Source: an optimization exercise on an open RTL-to-GDS flow (aim: small area). Production flows keep margins and buffers that such runs may drop.
RTL that was checked went through simulation tests only; none was proved equivalent to the original.
Some runs may be left out. An edit can pass the tests and still lose a function that they never use.
Only the layout flow was run in run 6; the RTL was not checked for function there.
In runs 13 and 14 the design's own scripts or RTL, not TritonCTS, make the clock network.
The clock input has no modelled driver; a real chip could not lean on it and would need a root buffer or a full tree.

$ cat flow/design.v
`timescale 1ns / 1ps
module Car_Alarm_System_S (
input Brake_depressed_switch , Hidden_switch , Ignition_switch , Driver_door , Passenger_door ,Clock, System_reset,
output Fuel_pump_power , Siren , Status_indicator
);
  wire [3:0] value;
  wire [1:0] interval;
  wire expired,start_timer, one_hz;
 wire Brake_depressed_switch_d , Hidden_switch_d , Ignition_switch_d , Driver_door_d , Passenger_door_d , System_reset_d;
    Debouncer D1 (Clock, System_reset, System_reset_d);
    Debouncer D2 (Clock, Ignition_switch, Ignition_switch_d);
    Debouncer D3 (Clock, Brake_depressed_switch, Brake_depressed_switch_d);
    Debouncer D4 (Clock, Hidden_switch, Hidden_switch_d);
    Debouncer D5 (Clock, Driver_door, Driver_door_d);
    Debouncer D6 (Clock, Passenger_door, Passenger_door_d);
  fuel_pump_logic FPL(Clock,System_reset_d, Brake_depressed_switch_d , Hidden_switch_d , Ignition_switch_d , Fuel_pump_power);
  Anti_theft_FSM ATF( System_reset_d,Clock , Ignition_switch_d , Driver_door_d , Passenger_door_d, expired , one_hz , start_timer , Siren , Status_indicator , interval);
  time_parameters TP(interval,  Clock , value );
  timer T ( System_reset_d, Clock ,start_timer, value, expired, one_hz);
endmodule
module Debouncer (input clock, I, output reg O);
    localparam DEBOUNCE = 2000;
    reg [10:0] count;
    reg IReg;
    always @ (posedge clock)
        begin
            if (IReg != I)
                begin
                    IReg <= I;
                    count <= 11'd0;
                end
            else if (count == DEBOUNCE)
                O <= IReg;
            else
                count <= count + 1'b1;
        end
endmodule
module fuel_pump_logic (
input Clock,System_reset,  Brake_depressed_switch , Hidden_switch , Ignition_switch,
  output reg Fuel_pump_power
);
  reg Fuel_pump_power_1;
  always @(System_reset or Ignition_switch or Brake_depressed_switch or Hidden_switch or Fuel_pump_power_1)
    begin
      Fuel_pump_power = ~System_reset && Ignition_switch && Brake_depressed_switch && Hidden_switch || ~System_reset && Ignition_switch && Fuel_pump_power_1;
    end
    always @(posedge Clock)
     Fuel_pump_power_1 <= Fuel_pump_power;
endmodule
module Anti_theft_FSM(
  input System_reset, clk ,ig_sw , driver_door , passenger_door, expired, one_hz,
  output reg start_timer , siren, output status_indicator, output reg [1:0] interval);
reg [2:0] state;
  parameter Armed = 3'b000,
            Triggered = 3'b001 ,
            Sound_Alarm = 3'b010 ,
            Disarmed = 3'b011 ,
            Ignition_off = 3'b 100 ,
            Door_open = 3'b101 ,
            Door_close = 3'b110,
            Alarm_on = 3'b111;
  reg [2:0] next_state;
  reg [1:0] led_state;
  always @(posedge clk)
    begin
    case(state)
      Armed : begin led_state <= 2'b01; siren <= 0; if(ig_sw == 0 && (driver_door == 1)) begin interval <= 2'b01; start_timer <= 1;  end  else if(ig_sw == 0 && passenger_door == 1) begin  interval <= 2'b10; start_timer <= 1;  end else start_timer <= 0;  end
      Triggered : begin led_state <= 2'b10; siren <= 0;start_timer <= 0; end
      Sound_Alarm : begin led_state <= 2'b10; siren <= 1;if((driver_door == 0 && passenger_door == 0) || ig_sw == 1) begin  interval <= 2'b11; start_timer <= 1; end   end
      Alarm_on : begin siren <= 1;start_timer <= 0; end
      Disarmed : begin led_state <= 2'b00 ; siren <= 0; end
      Ignition_off : begin led_state <= 2'b00; siren <= 0; start_timer <= 0; end
      Door_open : begin led_state <= 2'b00 ; siren <= 0; if(driver_door == 0 && passenger_door == 0) begin interval <= 2'b00;  start_timer <= 1;end end
      Door_close : begin start_timer <= 0;end
    endcase
    end
    always @(posedge clk)
    begin
    if(System_reset)
       state <= Armed;
    else
       state <= next_state;
      end
  always @(*)
    begin
      if(state == Armed)
        begin
          if(ig_sw == 1)
            next_state = Disarmed;
          else if(driver_door == 1 || passenger_door == 1)
            next_state = Triggered;
          else
            next_state = Armed;
        end
      else if(state == Triggered)
        begin
          if(ig_sw == 1)
            next_state = Disarmed;
          else if(expired == 1)
            next_state = Sound_Alarm;
          else
             next_state = Triggered;
        end
      else if(state == Sound_Alarm)
        begin
          if(driver_door == 0 && passenger_door == 0 || ig_sw == 1)
            next_state  = Alarm_on;
          else
             next_state = Sound_Alarm;
        end
      else if(state == Alarm_on)
        begin
          if(expired == 1)
            begin
              if(driver_door == 0 && passenger_door == 0)
                next_state = Armed;
              else if(ig_sw ==1)
                next_state = Disarmed;
              else
                next_state = Alarm_on;
            end
          else
            next_state = Alarm_on;
        end
     else if(state == Disarmed)
        begin
          if(ig_sw == 1)
            next_state = Disarmed;
          else
            next_state = Ignition_off;
        end
      else if(state == Ignition_off)
        begin
          if(driver_door == 1)
            next_state = Door_open;
            else
              next_state = Ignition_off;
        end
      else if(state == Door_open)
        begin
          if(driver_door == 0 && passenger_door == 0)
            next_state = Door_close;
          else
            next_state = Door_open;
        end
      else
        begin
          if(expired)
            next_state = Armed;
          else if(driver_door == 1 || passenger_door == 1)
            next_state = Door_open;
          else
            next_state = Door_close;
        end
    end
  led L(led_state ,clk, System_reset, one_hz,status_indicator);
 endmodule
module led (input [1:0] status_indicator_led ,input clk ,rst, one_hz, output  status_indicator);
reg status_indicator_2;
     assign status_indicator = status_indicator_2;
  always @(posedge clk)
    begin
      if (rst)
        status_indicator_2 <= 0;
      else if (one_hz)
      case(status_indicator_led)
        2'b 00 : status_indicator_2 <= 0;
        2'b 01 : status_indicator_2 <= ~status_indicator_2;
        2'b 10 : status_indicator_2 <= 1;
        2'b 11 : status_indicator_2 <= 0;
      endcase
    end
endmodule
module time_parameters (
  input [1:0]  interval, input clk,
  output reg [3:0] value
);
  always @(interval)
    begin
      case(interval)
        2'b00 : value = 4'b0110;
        2'b01 : value = 4'b0010;   
        2'b10 : value = 4'b1111;
        2'b11 : value = 4'b1010;
        default : value = 4'b0000;
      endcase
    end
endmodule
 module timer (input System_reset , Clk , Start_timer , input [3:0] value , output reg expired , output enable);
reg count;
reg [3:0] counter;
wire reset = Start_timer || System_reset;
freq_divider FD(Clk , reset , enable);
always @(posedge Clk)
begin
  if (System_reset)
    begin count <= 1'b0; expired <= 1'b0; counter <= 4'd0; end
  else if (Start_timer)
    begin count <= 1'b1; expired <= 1'b0; counter <= value; end
  else if (enable && count)
    begin
      if (counter <= 4'd1)
        begin count <= 1'b0; expired <= 1'b1; counter <= 4'd0; end
      else
        begin expired <= 1'b0; counter <= counter - 1'b1; end
    end
  else
    expired <= 1'b0;
end
endmodule
module freq_divider (input clk , rst , output led);
  reg [13:0] Cout;
  always @(posedge clk)
    if (rst)
      Cout <= 14'd0;
    else
      Cout <= Cout + 1'b1;
  assign led = &Cout;
endmodule
$ cat flow/run.sh
#!/bin/bash
# synth_recipe.tcl (not shown) runs the flow's synth.tcl, then flattens the netlist and writes it again
# the make line also repeats each setting of config.mk as NAME=value (left out here)
make -C /OpenROAD-flow-scripts/flow DESIGN_CONFIG=/design/flow/config.mk WORK_HOME=/design/flow/orfs CLKGATE_MAP_FILE= SYNTH_SCRIPT=/design/flow/synth_recipe.tcl finish
$ cat flow/config.mk
export PLATFORM = sky130hd
export DESIGN_NAME = Car_Alarm_System_S
export DESIGN_NICKNAME = Car_Alarm_System_S
export VERILOG_FILES = /design/flow/design.v
export SDC_FILE = /design/flow/constraint.sdc
export NUM_CORES = 4
export LEC_CHECK = 0
export CAP_MARGIN = 20
export CORE_MARGIN = 2
export CORE_UTILIZATION = 40
export SLEW_MARGIN = 20
$ cat flow/constraint.sdc
create_clock -name core_clock -period 10.0 [get_ports {Clock}]
set_input_delay 2.0000 -clock core_clock [delete_from_list [all_inputs] [get_ports {Clock}]]
set_output_delay 2.0000 -clock core_clock [all_outputs]
set_load 0.01 [all_outputs]
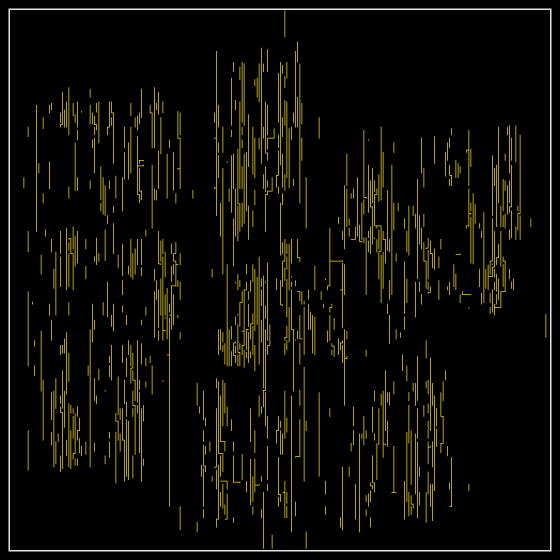
Run 1: metal 2
The layer holds 47% of the routed length. The wires run mostly vertical.

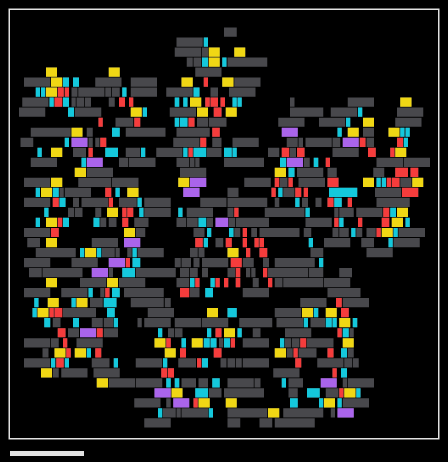
Run 1: gate families picked out
Scale bar: 20 um.
Key: red = nand cells [cells 97]; cyan = nor cells [cells 121, where all over the die]; yellow = xor and xnor cells [cells 62, where all over the die]; purple = fa/ha/maj cells [cells 16]

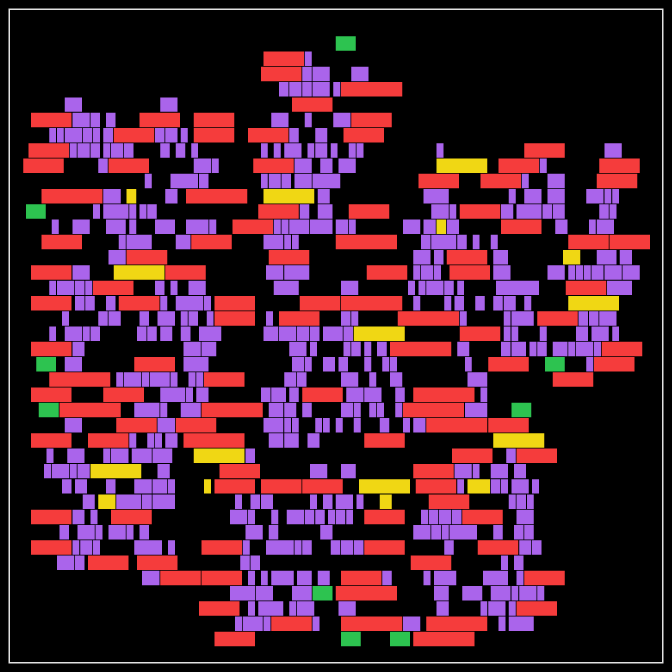
Run 1: placed cells, one colour a class
Key: green = remaining buffers and delay cells [cells 9]; purple = combinational and other logic [cells 422]; yellow = clock drivers and dummy loads [cells 16]; red = sequential cells [cells 109]

[run 1: flip-flops by register name, indices dropped and copies added (netlist names), 2 cells and up]
register and count:
T.FD.Cout 14, D1.count 11, D2.count 11, D3.count 11
D4.count 11, D5.count 11, D6.count 11, T.counter 4
ATF.state 3, ATF.interval 2, ATF.led_state 2
[run 1: metal layers]
layer / global-route usage / share of wire / up-vias
li1: - / - / 1917
met1: 0.165 / 0.48 / 1694
met2: 0.237 / 0.47 / 39
met3: 0.0472 / 0.035 / 9
met4: 0.0476 / 0.015 / 0
met5: 0 / 0 / -
[run 1: logic make-up (layout without fill, tap and decap cells)]
kind of cell	count (synthesis)	after routing	share of synthesized area
buffers and inverters	33	47	0.0246
muxes	15	15	0.0316
xor gates and xnor gates	62	62	0.108
and+or+nand+nor	248	248	0.256
DFF	109	109	0.470
adders and majority gates	16	16	0.0393
AOI/OAI and AO/OA	59	59	0.0704
[run 1: worst register-to-register path, stage by stage, from the launching register on]
cell      delay [ns]
edfxtp_1        0.43
nor2_1          0.48
nor2_1          0.14
xnor2_1         0.16
o32ai_1         0.39
[run 1: area by class of cell]
type,instances,area [sq um],share of cell area
multi-input cells,400,2540,0.457
flip-flops and latches,109,2360,0.425
clock buffers,10,229,0.0412
well taps,168,210,0.0378
repair buffers,9,90.1,0.0162
inverters,22,82.6,0.0148
clock inverters,6,45.0,0.00810
[run 1: metrics by stage]
step,cell area (sq um),util
CTS,5560,0.457
detailed placement,5290,0.435
global placement,5290,0.435
floorplan,5030,-
global route,5560,0.457
finish,5560,0.457
[run 1: worst min-delay path by stage]
stage,start,end,depth (start not counted)
detailed placement,T.FD.Cout[0],T.FD.Cout[0],1
finish,T.FD.Cout[0],T.FD.Cout[0],1
CTS,T.FD.Cout[0],T.FD.Cout[0],1
global route,T.FD.Cout[0],T.FD.Cout[0],1
global placement,T.FD.Cout[0],T.FD.Cout[0],1
floorplan,T.FD.Cout[0],T.FD.Cout[0],1
[run 1: cell usage in the layout (no fill, tap or decap), types with 2 or more instances in the layout]
cell / n
nand4b_1: 2
and3_1: 3
nor2_2: 2
or3_1: 10
nor3_1: 23
or4b_4: 6
clkdlybuf4s50_1: 9
a21oi_1: 16
and4_1: 4
clkbuf_16: 9
o31ai_1: 7
nand2_1: 48
edfxtp_1: 18
nor4_1: 7
or2_2: 3
inv_1: 22
nand3_1: 26
xnor2_1: 30
or4_1: 2
a311oi_1: 2
o211ai_1: 4
nor3_2: 6
ha_1: 15
nand2b_1: 3
xor2_1: 32
dfxtp_1: 91
nor2b_1: 2
o21ai_0: 18
o21ai_1: 3
nand4_1: 15
clkinv_2: 2
mux2i_1: 8
nor2_1: 79
mux2_2: 7
a31oi_1: 3
==> metrics.md, run 1 <==
| Metric | Value |
|---|---|
| WP data required | `about 8.0 ns` |
| Fraction of registers with async set/reset | `0` |
| # clock sinks | `109` |
| Startpoint Class | `register` |
| Layout cells sized above 1 | `0.0773` |
| DRC Markers | `0` |
| Number of synthesized flops with an enable pin | `18` |
| CP peak stage delay | `0.60 ns` |
| GR Util All Layers | `0.139` |
| Slowest cell on crit path | `clkdlybuf4s50_1` |
| HPWL after DPL | `6030 um` |
| Pin count of the biggest net entering global routing | `19` |
| PortBufs | `9` |
| Crit path DAT | `1.89 ns` |
| Number of nets with antenna violations after routing | `0` |
| Row cnt | `40` |
| Crit Path Category | `register to primary output` |
| CTS Buf Count | `9` |
| Initial antenna violation count | `0` |
| Placed Instances | `708` |
| Worst Setup SP | `D1.O` |
| R2R setup slack | `8.07 ns` |
| Vias/cell | `5.05` |
| Die ar. | `~13000 sq um` |
| Pre-CTS WS | `6.25 ns` |
| Initial Util | `0.414` |
| Outcome | `no timing/DRC/antenna violations` |
| Worst-path clk slew | `0.07 ns` |
| Crit path time final | `3.89 ns` |
| Crit path to | `Fuel_pump_power` |
| Slew Limit Fails | `0` |
==> run 1 -> run 2 <==
==> flow/design.v (replaced) <==
`timescale 1ns / 1ps
module Car_Alarm_System_S (
input Brake_depressed_switch , Hidden_switch , Ignition_switch , Driver_door , Passenger_door ,Clock, System_reset,
output Fuel_pump_power , Siren , Status_indicator
);
  wire rst, ig, brk, hid, dd, pd;
  Debouncer D1 (Clock, System_reset, rst);
  Debouncer D2 (Clock, Ignition_switch, ig);
  Debouncer D3 (Clock, Brake_depressed_switch, brk);
  Debouncer D4 (Clock, Hidden_switch, hid);
  Debouncer D5 (Clock, Driver_door, dd);
  Debouncer D6 (Clock, Passenger_door, pd);
  reg fp_q;
  assign Fuel_pump_power = ~rst & ig & ((brk & hid) | fp_q);
  always @(posedge Clock) fp_q <= Fuel_pump_power;
  localparam Armed = 3'b000, Triggered = 3'b001, Sound_Alarm = 3'b010, Disarmed = 3'b011,
             Ignition_off = 3'b100, Door_open = 3'b101, Door_close = 3'b110, Alarm_on = 3'b111;
  reg [2:0] state, next_state;
  reg [1:0] cls;
  reg start, drv;
  reg expired;
  wire tick;
  wire door = dd | pd;
  always @(*) begin
    case (state)
      Armed:        next_state = ig ? Disarmed : door ? Triggered : Armed;
      Triggered:    next_state = ig ? Disarmed : expired ? Sound_Alarm : Triggered;
      Sound_Alarm:  next_state = (~door | ig) ? Alarm_on : Sound_Alarm;
      Alarm_on:     next_state = ~expired ? Alarm_on : ~door ? Armed : ig ? Disarmed : Alarm_on;
      Disarmed:     next_state = ig ? Disarmed : Ignition_off;
      Ignition_off: next_state = dd ? Door_open : Ignition_off;
      Door_open:    next_state = ~door ? Door_close : Door_open;
      default:      next_state = expired ? Armed : door ? Door_open : Door_close;
    endcase
  end
  always @(posedge Clock) begin
    state <= rst ? Armed : next_state;
    case (state)
      Armed:                 cls <= 2'b01;
      Triggered:             cls <= 2'b10;
      Sound_Alarm, Alarm_on: cls <= 2'b11;
      default:               cls <= 2'b00;
    endcase
    start <= (state == Armed & ~ig & door) | (state == Sound_Alarm & (~door | ig)) |
             (state == Door_open & ~door);
    drv <= dd;
  end
  assign Siren = cls[1] & cls[0];
  reg [3:0] counter;
  wire [3:0] value = (cls == 2'b01) ? (drv ? 4'd2 : 4'd15) : cls[1] ? 4'd10 : 4'd6;
  always @(posedge Clock) begin
    if (rst)
      counter <= 4'd0;
    else if (start)
      counter <= value;
    else if (tick && counter != 4'd0)
      counter <= counter - 1'b1;
    expired <= ~rst & ~start & tick & (counter == 4'd1);
  end
  TickDivider TD (Clock, rst | start, tick);
  reg led;
  assign Status_indicator = led;
  always @(posedge Clock)
    if (rst)
      led <= 1'b0;
    else if (tick)
      led <= cls[1] | (cls[0] & ~led);
endmodule
module Debouncer (input clock, I, output reg O);
  reg [10:0] r;
  reg IReg;
  wire diff = IReg ^ I;
  wire at_end = (r[10:1] == 10'b0101010101);
  always @(posedge clock) begin
    IReg <= I;
    if (diff)
      r <= 11'b01010100111;
    else
      r <= {~r[9:0], r[10] ^ r[8]};
    if (!diff && at_end)
      O <= IReg;
  end
endmodule
module TickDivider (input clk, rst, output tick);
  reg [13:0] q;
  wire z = (q[12:0] == 13'b1010101010101);
  assign tick = z & ~q[13];
  always @(posedge clk)
    if (rst)
      q <= 14'b01010101010100;
    else
      q <= {~q[12:0], q[13] ^ q[4] ^ q[2] ^ q[0] ^ z};
endmodule
--- a/flow/config.mk
+++ b/flow/config.mk
@@ -5,6 +5,7 @@
 export SDC_FILE = /design/flow/constraint.sdc
 export NUM_CORES = 4
 export LEC_CHECK = 0
+export ABC_AREA = 1
 export CAP_MARGIN = 20
 export CORE_MARGIN = 2
 export CORE_UTILIZATION = 40
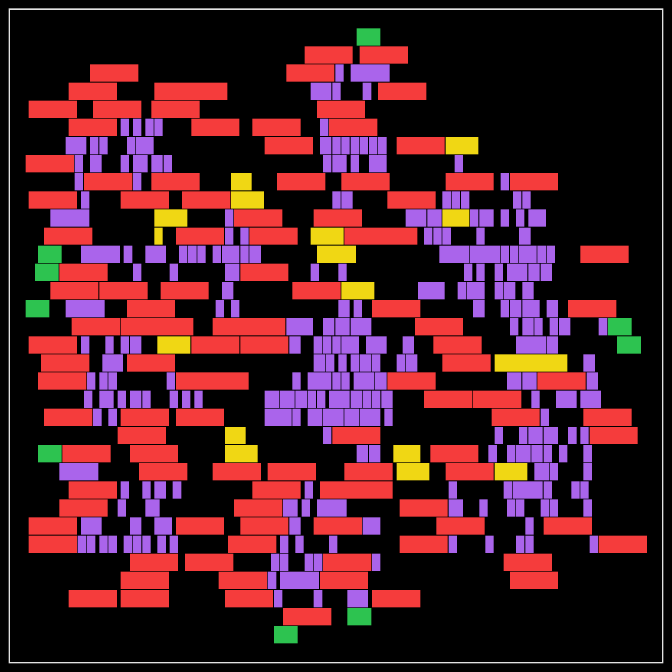
Run 2: placed cells, one colour a class
row cnt: 34
Design Area, Final: 3950 sq um
sequential cell area share: 0.552
core area: 8640 sq um

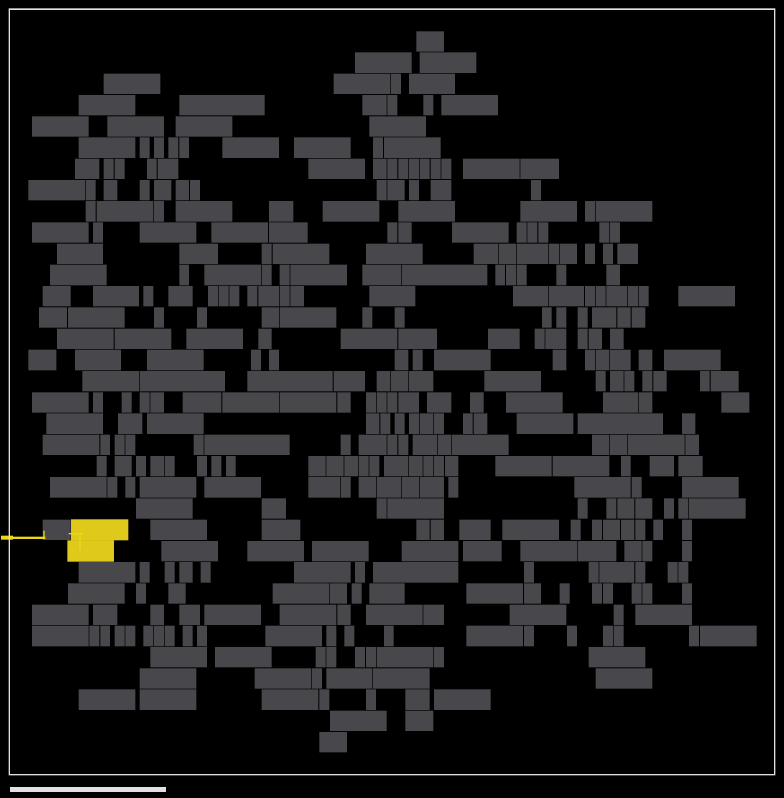
Run 2: I/O nets highlighted
Scale bar: 20 um.
Key: yellow = Brake_depressed_switch [direction input, edge left, end cells 2, buffers 1, wire 8.50 um]

==> metrics.md, run 2 <==
| Metric | Value |
|---|---|
| Mapped Avg Cell Area | `between 9 and 10 sq um` |
| Worst-path clk slew | `0.11 ns` |
| Synthesis Warnings | `3` |
| Io pins | `10` |
| DRC Markers | `0` |
| Postcts setup bufs | `0` |
| CTS-repair resized insts | `0` |
| Largest register FFs | `14` |
| Initial Util | `0.408` |
| Number of nets with antenna violations after routing | `0` |
| Synth cell count leaders | `100 x dfxtp_1, 72 x nand2_1, 55 x nor2_1` |
| Most common cell in the synthesized netlist | `dfxtp_1` |
| Die height | `between 90 and 100 um` |
| Number of synthesized flops with an enable pin | `6` |
| Largest Register | `TD.q` |
| Initial DRT Pass Iterations | `4` |
| Number of synthesized register bits | `106` |
| Slew at the pin closest to its max-slew limit | `0.321 ns` |
| PortBufs | `9` |
| CP peak stage delay | `0.59 ns` |
| Largest cells by area after synthesis | `dfxtp_1 57%, nand2_1 7.7%, nor2_1 5.9%` |
| First-pass GRT wire length | `9400 um` |
| Crit path time final | `approximately 3.8 ns` |
| Vias/cell | `4.59` |
| Die ar. | `9580 sq um` |
| # clock sinks | `106` |
| Crit path DAT | `around 1.9 ns` |
| Gate Count Post-Synth | `365` |
| Placer Congestion | `0.839` |
| WP data required | `8.00 ns` |
| Sequential fraction of the synthesis area | `0.619` |
| GR Util All Layers | `0.121` |
| Highest-count cells in the layout ignoring fill and taps | `100 x dfxtp_1, 72 x nand2_1, 55 x nor2_1` |
| Vias in the first global route | `2141` |
| Crit Path Category | `register to primary output` |
| Starting DRC count in detailed routing | `between 90 and 100` |
| Outcome | `no timing/DRC/antenna violations` |
| Pin count of the biggest net entering global routing | `21` |
| Routed wire length | `5310 um` |
| Antenna Cells | `0` |
| Startpoint Class | `register` |
| Fraction of registers with async set/reset | `0` |
| Initial antenna violation count | `0` |
| Slowest cell on crit path | `clkdlybuf4s50_1` |
| Critical Path, Cell by Cell | `inv_1 > nor3_1 > clkdlybuf4s50_1` |
| DR WL/cell | `10.7 um` |
| HPWL after DPL | `3890 um` |
| Critical Path Fanout Max | `7` |
| Most common cell after layout, fill and taps aside | `dfxtp_1` |
| Slew Limit Fails | `0` |
| Area leader, netlist | `dfxtp_1` |
| Layout cells sized above 1 | `0.123` |
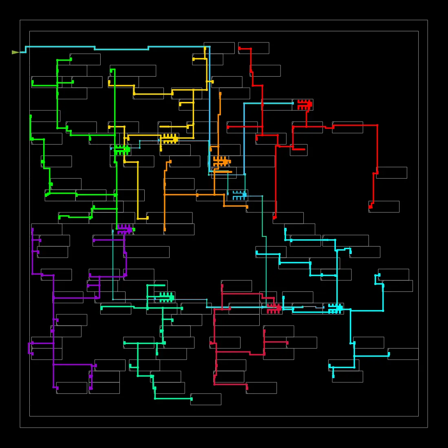
Run 2: CTS result over the die
CTS Buf Count: 9
FFs & Latches: 106
H-Tree Depth: 3

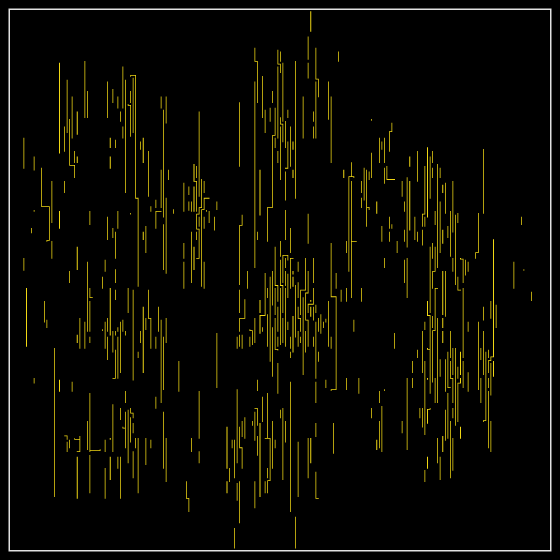
Run 2: metal 2
The longest straight run is 33.7 um. The layer holds 45% of the routed length. 328 nets have wire on it.

[run 2: logic make-up (layout without fill, tap and decap cells)]
logic type | Yosys count | after routing | synth area share
AO/OA/AOI/OAI | 25 | 25 | 0.0458
AND/OR/NAND/NOR | 184 | 184 | 0.241
adder cells (fa/ha/maj) | 2 | 2 | 0.00710
flip-flops | 106 | 106 | 0.619
XOR/XNOR | 15 | 15 | 0.0501
buffers and inverters | 33 | 57 | 0.0373
[run 2: worst paths after layout]
| check | start | to | slack (ns) | cells after the start |
|---|---|---|---|---|
| setup / recovery | D2.O | Fuel_pump_power | 6.15 | 3 |
| hold / removal | D5.r[0] | D5.r[1] | 0.37 | 1 |
| setup reg to reg | D3.IReg | D3.O | 8.63 | 3 |
| hold reg to reg | D5.r[0] | D5.r[1] | 0.37 | 1 |
[run 2: layout make-up]
class	instances	area (sq um)
clock buffer	10	128
clock inverter	6	86.3
fill	842	4680
inverter	32	120
multi-input combinational	226	1210
sequential	106	2180
tap	108	135
timing repair buffer	9	90.1
[run 2: metal layers]
layer  wire length, um  up-vias  global-route usage
met1              2670     1030               0.160
met2              2410       34               0.185
met5                 0        -                   0
li1                  -     1211                   -
met4                46        0              0.0417
met3               182        4              0.0429
[run 2: through the flow]
stage	std cells	instance area, sq um	utilization	worst slack (ns)
floorplan	365	3520	-	7.07
global placement	481	3740	0.433	6.54
detailed placement	481	3740	0.433	6.47
CTS	497	3950	0.458	6.09
global route	497	3950	0.458	6.01
finish	497	3950	0.458	6.15
[run 2: critical path: cells and delay by family, from the launching register on]
family | cells | cell delay (ns)
simple gates | 1 | 0.28
buf+inv | 2 | 0.72
flops | 1 | 0.50
==> run 2 -> run 3 <==
--- a/flow/config.mk
+++ b/flow/config.mk
@@ -8,5 +8,5 @@
 export ABC_AREA = 1
 export CAP_MARGIN = 20
 export CORE_MARGIN = 2
-export CORE_UTILIZATION = 40
+export CORE_UTILIZATION = 75
 export SLEW_MARGIN = 20
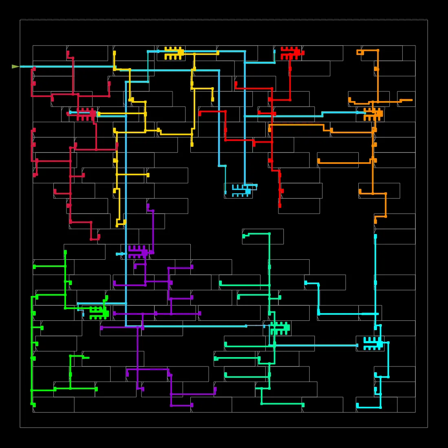
Run 3: CTS result over the die
CTS root buffer: clkbuf_8
# clock sinks: 106

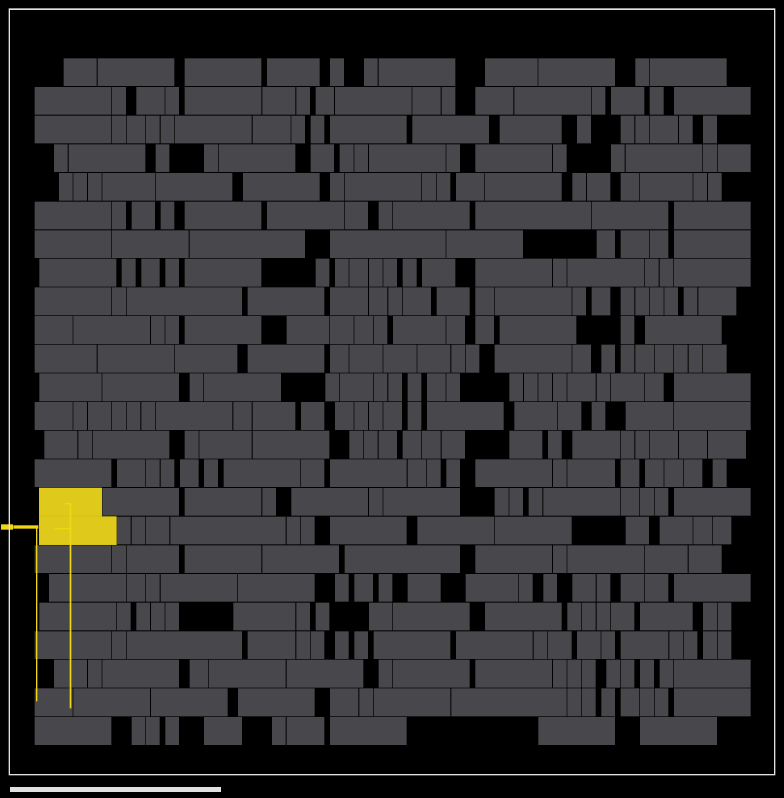
Run 3: I/O nets highlighted
Scale bar: 20 um.
io pins: 10
PortBufs: 9

==> metrics.md, run 3 <==
| Metric | Value |
|---|---|
| Outcome | `no timing/DRC/antenna violations` |
| Core area | `about 4400 sq um` |
| Starting DRC count in detailed routing | `between 100 and 150` |
| Crit Path Category | `register to primary output` |
| Highest-count cells in the layout ignoring fill and taps | `100 x dfxtp_1, 72 x nand2_1, 55 x nor2_1` |
| Mapped Avg Cell Area | `between 9 and 10 sq um` |
| Fin cells | `about 440` |
| Placer Congestion | `0.865` |
| Number of synthesized flops with an enable pin | `6` |
| Initial antenna violation count | `0` |
| Initial Util | `0.793` |
| Vias in the first global route | `2260` |
| Placed Instances | `425` |
| Critical Path Fanout Max | `7` |
| Most common cell in the synthesized netlist | `dfxtp_1` |
| Synth Flop Type | `dfxtp_1` |
| Gate Count Post-Synth | `365` |
| Crit path time final | `between 3 and 4 ns` |
| R2R setup slack | `8.60 ns` |
| Largest cells by area after synthesis | `dfxtp_1 57%, nand2_1 7.7%, nor2_1 5.9%` |
| Sequential fraction of the synthesis area | `0.619` |
| Layout cells sized above 1 | `0.121` |
| Antenna Cells | `0` |
| Cell family with most CP delay | `buffers and inverters` |
| Row cnt | `24` |
| Area leader, netlist | `dfxtp_1` |
| Slowest cell on crit path | `clkdlybuf4s50_1` |
| Pin count of the biggest net entering global routing | `18` |
| HPWL after DPL | `between 4000 and 5000 um` |
| H-Tree Depth | `3` |
| Fill cells | `218` |
| Largest register FFs | `14` |
| CTS-repair resized insts | `0` |
| Critical Path, Cell by Cell | `inv_1 > nor3_1 > clkdlybuf4s50_1` |
| Postcts setup bufs | `0` |
| WP buf/inv | `2` |
| Die W | `approximately 73 um` |
| CTS Buf Count | `9` |
| Vias/cell | `5.50` |
| Most common cell after layout, fill and taps aside | `dfxtp_1` |
| Die height | `72.6 um` |
| Slew Limit Fails | `0` |
| DRC Markers | `0` |
| Initial DRT Pass Iterations | `4` |
| Number of nets with antenna violations after routing | `0` |
| Die ar. | `around 5300 sq um` |
| Startpoint Class | `register` |
| Synthesis Warnings | `3` |
| Slew at the pin closest to its max-slew limit | `roughly 0.35 ns` |
| CP peak stage delay | `between 0.6 and 0.7 ns` |
| GR Util All Layers | `0.264` |
| Largest Register | `TD.q` |
| Number of synthesized register bits | `106` |
| Worst-path clk slew | `0.09 ns` |
| RSZ-0062 raised after global routing | `no` |
| Fraction of registers with async set/reset | `0` |
| Routed wire length | `roughly 6200 um` |
| Synth cell count leaders | `100 x dfxtp_1, 72 x nand2_1, 55 x nor2_1` |
| Crit path DAT | `1.91 ns` |
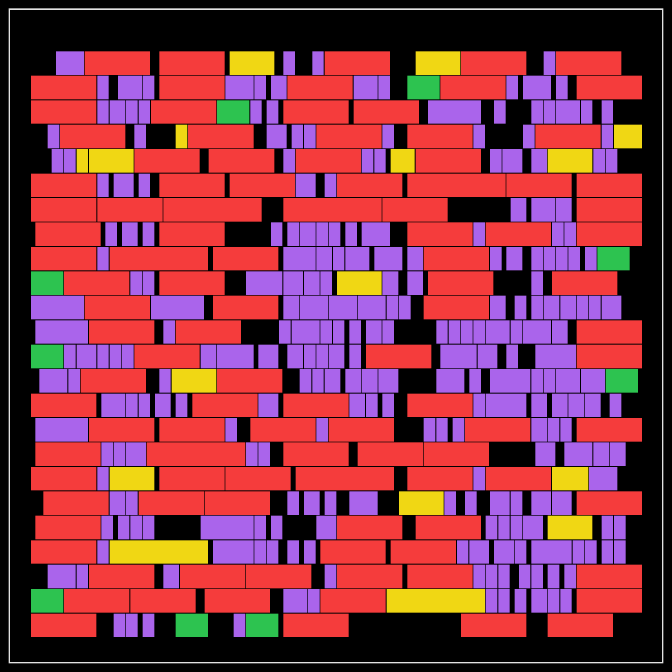
Run 3: placed cells, one colour a class
Key: purple = combinational and other logic [cells 258]; green = remaining buffers and delay cells [cells 9]; red = sequential cells [cells 106]; yellow = clock drivers and dummy loads [cells 16]

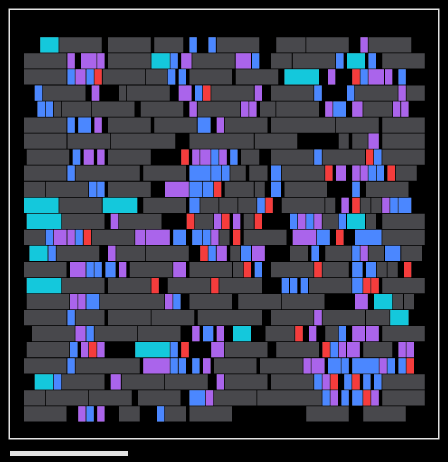
Run 3: gate families picked out
Scale bar: 20 um.
Key: purple = nor cells [cells 84, where all over the die]; cyan = xor and xnor cells [cells 15, where all over the die]; blue = nand cells [cells 99, where all over the die]; red = inv cells [cells 32]

-- run 3: kinds of logic after synthesis --
group,Yosys count,share of synthesized area
flops,106,0.619
buf+inv,33,0.0373
simple gates,184,0.241
fa+ha+maj,2,0.00710
compound gates,25,0.0458
xor+xnor,15,0.0501
-- run 3: stage by stage --
stage	cell area [sq um]	setup WS [ns]	hold WS, ns	util
4_1_cts	3890	6.07	0.378	0.875
5_1_grt	3890	5.96	0.385	0.875
3_3_place_gp	3670	6.51	0.356	0.825
6_report	3890	6.09	0.378	0.875
3_5_place_dp	3670	6.45	0.356	0.825
2_1_floorplan	3520	7.07	0.352	-
-- run 3: cell type report --
type,count,area [sq um],share of cell area
clock buffers,11,131,0.0338
well taps,52,65.1,0.0167
repair buffers,9,90.1,0.0232
flip-flops and latches,106,2180,0.561
multi-input cells,226,1210,0.312
inverters,32,120,0.0309
clock inverters,5,87.6,0.0225
-- run 3: path summary, 6_finish.rpt --
| check | start | endpoint | cells after the start |
|---|---|---|---|
| worst max register to register | D4.IReg | D4.O | 3 |
| worst max-delay path | D2.O | Fuel_pump_power | 3 |
| worst min register to register | D6.r[0] | D6.r[1] | 1 |
| worst min-delay path | D6.r[0] | D6.r[1] | 1 |
-- run 3: layer usage --
layer,track usage,up-vias,wire (um),share of wire
met1,0.313,1117,2640,0.43
met2,0.438,78,3120,0.50
met4,0.0947,0,116,0.019
met3,0.101,15,331,0.053
met5,0,-,0,0
li1,-,1217,-,-
==> run 3 -> run 4 <==
--- a/flow/config.mk
+++ b/flow/config.mk
@@ -5,8 +5,8 @@
 export SDC_FILE = /design/flow/constraint.sdc
 export NUM_CORES = 4
 export LEC_CHECK = 0
-export ABC_AREA = 1
 export CAP_MARGIN = 20
 export CORE_MARGIN = 2
-export CORE_UTILIZATION = 75
+export CORE_UTILIZATION = 40
+export GPL_TIMING_DRIVEN = 0
 export SLEW_MARGIN = 20
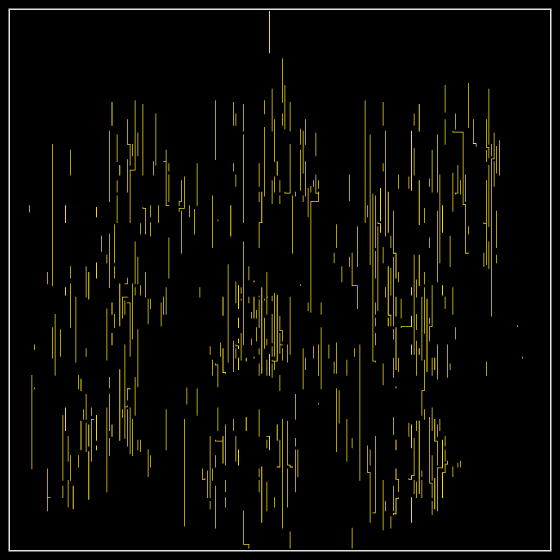
Run 4: metal 2
293 nets have wire on it. The layer carries 2180 um of wire. The longest straight run is 29.8 um. The wires run mostly vertical. The layer holds 45% of the routed length.

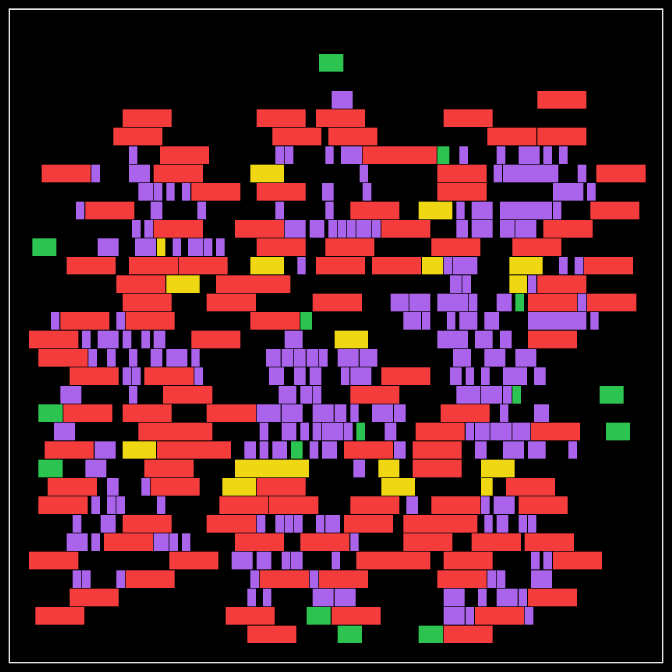
Run 4: placed cells, one colour a class
sequential cell area share: 0.571
Design Area, Final: 3820 sq um

==> metrics.md, run 4 <==
| Metric | Value |
|---|---|
| Outcome | `no timing/DRC/antenna violations` |
| CTS root buffer | `clkbuf_8` |
| Antenna Cells | `0` |
| Die height | `96.2 um` |
| Mux contribution to synthesized area | `0.00883` |
| Initial Util | `0.414` |
| Number of nets with antenna violations after routing | `0` |
| Fin cells | `451` |
| Initial antenna violation count | `0` |
| Synth Area in XOR/XNOR | `0.0607` |
| Adder-Cell Fraction of Synth Area | `0.00736` |
| Largest cells by area after synthesis | `dfxtp_1 59%, nor2_1 5.6%, nand2_1 5.4%` |
| Layout cells sized above 1 | `0.0723` |
| Simple-Gate Fraction of Synth Area | `0.206` |
| Critical Path Fanout Max | `6` |
| Crit path DAT | `1.77 ns` |
| Met1 wire length | `2420 um` |
| Most common cell in the synthesized netlist | `dfxtp_1` |
| Core area | `between 8000 and 9000 sq um` |
| Initial DRT Pass Iterations | `4` |
| Final core occ | `0.465` |
| DR WL/cell | `10.8 um` |
| Worst-path clk slew | `0.09 ns` |
| Sequential fraction of the synthesis area | `0.642` |
| Placed cell areas | `3620 sq um` |
| First-pass GRT wire length | `8660 um` |
| HPWL after DPL | `3410 um` |
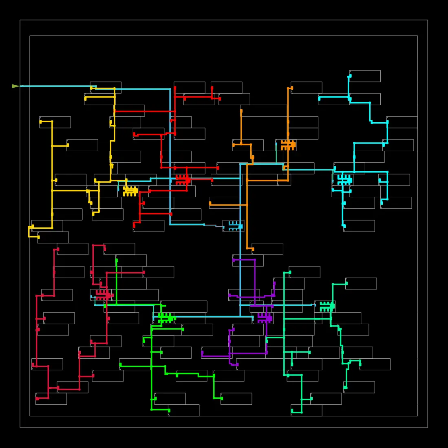
Run 4: CTS result over the die

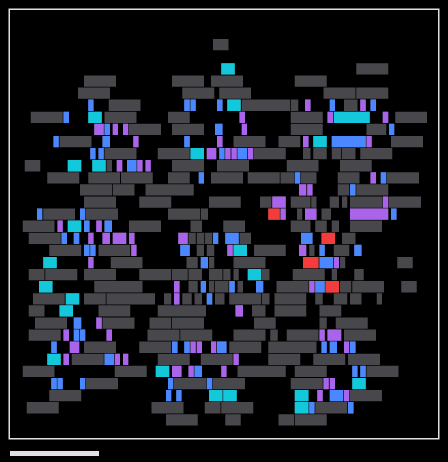
Run 4: gate families picked out
Scale bar: 20 um.
Key: blue = nand cells [cells 69]; cyan = xor and xnor cells [cells 22, where all over the die]; red = non-inverting ao/oa cells [cells 4, where middle right]; purple = nor cells [cells 65]

[run 4: cell count changes after synthesis, sizes merged, moves of 4 or more]
cell | before | now
xor2 | 1 | 6
nor4b | 0 | 4
nor2 | 65 | 51
nand2 | 75 | 49
nand3 | 14 | 9
a211oi | 0 | 4
nor3 | 11 | 4
inv | 31 | 8
[run 4: worst register-to-register path, stage by stage, from the launching register on]
cell and delay [ns]:
dfxtp_1 0.39, inv_1 0.07, ha_1 0.23, or4_1 0.40
o31a_1 0.26, o21ai_2 0.10
[run 4: cells by family after synthesis]
kind of cell	Yosys count
AND/OR/NAND/NOR	144
flip-flops	106
AO/OA/AOI/OAI	30
XOR/XNOR	22
buffers and inverters	14
multiplexers	3
adder cells (fa/ha/maj)	2
[run 4: layer usage]
| layer | GRT usage | vias to the layer above |
|---|---|---|
| li1 | - | 1125 |
| met1 | 0.148 | 981 |
| met2 | 0.188 | 29 |
| met3 | 0.0525 | 9 |
| met4 | 0.0512 | 0 |
| met5 | 0 | - |
[run 4: worst paths after layout]
kind | from | to | slack (ns)
min reg2reg | D3.r[0] | D3.r[1] | 0.37
min | D3.r[0] | D3.r[1] | 0.37
max reg2reg | counter[0] | counter[3] | 8.49
max | D2.O | Fuel_pump_power | 6.23
[run 4: metrics by stage]
step / setup WS, ns / hold WS [ns]
floorplan: 7.05 / 0.343
global placement: 6.41 / 0.345
detailed placement: 6.38 / 0.351
CTS: 6.16 / 0.373
global route: 6.07 / 0.383
finish: 6.23 / 0.369
[run 4: final cells by class]
cell class | count | area [sq um] | share of cell area
clock inverters | 6 | 63.8 | 0.0167
plain buffers | 6 | 26.3 | 0.00687
clock buffers | 10 | 138 | 0.0360
inverters | 8 | 30.0 | 0.00785
well taps | 105 | 131 | 0.0344
flip-flops and latches | 106 | 2180 | 0.571
multi-input cells | 201 | 1160 | 0.304
repair buffers | 9 | 90.1 | 0.0236
==> run 4 -> run 5 <==
--- a/flow/config.mk
+++ b/flow/config.mk
@@ -8,5 +8,4 @@
 export CAP_MARGIN = 20
 export CORE_MARGIN = 2
 export CORE_UTILIZATION = 40
-export GPL_TIMING_DRIVEN = 0
 export SLEW_MARGIN = 20
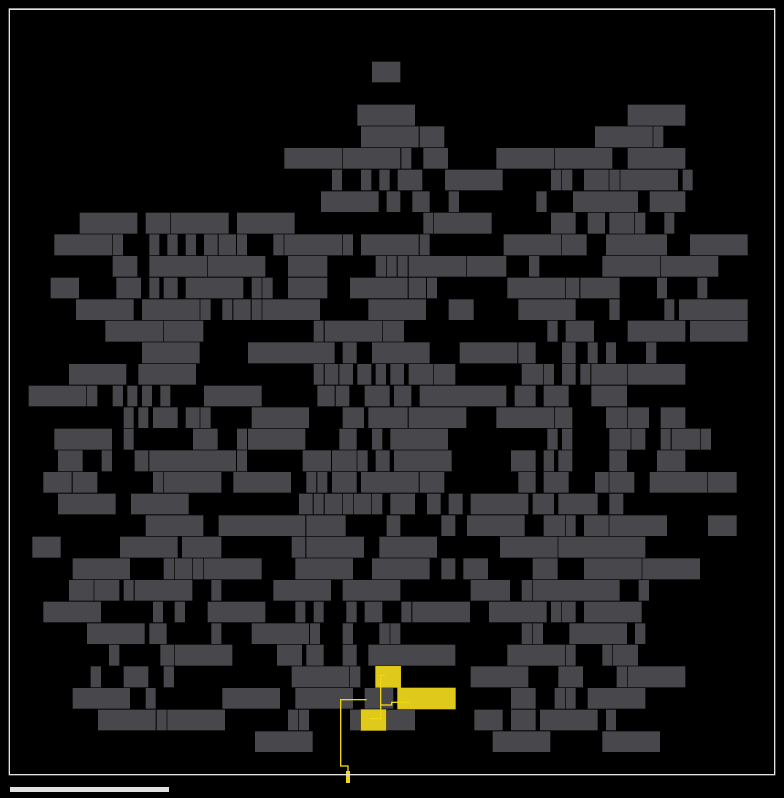
Run 5: I/O nets highlighted
Scale bar: 20 um.
Key: yellow = Brake_depressed_switch [direction input, edge bottom, end cells 3, buffers 1, wire 24.3 um]

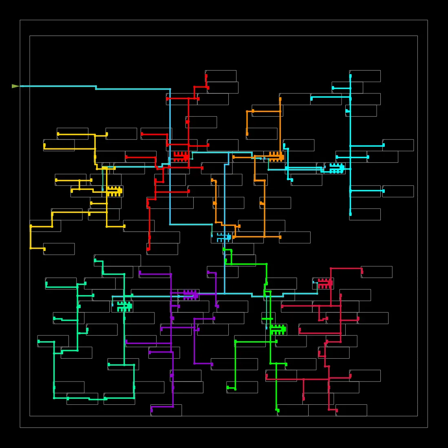
Run 5: CTS result over the die

==> metrics.md, run 5 <==
| Metric | Value |
|---|---|
| First-pass GRT wire length | `8910 um` |
| Worst Setup SP | `D1.O` |
| Startpoint Class | `register` |
| Pin count of the biggest net entering global routing | `18` |
| Area leader, netlist | `dfxtp_1` |
| RSZ-0062 raised after global routing | `no` |
| Highest-count cells in the layout ignoring fill and taps | `100 x dfxtp_1, 51 x nor2_1, 49 x nand2_1` |
| Io pins | `10` |
| CTS-repair resized insts | `0` |
| R2r endpoint | `expired` |
| Slew at the pin closest to its max-slew limit | `0.767 ns` |
| Largest register FFs | `14` |
| # clock sinks | `about 110` |
| Placed cell areas | `3600 sq um` |
| R2R setup slack | `8.32 ns` |
| Most common cell after layout, fill and taps aside | `dfxtp_1` |
| Worst reg2reg path depth | `3` |
| Synth cell count leaders | `100 x dfxtp_1, 51 x nor2_1, 49 x nand2_1` |
| Vias in the first global route | `2002` |
| Initial antenna violation count | `0` |
| Largest cells by area after synthesis | `dfxtp_1 59%, nor2_1 5.6%, nand2_1 5.4%` |
| CTS root buffer | `clkbuf_8` |
| Worst-path clk slew | `0.09 ns` |
| Synth Flop Type | `dfxtp_1` |
| CTS Buf Count | `9` |
| Final core occ | `0.462` |
| Placed Instances | `429` |
| Initial Util | `0.414` |
| Number of synthesized register bits | `106` |
| Most common cell in the synthesized netlist | `dfxtp_1` |
| Outcome | `no timing/DRC/antenna violations` |
| DR WL/cell | `11.6 um` |
| Starting DRC count in detailed routing | `99` |
| PortBufs | `9` |
| Synthesis Warnings | `3` |
| Crit path DAT | `1.79 ns` |
| Die height | `96.2 um` |
| Crit path to | `Fuel_pump_power` |
| Die ar. | `9260 sq um` |
| Layout cells sized above 1 | `0.0676` |
| Slew Limit Fails | `0` |
| FF-to-FF Start | `D1.O` |
| Fraction of registers with async set/reset | `0` |
| HPWL after DPL | `approximately 3500 um` |
| Crit path time final | `3.79 ns` |
| Area occupied by multi-input gates | `roughly 1200 sq um` |
| Vias/cell | `4.78` |
| Largest Register | `TD.q` |
| Die W | `96.2 um` |
| Postcts setup bufs | `0` |
| H-Tree Depth | `3` |
| Row cnt | `33` |
| Sequential fraction of the synthesis area | `0.642` |
| Mapped Avg Cell Area | `10.6 sq um` |
| Gate Count Post-Synth | `321` |
| DRC Markers | `0` |
| Placer Congestion | `approximately 0.83` |
| Core area | `roughly 8000 sq um` |
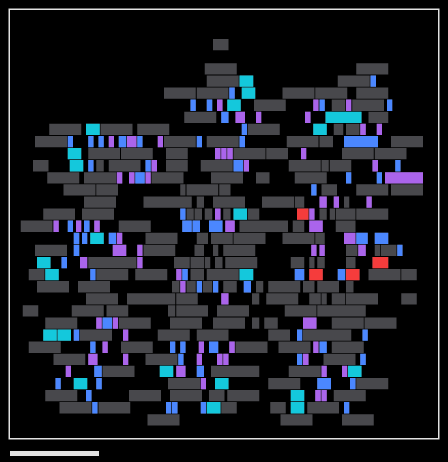
Run 5: gate families picked out
Scale bar: 20 um.
Key: cyan = xor and xnor cells [cells 22, where all over the die]; red = non-inverting ao/oa cells [cells 4, where middle right]; blue = nand cells [cells 69]; purple = nor cells [cells 65]

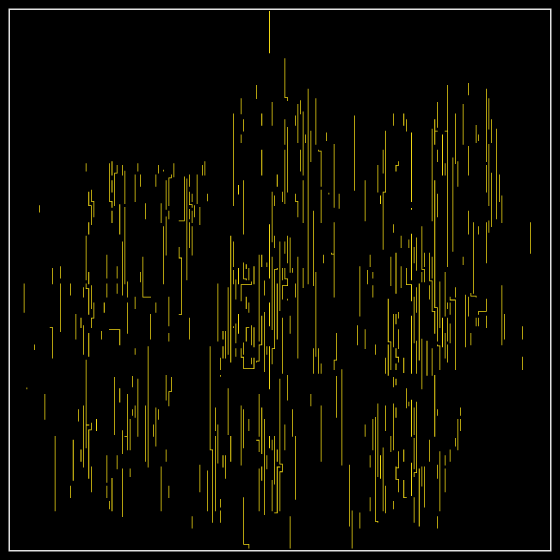
Run 5: metal 2
routed wire length: 5140 um
DR vias: 2126
met2 Usage GRT: 0.193

==> run 5: cell counts after synthesis <==
No cell type changed its count.
==> run 5: cells by family after synthesis <==
group	synth area share
AO/OA/AOI/OAI	0.0592
XOR/XNOR	0.0607
adder cells (fa/ha/maj)	0.00736
buffers and inverters	0.0166
flip-flops	0.642
multiplexers	0.00883
AND/OR/NAND/NOR	0.206
==> run 5: per-layer routing <==
metal | GRT usage | vias to the layer above | share of wire
li1 | - | 1109 | -
met1 | 0.160 | 991 | 0.51
met2 | 0.193 | 21 | 0.44
met3 | 0.0587 | 5 | 0.034
met4 | 0.0393 | 0 | 0.013
met5 | 0 | - | 0
==> run 5: worst min path at each step <==
stage	start	end	slack [ns]	depth (start not counted)
after CTS	D6.r[0]	D6.r[1]	0.37	1
after global placement	D3.r[0]	D3.r[1]	0.34	1
final	D1.r[0]	D1.r[1]	0.37	1
after detailed placement	D3.r[0]	D3.r[1]	0.35	1
after floorplan	D1.r[0]	D1.r[1]	0.34	1
after global routing	D4.r[0]	D4.r[1]	0.38	1
==> run 5: per-stage QoR <==
step	hold WS (ns)	worst slack, ns
6_report	0.368	6.21
5_1_grt	0.385	6.08
4_1_cts	0.371	6.15
3_5_place_dp	0.351	6.45
3_3_place_gp	0.344	6.50
2_1_floorplan	0.343	7.05
==> run 5: critical path, stage by stage, from the launching register on <==
cell             delay (ns)
edfxtp_1               0.54
nor3_1                 0.31
clkdlybuf4s50_1        0.59
==> run 5: area by class of cell <==
type                       instances  share of cell area
inverter                           8             0.00791
clock inverter                     6              0.0165
multi-input combinational        201               0.306
timing repair buffer               9              0.0237
clock buffer                      10              0.0363
tap                              105              0.0346
sequential                       106               0.575
==> run 5 -> run 6 <==
--- a/flow/design.v
+++ b/flow/design.v
@@ -66,19 +66,19 @@
     else if (tick)
       led <= cls[1] | (cls[0] & ~led);
 endmodule
-module Debouncer (input clock, I, output reg O);
+module Debouncer (input clock, I, output O);
   reg [10:0] r;
   reg IReg;
   wire diff = IReg ^ I;
-  wire at_end = (r[10:1] == 10'b0101010101);
+  wire z = (r[9:0] == 10'b1010101010);
+  wire settled = z & ~r[10];
+  assign O = settled ? IReg : ~IReg;
   always @(posedge clock) begin
     IReg <= I;
     if (diff)
-      r <= 11'b01010100111;
+      r <= settled ? 11'b11010101100 : 11'b01010101010;
     else
-      r <= {~r[9:0], r[10] ^ r[8]};
-    if (!diff && at_end)
-      O <= IReg;
+      r <= {~r[9:0], ~z & (r[10] ^ r[8])};
   end
 endmodule
 module TickDivider (input clk, rst, output tick);
--- a/flow/config.mk
+++ b/flow/config.mk
@@ -7,5 +7,5 @@
 export LEC_CHECK = 0
 export CAP_MARGIN = 20
 export CORE_MARGIN = 2
-export CORE_UTILIZATION = 40
+export CORE_UTILIZATION = 75
 export SLEW_MARGIN = 20
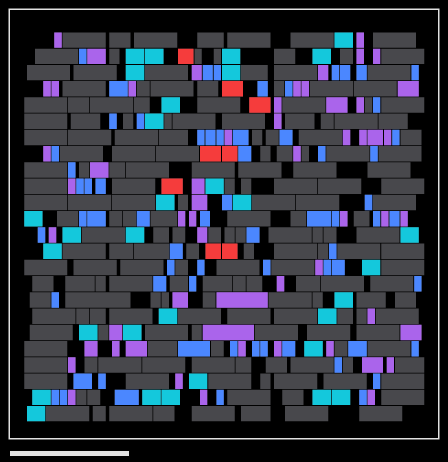
Run 6: gate families picked out
Scale bar: 20 um.
Key: cyan = xor and xnor cells [cells 31, where all over the die]; purple = nor cells [cells 56, where all over the die]; red = non-inverting ao/oa cells [cells 8]; blue = nand cells [cells 66, where all over the die]

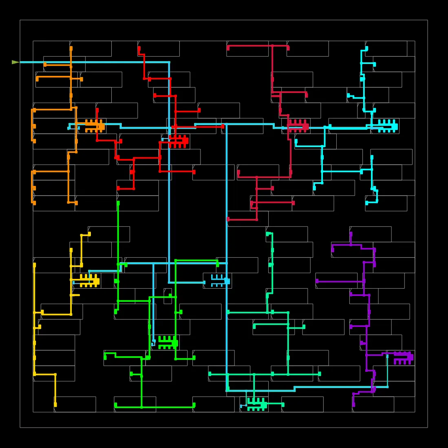
Run 6: CTS result over the die
FFs & Latches: 100
# clock sinks: 100

==> metrics.md, run 6 <==
| Metric | Value |
|---|---|
| Outcome | `no timing/DRC/antenna violations` |
| Starting DRC count in detailed routing | `80` |
| Startpoint Class | `register` |
| Vias/cell | `around 5.7` |
| Fraction of registers with async set/reset | `0` |
| Crit path DAT | `2.71 ns` |
| R2R setup slack | `7.87 ns` |
| Synthesis Warnings | `3` |
| Initial DRT Pass Iterations | `5` |
| WP data required | `~8.0 ns` |
| RSZ-0062 raised after global routing | `no` |
| Layout cells sized above 1 | `0.0630` |
| Gate Count Post-Synth | `330` |
| Worst reg2reg path depth | `6` |
| Synth Flop Type | `dfxtp_1` |
| Largest cells by area after synthesis | `dfxtp_1 58%, nand2_1 4.5%, nor2_1 4.2%` |
| DRC Markers | `0` |
| CTS root buffer | `clkbuf_8` |
| Design Area, Final | `3760 sq um` |
| Mapped Avg Cell Area | `10.4 sq um` |
| DR WL/cell | `14.4 um` |
| Fin Hold WS | `0.382 ns` |
| Critical Path Fanout Max | `7` |
| Worst hold path depth | `1` |
| Row cnt | `24` |
| Largest Register | `TD.q` |
| Die ar. | `around 5100 sq um` |
| Most common cell after layout, fill and taps aside | `dfxtp_1` |
| GR Util All Layers | `0.255` |
| Synth cell count leaders | `100 x dfxtp_1, 41 x nand2_1, 38 x nor2_1` |
| Crit Path Category | `register to primary output` |
| Largest register FFs | `14` |
| HPWL after DPL | `around 3800 um` |
| Pin count of the biggest net entering global routing | `15` |
| Postcts setup bufs | `0` |
| Antenna Cells | `0` |
| Placer Congestion | `0.794` |
| PortBufs | `9` |
| Slew Limit Fails | `0` |
| Worst-path clk slew | `approximately 0.08 ns` |
| Number of synthesized register bits | `100` |
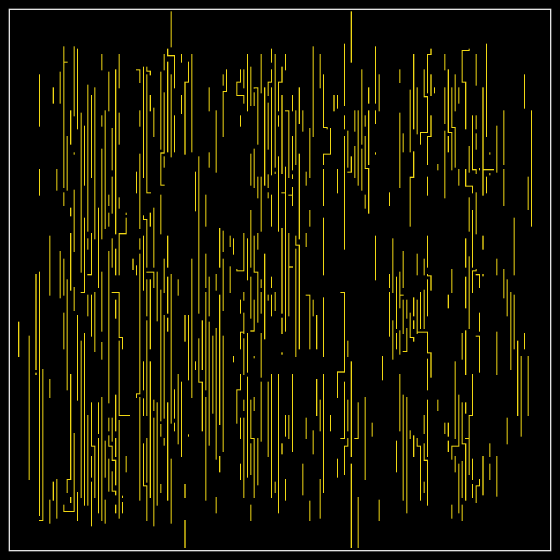
Run 6: metal 2
309 nets have wire on it. The layer carries 2860 um of wire. The longest straight run is 32.3 um.

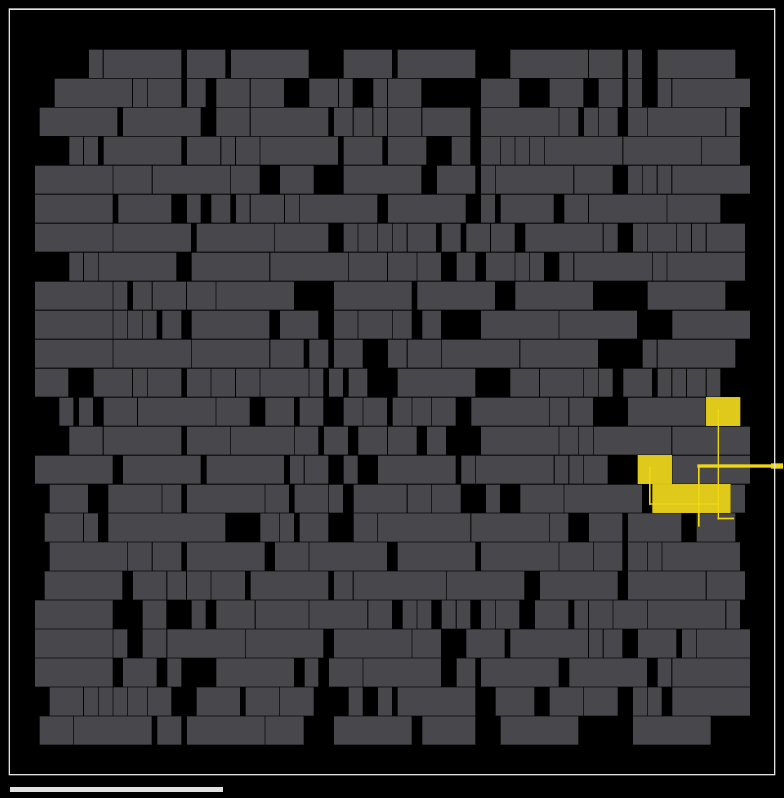
Run 6: I/O nets highlighted
Scale bar: 20 um.

## run 6: cell count changes after synthesis, sizes merged, moves of 8 or more
cell / delta
xor2: +9
nor2: -13
o21ai: +11
nand2: -8
## run 6: kinds of logic (layout without fill, tap and decap cells)
kind of cell | after synthesis | in the layout | share of synthesized area
adder cells (fa/ha/maj) | 2 | 2 | 0.00728
AND/OR/NAND/NOR | 142 | 142 | 0.228
flip-flops | 100 | 100 | 0.583
XOR/XNOR | 31 | 31 | 0.0790
multiplexers | 2 | 2 | 0.00619
buffers and inverters | 8 | 27 | 0.00874
AO/OA/AOI/OAI | 45 | 45 | 0.0885
## run 6: critical path, stage by stage, from the launching register on
cell and delay (ns):
dfxtp_1 0.32, nor4b_1 0.32, nand4b_1 0.15, nor2_1 0.24, xor2_1 0.52, nand2_1 0.10
nor2_1 0.15, clkdlybuf4s50_1 0.56
## run 6: through the flow
stage	utilization	instances
2_1_floorplan	-	330
3_3_place_gp	0.815	386
3_5_place_dp	0.815	386
4_1_cts	0.857	401
5_1_grt	0.857	401
6_report	0.857	401
## run 6: layer usage
layer  GRT usage  routed length, um  vias to the layer above
li1            -                  -                     1159
met1       0.309               2580                     1085
met2       0.419               2860                       38
met3      0.0844                212                       10
met4       0.103                113                        0
met5           0                  0                        -
## run 6: worst max path at each step
| stage | end | slack (ns) | cells past startpoint |
|---|---|---|---|
| CTS | Fuel_pump_power | 5.25 | 7 |
| floorplan | Fuel_pump_power | 6.34 | 6 |
| finish | Fuel_pump_power | 5.29 | 7 |
| global placement | Fuel_pump_power | 5.74 | 7 |
| detailed placement | Fuel_pump_power | 5.65 | 7 |
| global route | Fuel_pump_power | 5.04 | 7 |
## run 6: final cells by class
type,count,area (sq um),share of cell area
clock inverter,2,35.0,0.00933
multi-input combinational,222,1400,0.374
tap,52,65.1,0.0173
sequential,100,2000,0.533
clock buffer,13,149,0.0396
timing repair buffer,9,90.1,0.0240
inverter,3,11.3,0.00300
==> run 6 -> run 7 <==
--- a/flow/design.v
+++ b/flow/design.v
@@ -66,19 +66,19 @@
     else if (tick)
       led <= cls[1] | (cls[0] & ~led);
 endmodule
-module Debouncer (input clock, I, output O);
+module Debouncer (input clock, I, output reg O);
   reg [10:0] r;
   reg IReg;
   wire diff = IReg ^ I;
-  wire z = (r[9:0] == 10'b1010101010);
-  wire settled = z & ~r[10];
-  assign O = settled ? IReg : ~IReg;
+  wire at_end = (r[10:1] == 10'b0101010101);
   always @(posedge clock) begin
     IReg <= I;
     if (diff)
-      r <= settled ? 11'b11010101100 : 11'b01010101010;
+      r <= 11'b01010100111;
     else
-      r <= {~r[9:0], ~z & (r[10] ^ r[8])};
+      r <= {~r[9:0], r[10] ^ r[8]};
+    if (!diff && at_end)
+      O <= IReg;
   end
 endmodule
 module TickDivider (input clk, rst, output tick);
==> flow/flow/run.sh (new file) <==
#!/bin/bash
# Standard ORFS layout with a leaner clock tree (no dummy loads, clkbuf_8 sink
# buffers) and minimum-size port buffers. Synthesis is the standard one.
set -euo pipefail
export CTS_ARGS="-sink_clustering_enable -repair_clock_nets -dont_use_dummy_load -buf_list sky130_fd_sc_hd__clkbuf_8"
export BUFFER_PORTS_ARGS="-buffer_cell sky130_fd_sc_hd__buf_1"
bash standard.sh finish > standard_make.log 2>&1
==> flow/standard.sh (new file) <==
#!/bin/bash
# synth_recipe.tcl (not shown) runs the flow's synth.tcl, then flattens the netlist and writes it again
# the make line also repeats each setting of config.mk as NAME=value (left out here)
make -C /OpenROAD-flow-scripts/flow DESIGN_CONFIG=/design/flow/config.mk WORK_HOME=/design/flow/orfs CLKGATE_MAP_FILE= SYNTH_SCRIPT=/design/flow/synth_recipe.tcl "${@:-finish}"
--- a/flow/config.mk
+++ b/flow/config.mk
@@ -7,5 +7,6 @@
 export LEC_CHECK = 0
 export CAP_MARGIN = 20
 export CORE_MARGIN = 2
-export CORE_UTILIZATION = 75
+export CORE_UTILIZATION = 40
+export GPL_TIMING_DRIVEN = 0
 export SLEW_MARGIN = 20
removed: flow/run.sh
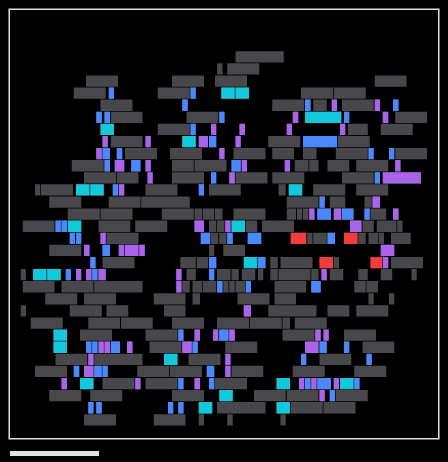
Run 7: gate families picked out
Scale bar: 20 um.
Key: purple = nor cells [cells 65]; blue = nand cells [cells 69, where all over the die]; red = non-inverting ao/oa cells [cells 4, where middle right]; cyan = xor and xnor cells [cells 22]

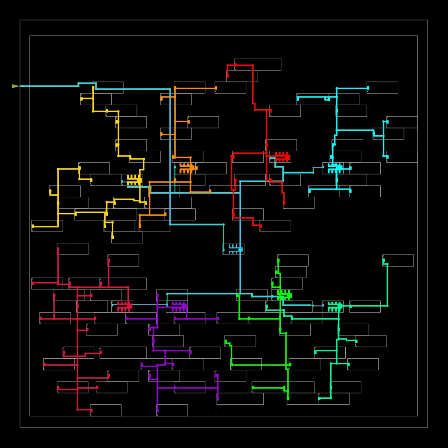
Run 7: CTS result over the die
# clock sinks: 106
FFs & Latches: 106

==> metrics.md, run 7 <==
| Metric | Value |
|---|---|
| FF+latch area | `2180 sq um` |
| Outcome | `no timing/DRC/antenna violations` |
| Crit path DAT | `1.37 ns` |
| Initial antenna violation count | `0` |
| Initial DRT Pass Iterations | `4` |
| Initial Util | `0.414` |
| Crit path time final | `3.37 ns` |
| Mapped Avg Cell Area | `10.6 sq um` |
| DR vias | `2111` |
| Postcts setup bufs | `0` |
| H-Tree Depth | `3` |
| Placer Congestion | `between 0.8 and 0.9` |
| Area occupied by multi-input gates | `roughly 1200 sq um` |
| RSZ-0062 raised after global routing | `no` |
| Antenna Cells | `0` |
| Die W | `96.2 um` |
| DR WL/cell | `11.2 um` |
| CTS root buffer | `clkbuf_8` |
| Area leader, netlist | `dfxtp_1` |
| Synth Flop Type | `dfxtp_1` |
| Fraction of registers with async set/reset | `0` |
| Synthesis Warnings | `3` |
| Highest-count cells in the layout ignoring fill and taps | `100 x dfxtp_1, 51 x nor2_1, 49 x nand2_1` |
| Number of synthesized register bits | `between 100 and 150` |
| Number of synthesized flops with an enable pin | `6` |
| Worst reg2reg path depth | `4` |
| Placed cell areas | `~3600 sq um` |
| WP data required | `8.00 ns` |
| Largest register FFs | `14` |
| Die height | `approximately 96 um` |
| Largest Register | `TD.q` |
| DRC Markers | `0` |
| GR Util All Layers | `0.120` |
| Vias in the first global route | `1990` |
| Crit Path Category | `register to primary output` |
| Critical Path Fanout Max | `6` |
| Sequential fraction of the synthesis area | `0.642` |
| Startpoint Class | `register` |
| Vias/cell | `4.75` |
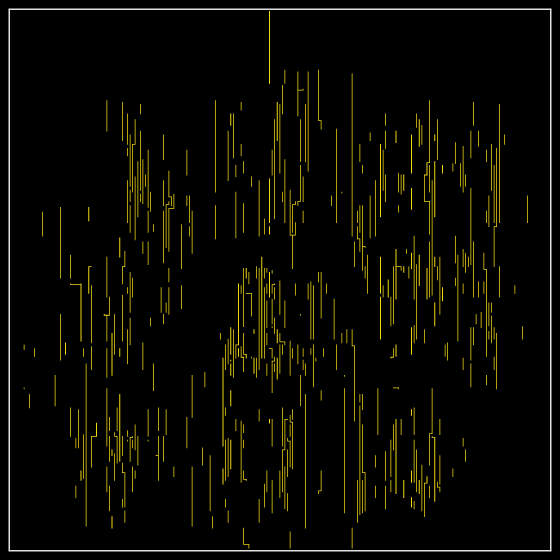
Run 7: metal 2
The layer holds 44% of the routed length. The longest straight run is 28.9 um. The wires run mostly vertical. The layer carries 2180 um of wire. 286 nets have wire on it.

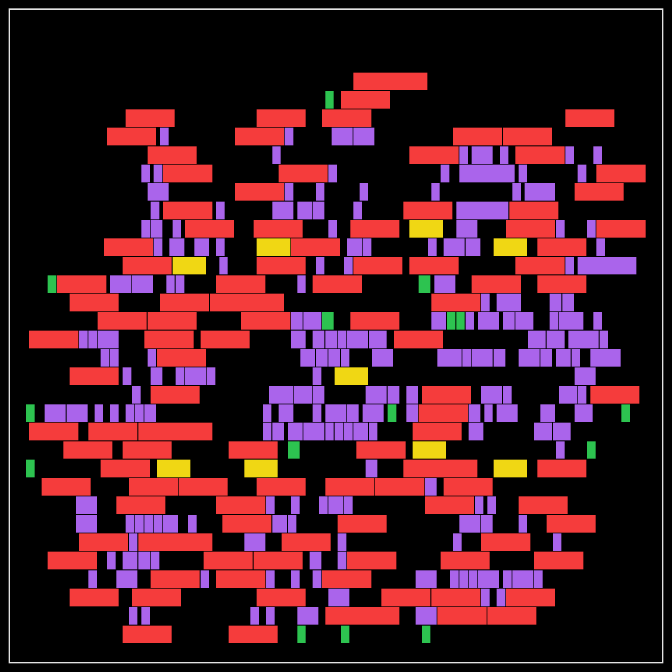
Run 7: placed cells, one colour a class
Key: red = sequential cells [cells 106]; green = remaining buffers and delay cells [cells 15]; yellow = clock drivers [cells 9]; purple = combinational and other logic [cells 209]

-- run 7: cell count changes in the layout (fill, tap and decap cells not counted), moves of 6 or more --
cell,delta
nand2b_1,-6
nand2_1,+8
edfxtp_1,+6
nor2_1,+13
buf_1,+9
clkdlybuf4s50_1,-9
a21boi_0,-6
xor2_1,-9
o21ai_0,-12
-- run 7: worst paths after layout --
kind | slack [ns] | from | endpoint
max | 6.63 | D2.O | Fuel_pump_power
max reg2reg | 8.43 | D5.O | state[0]
min reg2reg | 0.36 | TD.q[1] | TD.q[2]
min | 0.36 | TD.q[1] | TD.q[2]
-- run 7: layout make-up --
class	count	share of cell area
flip-flops and latches	106	0.591
multi-input cells	201	0.315
well taps	105	0.0356
clock buffers	9	0.0336
repair buffers	9	0.00916
inverters	8	0.00814
plain buffers	6	0.00712
-- run 7: logic make-up after synthesis --
logic type,after synthesis,synth area share
and+or+nand+nor,144,0.206
DFF,106,0.642
buffers and inverters,14,0.0166
AOI/OAI and AO/OA,30,0.0592
adders and majority gates,2,0.00736
xor gates and xnor gates,22,0.0607
muxes,3,0.00883
-- run 7: critical path, stage by stage (launching register included) --
cell and delay [ns]:
edfxtp_1 0.46, inv_1 0.10, nor3_1 0.28, buf_1 0.18
-- run 7: stage by stage --
step	std cells	utilization	setup slack, ns	hold WS, ns
after CTS	444	0.449	6.56	0.368
final	444	0.449	6.63	0.364
after detailed placement	435	0.434	6.79	0.351
after global routing	444	0.449	6.45	0.384
after floorplan	321	-	7.05	0.343
after global placement	435	0.434	6.78	0.345
-- run 7: per-layer routing --
layer  track usage  share of wire
met2         0.188           0.44
met4        0.0393          0.015
met1         0.151           0.51
met3        0.0493          0.039
met5             0              0
==> run 7 -> run 8 <==
==> flow/flow/run.sh (replaced) <==
#!/bin/bash
# Standard ORFS layout with a leaner clock tree (no dummy loads, clkbuf_8 sink
# buffers) and minimum-size port buffers. Synthesis is the standard one.
set -euo pipefail
export CTS_ARGS="-sink_clustering_enable -repair_clock_nets -dont_use_dummy_load -buf_list sky130_fd_sc_hd__clkbuf_8 -sink_clustering_size 30 -sink_clustering_max_diameter 150"
export BUFFER_PORTS_ARGS="-buffer_cell sky130_fd_sc_hd__buf_1"
bash standard.sh finish > standard_make.log 2>&1
--- a/flow/config.mk
+++ b/flow/config.mk
@@ -7,6 +7,5 @@
 export LEC_CHECK = 0
 export CAP_MARGIN = 20
 export CORE_MARGIN = 2
-export CORE_UTILIZATION = 40
-export GPL_TIMING_DRIVEN = 0
+export CORE_UTILIZATION = 70
 export SLEW_MARGIN = 20
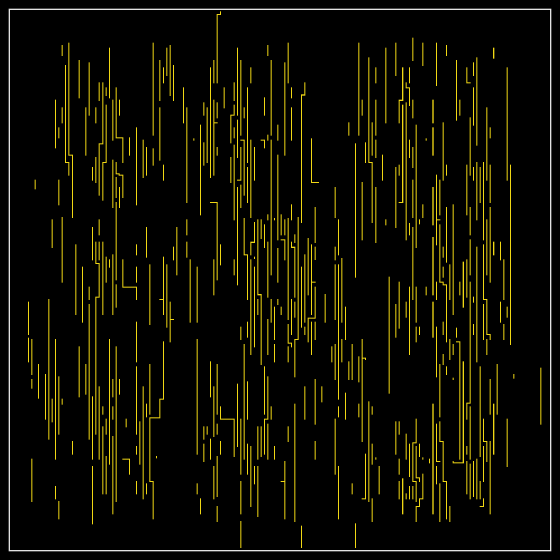
Run 8: metal 2
The layer holds 48% of the routed length. 288 nets have wire on it. The layer carries 2450 um of wire.

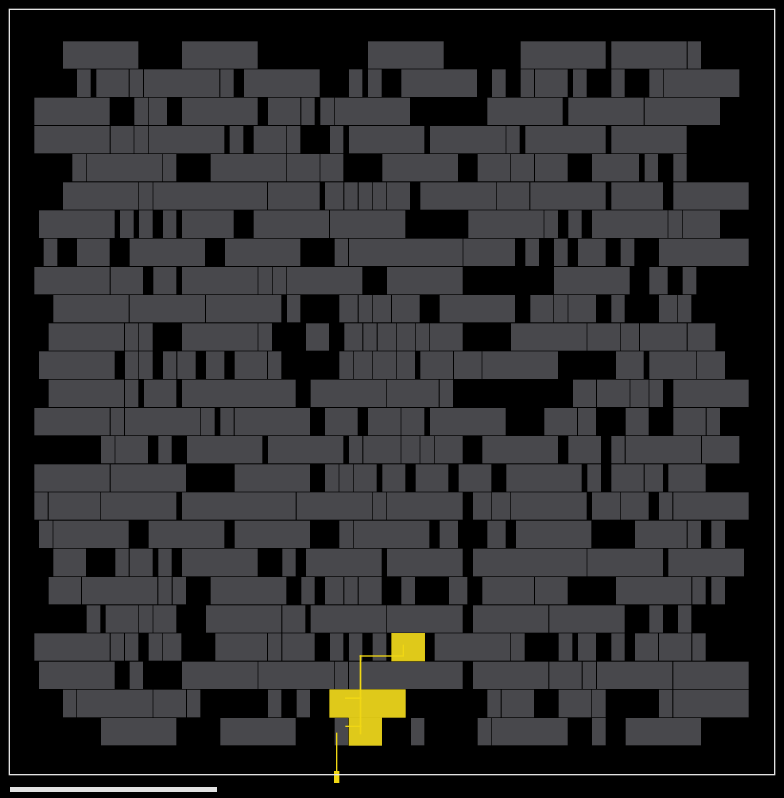
Run 8: I/O nets highlighted
Scale bar: 20 um.
Key: yellow = Brake_depressed_switch [direction input, edge bottom, end cells 3, buffers 1, wire 19.0 um]

==> metrics.md, run 8 <==
| Metric | Value |
|---|---|
| GR Util All Layers | `0.219` |
| Gate Count Post-Synth | `between 300 and 400` |
| Synth Area in Compound Gates | `0.0592` |
| Vias/cell | `~5.5` |
| Postcts setup bufs | `0` |
| Initial antenna violation count | `0` |
| PortBufs | `9` |
| Placer Congestion | `0.774` |
| Antenna Cells | `0` |
| First-pass GRT wire length | `8940 um` |
| WP data required | `8.00 ns` |
| # clock sinks | `106` |
| Number of nets with antenna violations after routing | `0` |
| Startpoint Class | `register` |
| Worst-path clk slew | `0.08 ns` |
| Sequential fraction of the synthesis area | `0.642` |
| Starting DRC count in detailed routing | `90` |
| Initial Util | `0.725` |
| Synth Area in XOR/XNOR | `0.0607` |
| Crit path DAT | `1.38 ns` |
| Synthesis Warnings | `3` |
| Outcome | `no timing/DRC/antenna violations` |
| Simple-Gate Fraction of Synth Area | `0.206` |
| Die height | `73.7 um` |
| Mapped Avg Cell Area | `10.6 sq um` |
| Io pins | `10` |
| Vias in the first global route | `2078` |
| Slowest cell on crit path | `edfxtp_1` |
| Routed wire length | `5050 um` |
| Slew at the pin closest to its max-slew limit | `roughly 0.70 ns` |
| Final worst setup slack | `6.62 ns` |
| CP peak stage delay | `0.47 ns` |
| Core area | `4690 sq um` |
| Layout cells sized above 1 | `0.0480` |
| Initial DRT Pass Iterations | `4` |
| Crit Path Category | `register to primary output` |
| Largest register FFs | `14` |
| DR vias | `2133` |
| CTS Buf Count | `9` |
| Largest cells by area after synthesis | `dfxtp_1 59%, nor2_1 5.6%, nand2_1 5.4%` |
| Pre-CTS WS | `6.75 ns` |
| HPWL after DPL | `3520 um` |
| Area leader, netlist | `dfxtp_1` |
| Synth cell count leaders | `100 x dfxtp_1, 51 x nor2_1, 49 x nand2_1` |
| DRC Markers | `0` |
| Fin cells | `387` |
| Most common cell after layout, fill and taps aside | `dfxtp_1` |
| CTS root buffer | `clkbuf_8` |
| Die W | `73.7 um` |
| Fraction of registers with async set/reset | `0` |
| Slew Limit Fails | `0` |
| Number of synthesized register bits | `106` |
| RSZ-0062 raised after global routing | `no` |
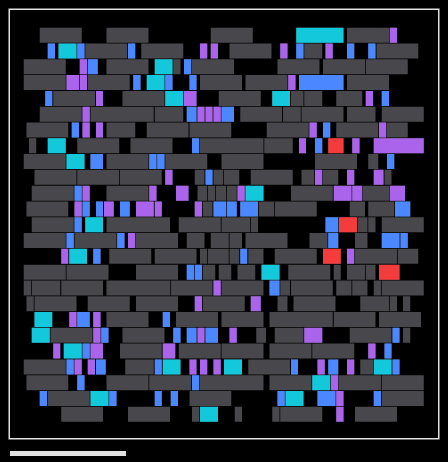
Run 8: gate families picked out
Scale bar: 20 um.
Key: blue = nand cells [cells 69, where all over the die]; red = non-inverting ao/oa cells [cells 4, where middle right]; purple = nor cells [cells 65, where all over the die]; cyan = xor and xnor cells [cells 22, where all over the die]

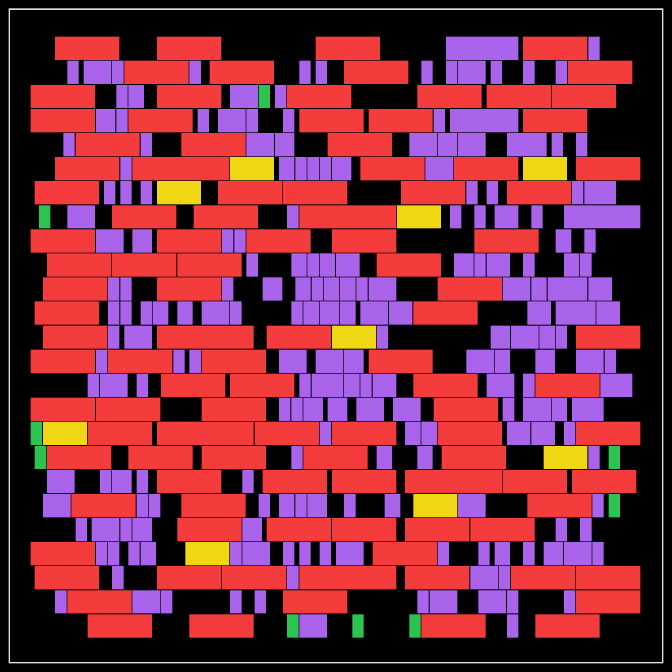
Run 8: placed cells, one colour a class
Design Area, Final: 3600 sq um
row cnt: 25

==> run 8: final cells by class <==
class                   count  area (sq um)  share of cell area
clock buffers               9           124              0.0344
inverters                   8          30.0             0.00834
multi-input cells         201          1160               0.323
flip-flops and latches    106          2180               0.606
well taps                  54          67.6              0.0188
repair buffers              9          33.8             0.00938
==> run 8: logic make-up after synthesis <==
| group | count (synthesis) |
|---|---|
| mux | 3 |
| xor+xnor | 22 |
| buf+inv | 14 |
| flops | 106 |
| simple gates | 144 |
| fa+ha+maj | 2 |
| compound gates | 30 |
==> run 8: worst paths after layout <==
check	startpoint	end	slack, ns	cells after the start
worst max-delay path	D2.O	Fuel_pump_power	6.62	3
worst min-delay path	D1.r[6]	D1.r[7]	0.37	1
worst max register to register	D1.O	counter[2]	8.38	4
worst min register to register	D1.r[6]	D1.r[7]	0.37	1
==> run 8: metal layers <==
layer  vias up  share of wire  global-route usage
li1       1102              -                   -
met5         -              0                   0
met2        32           0.48               0.346
met1       995           0.47               0.272
met4         0         0.0065              0.0869
met3         4          0.037              0.0837
==> run 8: per-stage QoR <==
stage / hold WS, ns / cell area (sq um) / utilization
detailed placement: 0.348 / 3480 / 0.741
floorplan: 0.343 / 3400 / -
global placement: 0.344 / 3480 / 0.741
CTS: 0.373 / 3600 / 0.767
global route: 0.386 / 3600 / 0.767
finish: 0.369 / 3600 / 0.767
==> run 8: critical path, delay by kind of cell (launching register included) <==
| kind | cells | cell delay (ns) |
|---|---|---|
| simple gates | 1 | 0.26 |
| buf+inv | 2 | 0.30 |
| flops | 1 | 0.47 |
==> run 8 -> run 9 <==
--- a/flow/design.v
+++ b/flow/design.v
@@ -13,8 +13,7 @@
   reg fp_q;
   assign Fuel_pump_power = ~rst & ig & ((brk & hid) | fp_q);
   always @(posedge Clock) fp_q <= Fuel_pump_power;
-  localparam Armed = 3'b000, Triggered = 3'b001, Sound_Alarm = 3'b010, Disarmed = 3'b011,
-             Ignition_off = 3'b100, Door_open = 3'b101, Door_close = 3'b110, Alarm_on = 3'b111;
+  localparam Armed = 3'b000, Triggered = 3'b010, Sound_Alarm = 3'b011, Disarmed = 3'b001, Ignition_off = 3'b101, Door_open = 3'b110, Door_close = 3'b100, Alarm_on = 3'b111;
   reg [2:0] state, next_state;
   reg [1:0] cls;
   reg start, drv;
==> flow/flow/run.sh (replaced) <==
#!/bin/bash
# Standard ORFS layout (the standard synthesis) with a leaner clock tree:
# no dummy loads and small sink buffers; minimum-size port buffers.
set -euo pipefail
export CTS_ARGS="-sink_clustering_enable -repair_clock_nets -dont_use_dummy_load -buf_list sky130_fd_sc_hd__clkbuf_2 -root_buf sky130_fd_sc_hd__clkbuf_8"
export BUFFER_PORTS_ARGS="-buffer_cell sky130_fd_sc_hd__buf_1"
bash standard.sh finish > standard_make.log 2>&1
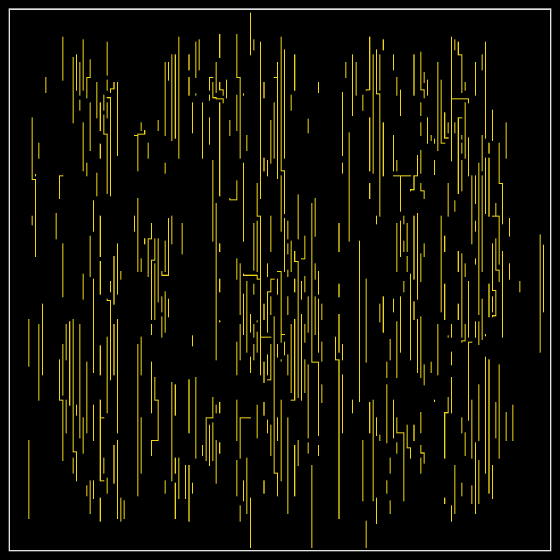
Run 9: metal 2
The layer holds 48% of the routed length. The layer carries 2340 um of wire. The wires run mostly vertical. 288 nets have wire on it. The longest straight run is 21.6 um.

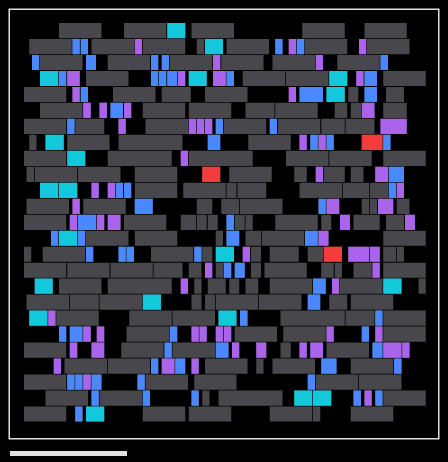
Run 9: gate families picked out
Scale bar: 20 um.
Key: cyan = xor and xnor cells [cells 20, where all over the die]; red = non-inverting ao/oa cells [cells 3]; purple = nor cells [cells 66, where all over the die]; blue = nand cells [cells 70, where all over the die]

==> metrics.md, run 9 <==
| Metric | Value |
|---|---|
| Slew at the pin closest to its max-slew limit | `0.706 ns` |
| Fin Hold WS | `0.371 ns` |
| Most common cell after layout, fill and taps aside | `dfxtp_1` |
| Vias/cell | `between 5 and 6` |
| Die ar. | `5310 sq um` |
| Critical Path Fanout Max | `13` |
| Most common cell in the synthesized netlist | `dfxtp_1` |
| Synth Flop Type | `dfxtp_1` |
| Crit Path Category | `register to primary output` |
| Placer Congestion | `0.787` |
| Die W | `72.9 um` |
| Crit path DAT | `1.40 ns` |
| Final worst setup slack | `6.60 ns` |
| Routed wire length | `4850 um` |
| Critical Path, Cell by Cell | `nor3_1 > buf_1` |
| Startpoint Class | `register` |
| WP buf/inv | `1` |
| Placed cell areas | `roughly 3400 sq um` |
| Largest Register | `TD.q` |
| Slowest cell on crit path | `edfxtp_1` |
| # clock sinks | `around 110` |
| Cell family with most CP delay | `flip-flops` |
| Placed Instances | `373` |
| Largest cells by area after synthesis | `dfxtp_1 60%, nand2_1 5.5%, edfxtp_1 5.4%` |
| Area leader, netlist | `dfxtp_1` |
| Outcome | `no timing/DRC/antenna violations` |
| FF+latch area | `approximately 2200 sq um` |
| CP peak stage delay | `around 0.57 ns` |
| CTS root buffer | `clkbuf_8` |
| Slew Limit Fails | `0` |
| Fin cells | `382` |
| Io pins | `10` |
| Antenna Cells | `0` |
| DR WL/cell | `12.7 um` |
| Initial DRT Pass Iterations | `4` |
| Die height | `72.9 um` |
| CTS Buf Count | `9` |
| DR vias | `around 2100` |
| Pre-CTS WS | `6.85 ns` |
| Crit path time final | `3.40 ns` |
| Row cnt | `25` |
| Pin count of the biggest net entering global routing | `18` |
| Largest register FFs | `14` |
| RSZ-0062 raised after global routing | `no` |
| Fill cells | `approximately 350` |
| Initial Util | `0.712` |
| Layout cells sized above 1 | `0.0427` |
| Initial antenna violation count | `0` |
| HPWL after DPL | `roughly 3500 um` |
| Mapped Avg Cell Area | `10.5 sq um` |
| CTS-repair resized insts | `0` |
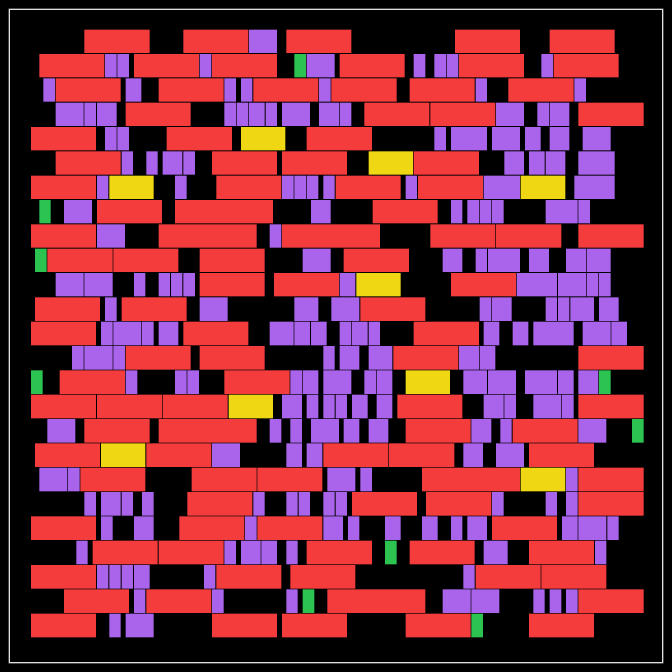
Run 9: placed cells, one colour a class
final core occ: 0.757
Design Area, Final: 3530 sq um
core area: 4660 sq um
sequential cell area share: 0.619

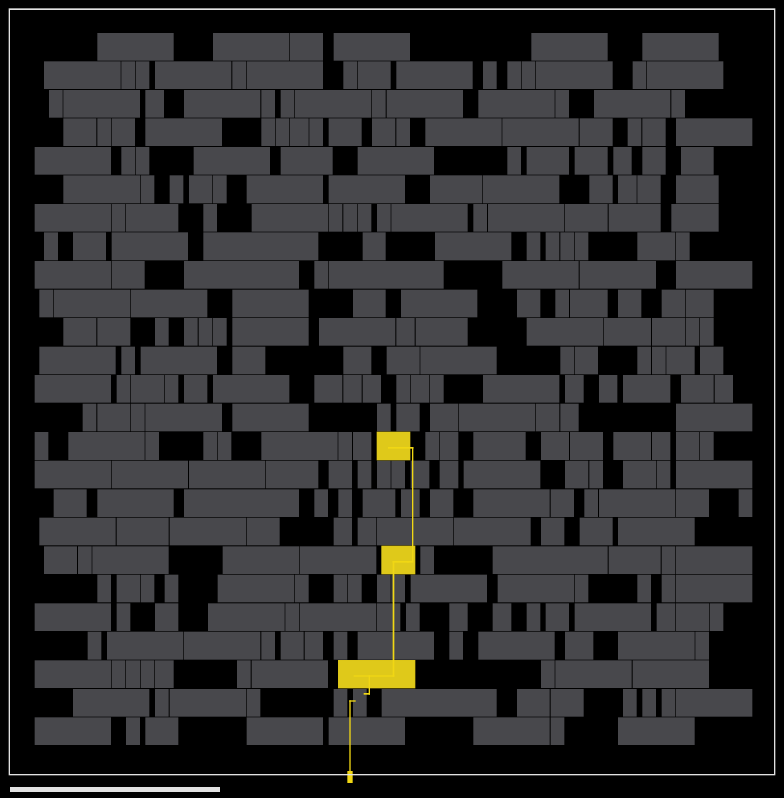
Run 9: I/O nets highlighted
Scale bar: 20 um.
Key: yellow = Brake_depressed_switch [direction input, edge bottom, end cells 3, buffers 1, wire 38.9 um]

## run 9: cell types whose count changed after synthesis, sizes merged, moves of 3 or more
| cell | before | now |
|---|---|---|
| buf | 3 | 0 |
| nand3 | 9 | 6 |
| nor2 | 51 | 48 |
| nor4 | 4 | 10 |
| nor4b | 4 | 1 |
## run 9: area by class of cell
class,instances,area share
sequential,106,0.619
inverter,7,0.00745
tap,54,0.0192
clock buffer,9,0.0351
timing repair buffer,9,0.00958
multi-input combinational,197,0.310
## run 9: layer usage
metal,global-route usage,routed length (um),vias to the layer above
li1,-,-,1090
met5,0,0,-
met2,0.325,2340,30
met3,0.0746,166,2
met4,0.0802,15,0
met1,0.273,2340,994
## run 9: kinds of logic after synthesis
family | share of synthesized area
XOR/XNOR | 0.0528
AO/OA/AOI/OAI | 0.0573
adder cells (fa/ha/maj) | 0.00754
buffers and inverters | 0.0136
flip-flops | 0.657
multiplexers | 0.00302
AND/OR/NAND/NOR | 0.208
## run 9: final timing paths
path	slack, ns	to	depth (start not counted)	startpoint
max reg2reg	8.02	counter[2]	4	TD.q[7]
max	6.60	Fuel_pump_power	2	D1.O
min reg2reg	0.37	D6.r[1]	1	D6.r[0]
min	0.37	D6.r[1]	1	D6.r[0]
==> run 9 -> run 10 <==
==> flow/flow/run.sh (replaced) <==
#!/bin/bash
# Standard ORFS layout (the standard synthesis) with a leaner clock tree:
# no dummy loads and small sink buffers; minimum-size port buffers.
set -euo pipefail
export CTS_ARGS="-sink_clustering_enable -repair_clock_nets -dont_use_dummy_load -buf_list sky130_fd_sc_hd__clkbuf_4 -root_buf sky130_fd_sc_hd__clkbuf_8"
export BUFFER_PORTS_ARGS="-buffer_cell sky130_fd_sc_hd__buf_1"
bash standard.sh finish > standard_make.log 2>&1
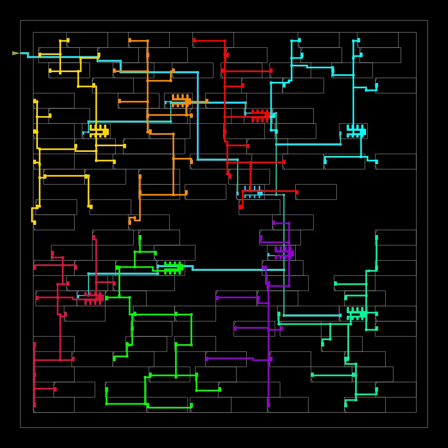
Run 10: CTS result over the die

==> metrics.md, run 10 <==
| Metric | Value |
|---|---|
| Synth Flop Type | `dfxtp_1` |
| Layout cells sized above 1 | `0.0427` |
| Hold Path Sink | `D6.r[1]` |
| RSZ-0062 raised after global routing | `no` |
| Crit Path Category | `register to primary output` |
| CTS-repair resized insts | `0` |
| PortBufs | `9` |
| Vias in the first global route | `1956` |
| Most common cell in the synthesized netlist | `dfxtp_1` |
| H-Tree Depth | `3` |
| Area leader, netlist | `dfxtp_1` |
| R2R setup slack | `8.02 ns` |
| Placer Congestion | `about 0.79` |
| Vias/cell | `approximately 5.5` |
| Io pins | `10` |
| Die ar. | `~5300 sq um` |
| Simple-Gate Fraction of Synth Area | `0.208` |
| Largest Register | `TD.q` |
| Synth cell count leaders | `100 x dfxtp_1, 49 x nand2_1, 48 x nor2_1` |
| Final worst setup slack | `6.60 ns` |
| GR Util All Layers | `0.210` |
| Critical Path Fanout Max | `13` |
| Routed wire length | `4850 um` |
| Die W | `about 73 um` |
| Synth Area in XOR/XNOR | `0.0528` |
| WP data required | `8.00 ns` |
| Largest family of logic cells by synthesized area | `simple AND/OR/NAND/NOR gates` |
| Synthesis Warnings | `3` |
| DRC Markers | `0` |
| DR WL/cell | `12.7 um` |
| FF-to-FF Start | `TD.q[7]` |
| Worst reg2reg path depth | `4` |
| First-pass GRT wire length | `8510 um` |
| Sequential fraction of the synthesis area | `0.657` |
| Row cnt | `25` |
| Largest register FFs | `14` |
| # clock sinks | `106` |
| Postcts setup bufs | `0` |
| R2r endpoint | `counter[2]` |
| Gate Count Post-Synth | `315` |
| Worst-path clk slew | `0.08 ns` |
| Starting DRC count in detailed routing | `60` |
| Most common cell after layout, fill and taps aside | `dfxtp_1` |
| Initial Util | `0.712` |
| Outcome | `no timing/DRC/antenna violations` |
| Highest-count cells in the layout ignoring fill and taps | `100 x dfxtp_1, 49 x nand2_1, 48 x nor2_1` |
| Startpoint Class | `register` |
| DR vias | `2116` |
| HPWL after DPL | `3500 um` |
| Pin count of the biggest net entering global routing | `18` |
| Initial DRT Pass Iterations | `4` |
| Hold wc startpoint | `D6.r[0]` |
| Synth Area in Compound Gates | `0.0573` |
| Adder-Cell Fraction of Synth Area | `0.00754` |
| Die height | `72.9 um` |
| Pre-CTS WS | `6.85 ns` |
## run 10: cell counts in the layout (fill, tap and decap cells not counted)
No cell type changed its count.
## run 10: worst max path at each step
stage | from | endpoint | slack (ns) | depth (start not counted)
2_1_floorplan | D1.O | Fuel_pump_power | 7.06 | 2
3_3_place_gp | Driver_door | D5.O | 6.94 | 5
3_5_place_dp | Driver_door | D5.O | 6.85 | 5
4_1_cts | D1.O | Fuel_pump_power | 6.58 | 2
5_1_grt | D1.O | Fuel_pump_power | 6.49 | 2
6_report | D1.O | Fuel_pump_power | 6.60 | 2
## run 10: kinds of logic after synthesis
logic type / count (synthesis)
xor+xnor: 20
simple gates: 145
flops: 106
buf+inv: 12
compound gates: 29
mux: 1
fa+ha+maj: 2
## run 10: critical path, cell delays in order (launching register included)
cell      delay, ns
edfxtp_1       0.57
nor3_1         0.30
buf_1          0.19
## run 10: cell type report
class                           count  area [sq um]
Inverter                            7          26.3
Fill cell                         347          1130
Tap cell                           54          67.6
Clock buffer                        9           124
Sequential cell                   106          2180
Multi-Input combinational cell    197          1090
Timing Repair Buffer                9          33.8
## run 10: stage by stage
step	area, sq um	hold WS [ns]	utilization	instances
after floorplan	3320	0.343	-	315
after global placement	3400	0.344	0.730	373
after detailed placement	3400	0.354	0.730	373
after CTS	3530	0.376	0.757	382
after global routing	3530	0.378	0.757	382
final	3530	0.371	0.757	382
## run 10: per-layer routing
metal / global-route usage / wire length [um] / vias to the layer above
li1: - / - / 1090
met1: 0.273 / 2340 / 994
met2: 0.325 / 2340 / 30
met3: 0.0746 / 166 / 2
met4: 0.0802 / 15 / 0
met5: 0 / 0 / -
==> run 10 -> run 11 <==
==> flow/flow/run.sh (replaced) <==
#!/bin/bash
# Standard ORFS layout (the standard synthesis) with a leaner clock tree:
# no dummy loads and small clock buffers; minimum-size port buffers.
set -euo pipefail
export CTS_ARGS="-sink_clustering_enable -repair_clock_nets -dont_use_dummy_load -buf_list sky130_fd_sc_hd__clkbuf_4 -root_buf sky130_fd_sc_hd__clkbuf_8 -tree_buf sky130_fd_sc_hd__clkbuf_4"
export BUFFER_PORTS_ARGS="-buffer_cell sky130_fd_sc_hd__buf_1"
bash standard.sh finish > standard_make.log 2>&1
==> metrics.md, run 11 <==
| Metric | Value |
|---|---|
| PortBufs | `9` |
| Most common cell after layout, fill and taps aside | `dfxtp_1` |
| Slew Limit Fails | `0` |
| Core area | `4660 sq um` |
| Number of synthesized register bits | `106` |
| Io pins | `10` |
| Area occupied by multi-input gates | `roughly 1100 sq um` |
| DR WL/cell | `12.7 um` |
| CTS root buffer | `clkbuf_8` |
| Fill cells | `347` |
| Layout cells sized above 1 | `0.0427` |
| Met2 wire len | `2340 um` |
| # clock sinks | `106` |
| Vias/cell | `approximately 5.5` |
| Largest register FFs | `14` |
| Highest-count cells in the layout ignoring fill and taps | `100 x dfxtp_1, 49 x nand2_1, 48 x nor2_1` |
| Fraction of registers with async set/reset | `0` |
| WP data required | `8.00 ns` |
| Top Layer Used | `met4` |
| Crit path time final | `about 3.4 ns` |
| Synthesis Warnings | `3` |
| Gate Count Post-Synth | `315` |
| Die W | `roughly 73 um` |
| CTS-repair resized insts | `0` |
| Worst-path clk slew | `0.08 ns` |
| Placer Congestion | `0.787` |
| Met1 wire length | `2340 um` |
| Number of synthesized flops with an enable pin | `6` |
| Routed wire length | `4850 um` |
| Initial DRT Pass Iterations | `4` |
| DR vias | `2116` |
| DRC Markers | `0` |
| H-Tree Depth | `3` |
| Outcome | `no timing/DRC/antenna violations` |
| Initial Util | `0.712` |
| Starting DRC count in detailed routing | `60` |
| Synth Flop Type | `dfxtp_1` |
| Initial antenna violation count | `0` |
| Row cnt | `25` |
| Crit Path Category | `register to primary output` |
| Number of nets with antenna violations after routing | `0` |
| First-pass GRT wire length | `about 8500 um` |
| FF+latch area | `2180 sq um` |
| Mapped Avg Cell Area | `10.5 sq um` |
| Startpoint Class | `register` |
| Die height | `72.9 um` |
| Met3 wire length | `166 um` |
| Postcts setup bufs | `0` |
| GR Util All Layers | `0.210` |
| Pre-CTS WS | `about 6.9 ns` |
==> run 11: cell type report <==
cell class / count / share of cell area
flip-flops and latches: 106 / 0.619
multi-input cells: 197 / 0.310
clock buffers: 9 / 0.0351
well taps: 54 / 0.0192
repair buffers: 9 / 0.00958
inverters: 7 / 0.00745
==> run 11: worst paths after layout <==
path / startpoint / to / cells past startpoint / slack (ns)
setup reg to reg: TD.q[7] / counter[2] / 4 / 8.02
setup / recovery: D1.O / Fuel_pump_power / 2 / 6.60
hold reg to reg: D6.r[0] / D6.r[1] / 1 / 0.37
hold / removal: D6.r[0] / D6.r[1] / 1 / 0.37
==> run 11: through the flow <==
step	instance area, sq um	hold WS (ns)	cells	util
after floorplan	3320	0.343	315	-
after global placement	3400	0.344	373	0.730
after detailed placement	3400	0.354	373	0.730
after CTS	3530	0.376	382	0.757
after global routing	3530	0.378	382	0.757
final	3530	0.371	382	0.757
==> run 11: layer usage <==
metal | global-route usage | vias to the layer above
met5 | 0 | -
met4 | 0.0802 | 0
met3 | 0.0746 | 2
met2 | 0.325 | 30
met1 | 0.273 | 994
li1 | - | 1090
==> run 11: kinds of logic after synthesis <==
logic type | synth area share
compound gates | 0.0573
xor+xnor | 0.0528
fa+ha+maj | 0.00754
buf+inv | 0.0136
flops | 0.657
mux | 0.00302
simple gates | 0.208
==> run 11: worst max-delay path, cell delays in order (launching register included) <==
cell and delay [ns]:
edfxtp_1 0.57, nor3_1 0.30, buf_1 0.19
==> run 11 -> run 12 <==
==> flow/flow/run.sh (replaced) <==
#!/bin/bash
set -euo pipefail
export CTS_ARGS="-sink_clustering_enable -repair_clock_nets -dont_use_dummy_load -buf_list sky130_fd_sc_hd__clkbuf_16 -root_buf sky130_fd_sc_hd__clkbuf_16 -sink_clustering_size 50 -sink_clustering_max_diameter 500"
export BUFFER_PORTS_ARGS="-buffer_cell sky130_fd_sc_hd__buf_1"
bash standard.sh finish > standard_make.log 2>&1
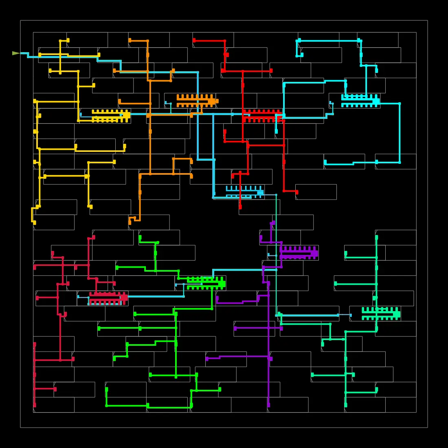
Run 12: CTS result over the die
CTS root buffer: clkbuf_16

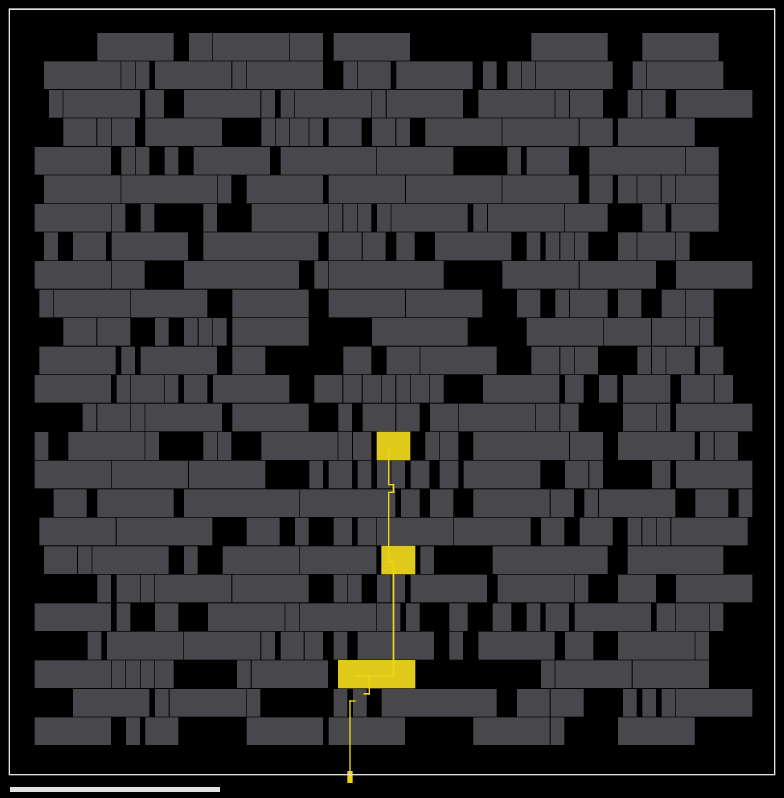
Run 12: I/O nets highlighted
Scale bar: 20 um.
Key: yellow = Brake_depressed_switch [direction input, edge bottom, end cells 3, buffers 1, wire 36.1 um]

==> metrics.md, run 12 <==
| Metric | Value |
|---|---|
| Outcome | `no timing/DRC/antenna violations` |
| Starting DRC count in detailed routing | `54` |
| Synth Flop Type | `dfxtp_1` |
| DR WL/cell | `~14 um` |
| HPWL after DPL | `3500 um` |
| Postcts setup bufs | `0` |
| Slew Limit Fails | `0` |
| WP data required | `~8 ns` |
| Initial antenna violation count | `0` |
| Largest Register | `TD.q` |
| Largest register FFs | `14` |
| Pin count of the biggest net entering global routing | `18` |
| PortBufs | `9` |
| Fraction of registers with async set/reset | `0` |
| Die height | `72.9 um` |
| Placer Congestion | `around 0.79` |
| Fill cells | `336` |
| CP peak stage delay | `between 0.5 and 0.6 ns` |
| Fin Hold WS | `0.366 ns` |
| Initial Util | `0.712` |
| Antenna Cells | `0` |
| Most common cell after layout, fill and taps aside | `dfxtp_1` |
| Startpoint Class | `register` |
| Mapped Avg Cell Area | `about 11 sq um` |
| Placed Instances | `373` |
| Area leader, netlist | `dfxtp_1` |
| Cell family with most CP delay | `flip-flops` |
| Number of nets with antenna violations after routing | `0` |
| First-pass GRT wire length | `9030 um` |
| Critical Path, Cell by Cell | `nor3_1 > buf_1` |
| Core area | `4660 sq um` |
| Synth cell count leaders | `100 x dfxtp_1, 49 x nand2_1, 48 x nor2_1` |
| Gate Count Post-Synth | `315` |
| Crit path time final | `3.38 ns` |
| Crit path DAT | `1.38 ns` |
| Most common cell in the synthesized netlist | `dfxtp_1` |
| Die W | `72.9 um` |
| Initial DRT Pass Iterations | `6` |
| Slew at the pin closest to its max-slew limit | `0.761 ns` |
| Die ar. | `5310 sq um` |
| CTS Buf Count | `9` |
| Critical Path Fanout Max | `13` |
| Sequential fraction of the synthesis area | `0.657` |
| Row cnt | `25` |
| Vias/cell | `5.64` |
| Io pins | `10` |
| GR Util All Layers | `0.222` |
| Crit Path Category | `register to primary output` |
| WP buf/inv | `1` |
| DRC Markers | `0` |
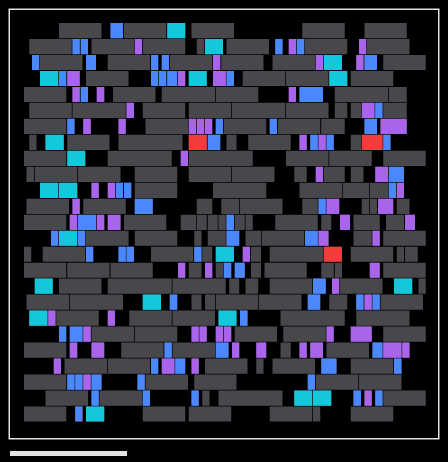
Run 12: gate families picked out
Scale bar: 20 um.
Key: purple = nor cells [cells 66, where all over the die]; cyan = xor and xnor cells [cells 20, where all over the die]; blue = nand cells [cells 70, where all over the die]; red = non-inverting ao/oa cells [cells 3]

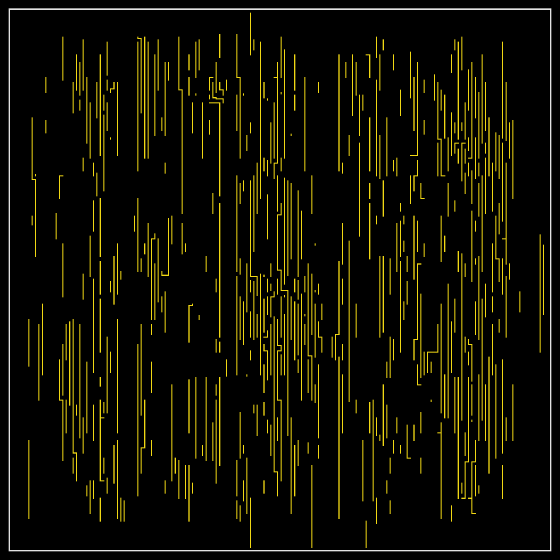
Run 12: metal 2
routed wire length: 5200 um
DR vias: 2153
met2 Usage GRT: 0.367

==> run 12: cell counts after synthesis <==
Identical to the previous run, type by type.
==> run 12: area by class of cell <==
class,count,area [sq um],share of cell area
clock buffers,9,225,0.0621
inverters,7,26.3,0.00724
multi-input cells,197,1090,0.301
flip-flops and latches,106,2180,0.602
well taps,54,67.6,0.0186
repair buffers,9,33.8,0.00931
==> run 12: layer usage <==
| metal | track usage | wire length (um) |
|---|---|---|
| met5 | 0 | 0 |
| met4 | 0.0597 | 30 |
| met3 | 0.0843 | 217 |
| met2 | 0.367 | 2570 |
| met1 | 0.273 | 2380 |
==> run 12: final timing paths <==
check	start	endpoint	slack, ns	depth (start not counted)
max	D1.O	Fuel_pump_power	6.62	2
min	D6.r[0]	D6.r[1]	0.37	1
max reg2reg	TD.q[7]	counter[1]	7.95	4
min reg2reg	D6.r[0]	D6.r[1]	0.37	1
==> run 12: cell families (layout without fill, tap and decap cells) <==
family                   Yosys count  in the layout  share of synthesized area
AO/OA/AOI/OAI                     29             29                     0.0573
AND/OR/NAND/NOR                  145            145                      0.208
buffers and inverters             12             25                     0.0136
XOR/XNOR                          20             20                     0.0528
flip-flops                       106            106                      0.657
multiplexers                       1              1                    0.00302
adder cells (fa/ha/maj)            2              2                    0.00754
==> run 12: worst register-to-register path: cells and delay by family, from the launching register on <==
kind               cells  cell delay (ns)
and+or+nand+nor        3             1.47
DFF                    1             0.31
AOI/OAI and AO/OA      1             0.12
==> run 12: per-stage QoR <==
| step | setup slack (ns) | util | area (sq um) |
|---|---|---|---|
| finish | 6.62 | 0.778 | 3630 |
| global route | 6.52 | 0.778 | 3630 |
| CTS | 6.61 | 0.778 | 3630 |
| detailed placement | 6.85 | 0.730 | 3400 |
| global placement | 6.94 | 0.730 | 3400 |
| floorplan | 7.06 | - | 3320 |
==> run 12 -> run 13 <==
==> flow/flow/run.sh (replaced) <==
#!/bin/bash
# Standard ORFS layout on the standard synthesis, except:
#  - port buffers are buf_1 (the smallest buffer);
#  - after CTS, the clock tree is rebuilt as three clkbuf_16 leaf buffers fed by
#    the clock port (flow/post_cts.tcl), a balanced one-level tree.
set -euo pipefail
export CTS_ARGS="-sink_clustering_enable -repair_clock_nets -dont_use_dummy_load -buf_list sky130_fd_sc_hd__clkbuf_8 -root_buf sky130_fd_sc_hd__clkbuf_8"
export BUFFER_PORTS_ARGS="-buffer_cell sky130_fd_sc_hd__buf_1"
export POST_CTS_TCL="$PWD/flow/post_cts.tcl"
bash standard.sh finish > standard_make.log 2>&1
==> flow/flow/post_cts.tcl (new file) <==
# Sourced by ORFS's cts.tcl after clock_tree_synthesis (POST_CTS_TCL): replaces
# the H-tree by three large leaf buffers driven by the clock port, each driving
# one cluster of flip-flops, then legalizes the new buffers.
source [file join [file dirname [info script]] tree.tcl]
rebuild_clock_tree 3 sky130_fd_sc_hd__clkbuf_16
detailed_placement
check_placement -verbose
estimate_parasitics -placement
report_clock_skew
==> flow/flow/tree.tcl (new file) <==
# Rebuild the clock tree: the clock port drives a few leaf buffers directly,
# each leaf buffer drives one cluster of flip-flops (k-means on position).
proc rebuild_clock_tree {nleaf leafcell} {
  set block [ord::get_db_block]
  set db [ord::get_db]
  set clk [$block findNet Clock]
  set sinks {}
  set bufs {}
  set todo [list $clk]
  while {[llength $todo]} {
    set net [lindex $todo 0]
    set todo [lrange $todo 1 end]
    foreach it [$net getITerms] {
      if {![$it isInputSignal] && [$it getIoType] ne "INPUT"} { continue }
      set inst [$it getInst]
      set m [[$inst getMaster] getName]
      if {[string match "*clkbuf*" $m] || [string match "*clkinv*" $m] || [string match "*buf_*" $m]} {
        lappend bufs $inst
        foreach o [$inst getITerms] {
          if {[$o getIoType] eq "OUTPUT" && [$o getNet] ne "NULL"} { lappend todo [$o getNet] }
        }
      } else {
        lappend sinks $it
      }
    }
  }
  set oldnets {}
  foreach it $sinks { $it disconnect }
  foreach inst $bufs {
    foreach o [$inst getITerms] {
      if {[$o getIoType] eq "OUTPUT" && [$o getNet] ne "NULL"} { lappend oldnets [$o getNet] }
    }
    odb::dbInst_destroy $inst
  }
  foreach n $oldnets { if {[llength [$n getITerms]] == 0} { odb::dbNet_destroy $n } }
  # positions
  set pts {}
  foreach it $sinks {
    set b [[$it getInst] getBBox]
    lappend pts [list [expr {([$b xMin]+[$b xMax])/2.0}] [expr {([$b yMin]+[$b yMax])/2.0}]]
  }
  # k-means, initial centres spread along sorted x then y
  set n [llength $pts]
  set cs {}
  for {set k 0} {$k < $nleaf} {incr k} {
    lappend cs [lindex $pts [expr {int(($k + 0.5) * $n / $nleaf)}]]
  }
  for {set iter 0} {$iter < 30} {incr iter} {
    set asg {}
    foreach p $pts {
      set best 0; set bd 1e30
      for {set k 0} {$k < $nleaf} {incr k} {
        set c [lindex $cs $k]
        set d [expr {abs([lindex $p 0]-[lindex $c 0]) + abs([lindex $p 1]-[lindex $c 1])}]
        if {$d < $bd} { set bd $d; set best $k }
      }
      lappend asg $best
    }
    set ncs {}
    for {set k 0} {$k < $nleaf} {incr k} {
      set sx 0; set sy 0; set cnt 0
      foreach p $pts a $asg { if {$a == $k} { set sx [expr {$sx+[lindex $p 0]}]; set sy [expr {$sy+[lindex $p 1]}]; incr cnt } }
      if {$cnt} { lappend ncs [list [expr {$sx/$cnt}] [expr {$sy/$cnt}]] } else { lappend ncs [lindex $cs $k] }
    }
    set cs $ncs
  }
  set master [$db findMaster $leafcell]
  for {set k 0} {$k < $nleaf} {incr k} {
    set inst [odb::dbInst_create $block $master "clkleaf_$k"]
    set net [odb::dbNet_create $block "clknet_leaf_$k"]
    $net setSigType CLOCK
    [$inst findITerm A] connect $clk
    [$inst findITerm X] connect $net
    set c [lindex $cs $k]
    $inst setLocation [expr {int([lindex $c 0])}] [expr {int([lindex $c 1])}]
    $inst setPlacementStatus PLACED
    foreach it $sinks a $asg { if {$a == $k} { $it connect $net } }
    puts "clock leaf $k: [llength [$net getITerms]] pins"
  }
}
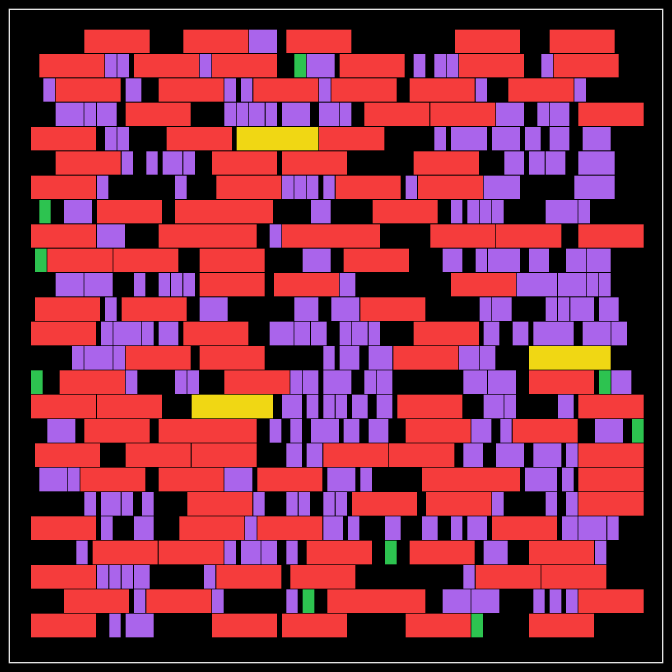
Run 13: placed cells, one colour a class
Key: yellow = clock drivers [cells 3]; green = remaining buffers and delay cells [cells 9]; purple = combinational and other logic [cells 204]; red = sequential cells [cells 106]

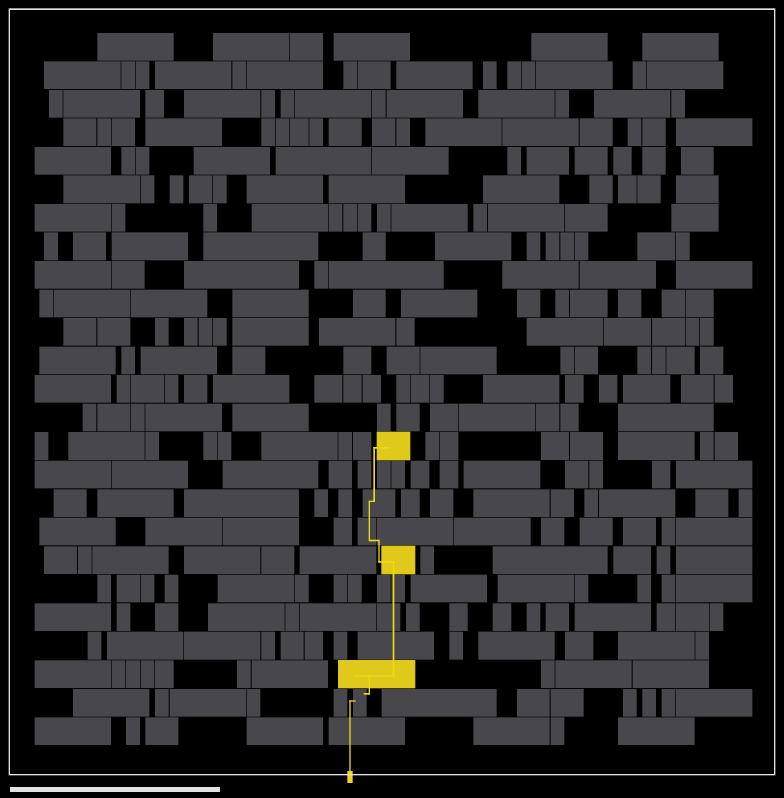
Run 13: I/O nets highlighted
Scale bar: 20 um.
Key: yellow = Brake_depressed_switch [direction input, edge bottom, end cells 3, buffers 1, wire 38.9 um]

==> metrics.md, run 13 <==
| Metric | Value |
|---|---|
| Placed cell areas | `3400 sq um` |
| First-pass GRT wire length | `8540 um` |
| Io pins | `10` |
| Number of nets with antenna violations after routing | `0` |
| HPWL after DPL | `3500 um` |
| Fin Hold WS | `0.381 ns` |
| Vias in the first global route | `1967` |
| Most common cell in the synthesized netlist | `dfxtp_1` |
| R2R setup slack | `around 8.0 ns` |
| Largest Register | `TD.q` |
| Vias/cell | `5.47` |
| Mapped Avg Cell Area | `10.5 sq um` |
| Met2 wire len | `2300 um` |
| Row cnt | `25` |
| Startpoint Class | `register` |
| Most common cell after layout, fill and taps aside | `dfxtp_1` |
| Outcome | `no timing/DRC/antenna violations` |
| Die ar. | `approximately 5300 sq um` |
| Initial Util | `0.712` |
| Largest register FFs | `14` |
| Slew at the pin closest to its max-slew limit | `between 0.7 and 0.8 ns` |
| Cell family with most CP delay | `flip-flops` |
| Synth Flop Type | `dfxtp_1` |
| Antenna Cells | `0` |
| DRC Markers | `0` |
| Met1 wire length | `2490 um` |
| Crit path DAT | `1.24 ns` |
| # clock sinks | `106` |
| Worst-path clk slew | `0.12 ns` |
| Layout cells sized above 1 | `0.0248` |
| Placer Congestion | `around 0.79` |
| Highest-count cells in the layout ignoring fill and taps | `100 x dfxtp_1, 49 x nand2_1, 48 x nor2_1` |
| Crit path to | `Fuel_pump_power` |
| Gate Count Post-Synth | `between 300 and 400` |
| Crit Path Category | `register to primary output` |
| Area leader, netlist | `dfxtp_1` |
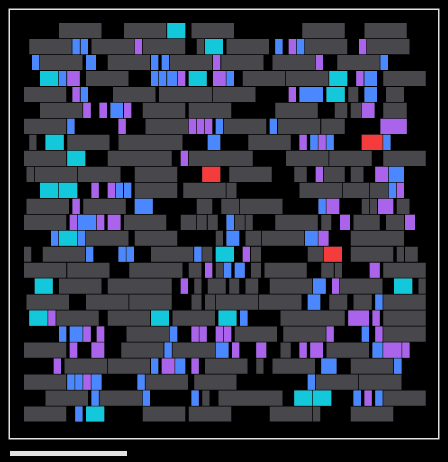
Run 13: gate families picked out
Scale bar: 20 um.
Key: purple = nor cells [cells 66, where all over the die]; red = non-inverting ao/oa cells [cells 3]; cyan = xor and xnor cells [cells 20, where all over the die]; blue = nand cells [cells 70, where all over the die]

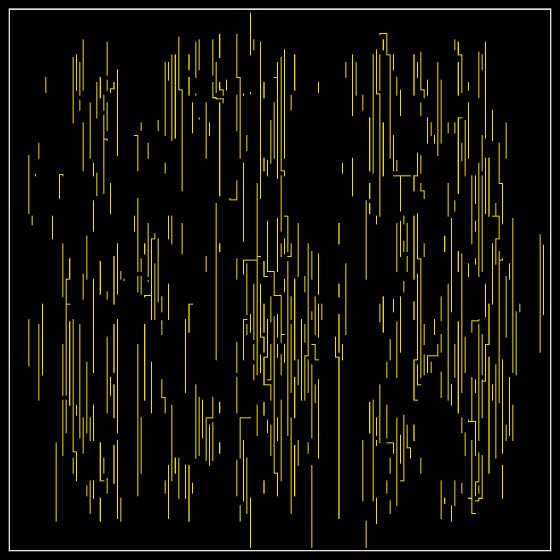
Run 13: metal 2
routed wire length: 4910 um
DR vias: 2055

[run 13: cell counts after synthesis]
Identical to the previous run, type by type.
[run 13: per-stage QoR]
| step | std cells | utilization |
|---|---|---|
| floorplan | 315 | - |
| global placement | 373 | 0.730 |
| detailed placement | 373 | 0.730 |
| global route | 376 | 0.746 |
| finish | 376 | 0.746 |
[run 13: cells by family after synthesis]
kind of cell               share of synthesized area
muxes                                        0.00302
xor gates and xnor gates                      0.0528
AOI/OAI and AO/OA                             0.0573
buffers and inverters                         0.0136
and+or+nand+nor                                0.208
DFF                                            0.657
adders and majority gates                    0.00754
[run 13: worst min-delay path by stage]
| stage | from | endpoint | slack [ns] | depth (start not counted) |
|---|---|---|---|---|
| floorplan | D1.r[0] | D1.r[1] | 0.34 | 1 |
| global placement | D5.r[0] | D5.r[1] | 0.34 | 1 |
| detailed placement | D4.r[0] | D4.r[1] | 0.35 | 1 |
| global route | D1.r[0] | D1.r[1] | 0.39 | 1 |
| finish | D1.r[0] | D1.r[1] | 0.38 | 1 |
[run 13: layer usage]
layer | global-route usage | vias to the layer above
li1 | - | 1082
met1 | 0.275 | 957
met2 | 0.342 | 13
met3 | 0.0373 | 3
met4 | 0.0309 | 0
met5 | 0 | -
[run 13: area by class of cell]
| cell class | count | area share |
|---|---|---|
| Sequential cell | 106 | 0.628 |
| Multi-Input combinational cell | 197 | 0.314 |
| Buffer | 3 | 0.0216 |
| Tap cell | 54 | 0.0194 |
| Timing Repair Buffer | 9 | 0.00972 |
| Inverter | 7 | 0.00756 |
==> run 13 -> run 14 <==
--- a/flow/flow/run.sh
+++ b/flow/flow/run.sh
@@ -1,7 +1,7 @@
 #!/bin/bash
 # Standard ORFS layout on the standard synthesis, except:
 #  - port buffers are buf_1 (the smallest buffer);
-#  - after CTS, the clock tree is rebuilt as three clkbuf_16 leaf buffers fed by
+#  - after CTS, the clock tree is rebuilt as four clkbuf_16 leaf buffers fed by
 #    the clock port (flow/post_cts.tcl), a balanced one-level tree.
 set -euo pipefail
 export CTS_ARGS="-sink_clustering_enable -repair_clock_nets -dont_use_dummy_load -buf_list sky130_fd_sc_hd__clkbuf_8 -root_buf sky130_fd_sc_hd__clkbuf_8"
==> flow/flow/post_cts.tcl (replaced) <==
# Sourced by ORFS's cts.tcl after clock_tree_synthesis (POST_CTS_TCL): replaces
# the H-tree by four large leaf buffers driven by the clock port, each driving
# one cluster of flip-flops, then legalizes the new buffers.
source [file join [file dirname [info script]] tree.tcl]
rebuild_clock_tree 4 sky130_fd_sc_hd__clkbuf_16
detailed_placement
check_placement -verbose
estimate_parasitics -placement
report_clock_skew
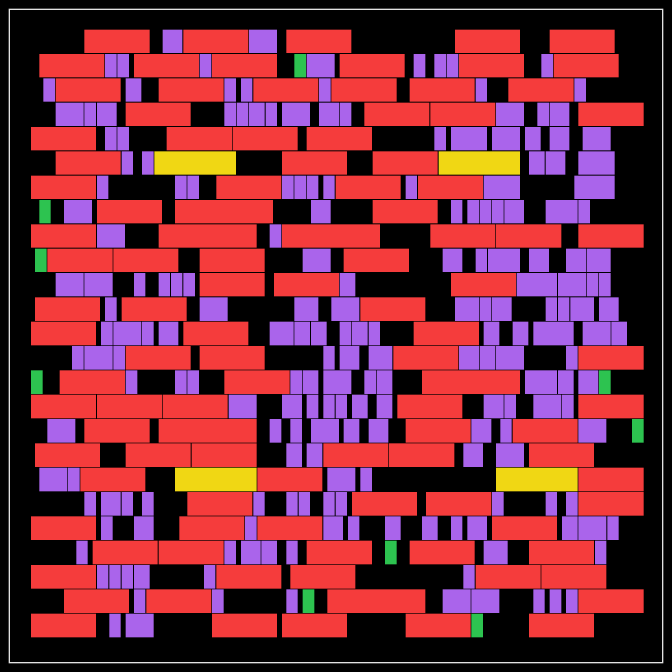
Run 14: placed cells, one colour a class
final core occ: 0.751
Design Area, Final: 3500 sq um
sequential cell area share: 0.623

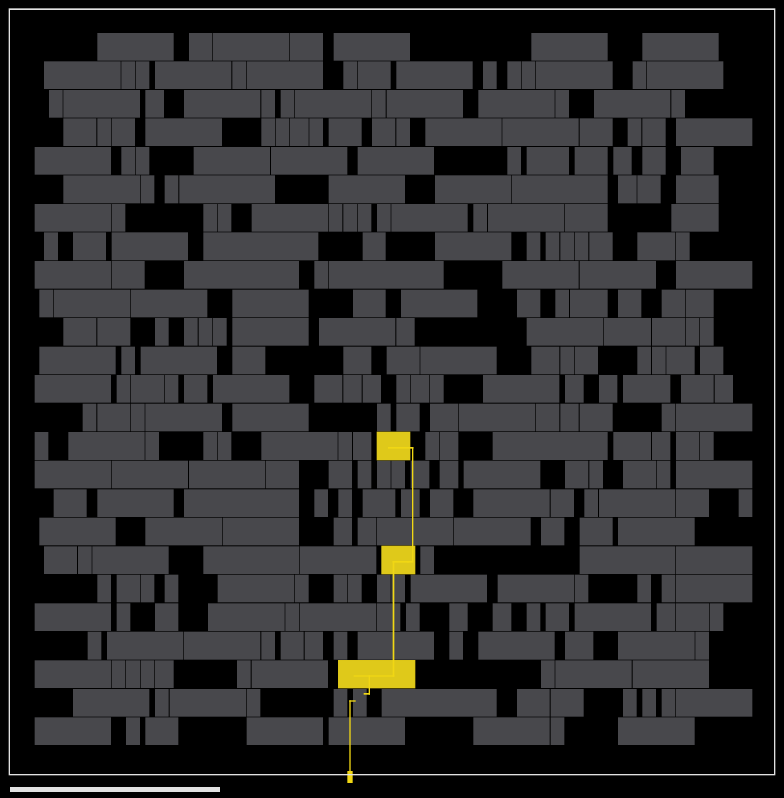
Run 14: I/O nets highlighted
Scale bar: 20 um.
Key: yellow = Brake_depressed_switch [direction input, edge bottom, end cells 3, buffers 1, wire 38.9 um]

==> metrics.md, run 14 <==
| Metric | Value |
|---|---|
| Outcome | `no timing/DRC/antenna violations` |
| Antenna Cells | `0` |
| R2r endpoint | `counter[2]` |
| Highest-count cells in the layout ignoring fill and taps | `100 x dfxtp_1, 49 x nand2_1, 48 x nor2_1` |
| Startpoint Class | `register` |
| Most common cell after layout, fill and taps aside | `dfxtp_1` |
| Row cnt | `25` |
| Met2 wire len | `2420 um` |
| Worst hold path depth | `1` |
| FF-to-FF Start | `TD.q[7]` |
| Hold wc startpoint | `D5.r[0]` |
| Final worst setup slack | `roughly 6.8 ns` |
| Met1 wire length | `2420 um` |
| Top Layer Used | `met4` |
| Slew Limit Fails | `0` |
| Largest cells by area after synthesis | `dfxtp_1 60%, nand2_1 5.5%, edfxtp_1 5.4%` |
| Slowest cell on crit path | `edfxtp_1` |
| PortBufs | `9` |
| Number of nets with antenna violations after routing | `0` |
| Initial DRT Pass Iterations | `4` |
| First-pass GRT wire length | `8620 um` |
| R2R setup slack | `8.01 ns` |
| CP peak stage delay | `0.57 ns` |
| Die W | `72.9 um` |
| Layout cells sized above 1 | `0.0279` |
| Placed cell areas | `3400 sq um` |
| # clock sinks | `106` |
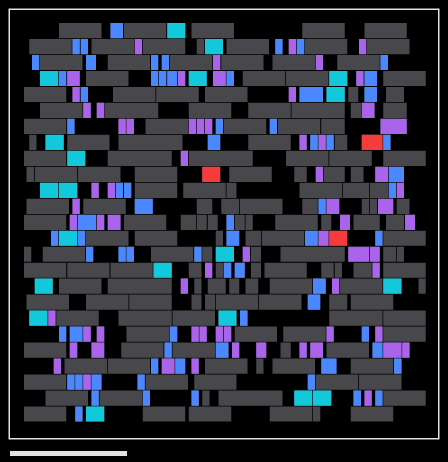
Run 14: gate families picked out
Scale bar: 20 um.
Key: cyan = xor and xnor cells [cells 20, where all over the die]; purple = nor cells [cells 66, where all over the die]; red = non-inverting ao/oa cells [cells 3]; blue = nand cells [cells 70, where all over the die]

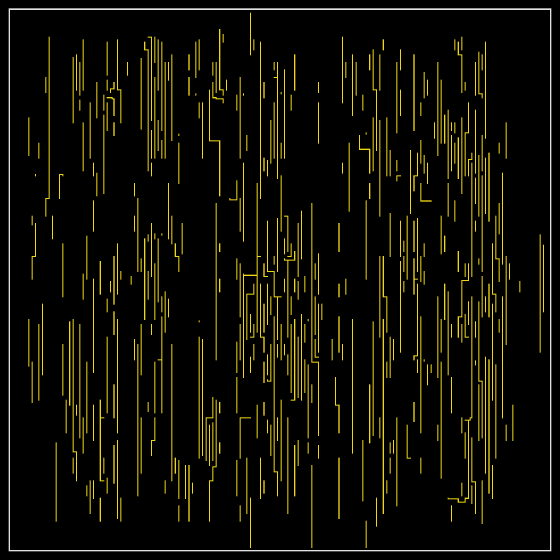
Run 14: metal 2
284 nets have wire on it. The longest straight run is 26.2 um.

## run 14: cell counts after synthesis
Identical to the previous run, type by type.
## run 14: worst max path at each step
stage / endpoint / slack (ns) / depth (start not counted)
after global routing: Fuel_pump_power / 6.68 / 2
final: Fuel_pump_power / 6.79 / 2
after detailed placement: D5.O / 6.85 / 5
after floorplan: Fuel_pump_power / 7.06 / 2
after global placement: D5.O / 6.94 / 5
## run 14: logic make-up (layout without fill, tap and decap cells)
family	after synthesis	count (layout)	synth area share
muxes	1	1	0.00302
xor gates and xnor gates	20	20	0.0528
buffers and inverters	12	20	0.0136
adders and majority gates	2	2	0.00754
and+or+nand+nor	145	145	0.208
DFF	106	106	0.657
AOI/OAI and AO/OA	29	29	0.0573
## run 14: routing by layer
layer / up-vias / track usage
li1: 1081 / -
met5: - / 0
met3: 2 / 0.0456
met1: 978 / 0.280
met2: 20 / 0.342
met4: 0 / 0.0432
## run 14: critical path, delay by kind of cell (launching register included)
kind | cells | cell delay [ns]
buf+inv | 1 | 0.18
simple gates | 1 | 0.28
flops | 1 | 0.57
## run 14: stage by stage
step	cells
floorplan	315
global placement	373
detailed placement	373
global route	377
finish	377
## run 14: cell type report
cell class,instances,area (sq um)
Multi-Input combinational cell,197,1090
Tap cell,54,67.6
Timing Repair Buffer,9,33.8
Sequential cell,106,2180
Buffer,4,100
Fill cell,348,1160
Inverter,7,26.3

static timing again, ports no longer ideal:
No port has a modelled driver above. Below, the same layouts with a new extraction and two added sets of constraints. Step 1, drivers: a clkbuf_16 drives Clock and a buf_2 each remaining input, both assumed. Step 2 moves the port delays by t, midway between the first and last clock arrival at a register: inputs arrive t later, outputs are due t later. That takes back most of the time a late clock gives input paths. Slacks: ideal / step 1 / step 2; pairs: ideal / step 1.
run	t (ns)	slack for setup (ns)	slew at the worst register clock pin (ns)
run 1	0.386	6.107 / 6.066 / 6.275	0.07 / 0.07
run 2	0.385	6.152 / 6.122 / 6.474	0.11 / 0.11
run 3	0.392	6.090 / 6.063 / 6.439	0.10 / 0.10
run 4	0.377	6.227 / 6.199 / 6.369	0.09 / 0.09
run 5	0.379	6.208 / 6.180 / 6.457	0.10 / 0.10
run 6	0.386	5.294 / 5.265 / 5.651	0.09 / 0.09
run 7	0.369	6.625 / 6.596 / 6.754	0.10 / 0.10
run 8	0.370	6.624 / 6.595 / 6.791	0.10 / 0.10
run 9	0.366	6.602 / 6.574 / 6.871	0.09 / 0.09
run 10	0.366	6.602 / 6.574 / 6.871	0.09 / 0.09
run 11	0.366	6.602 / 6.574 / 6.871	0.09 / 0.09
run 12	0.357	6.624 / 6.592 / 6.864	0.07 / 0.07
run 13	0.233	6.756 / 6.698 / 6.866	0.12 / 0.12
run 14	0.228	6.792 / 6.719 / 6.857	0.10 / 0.10
After both steps setup and hold are still met in every run listed.
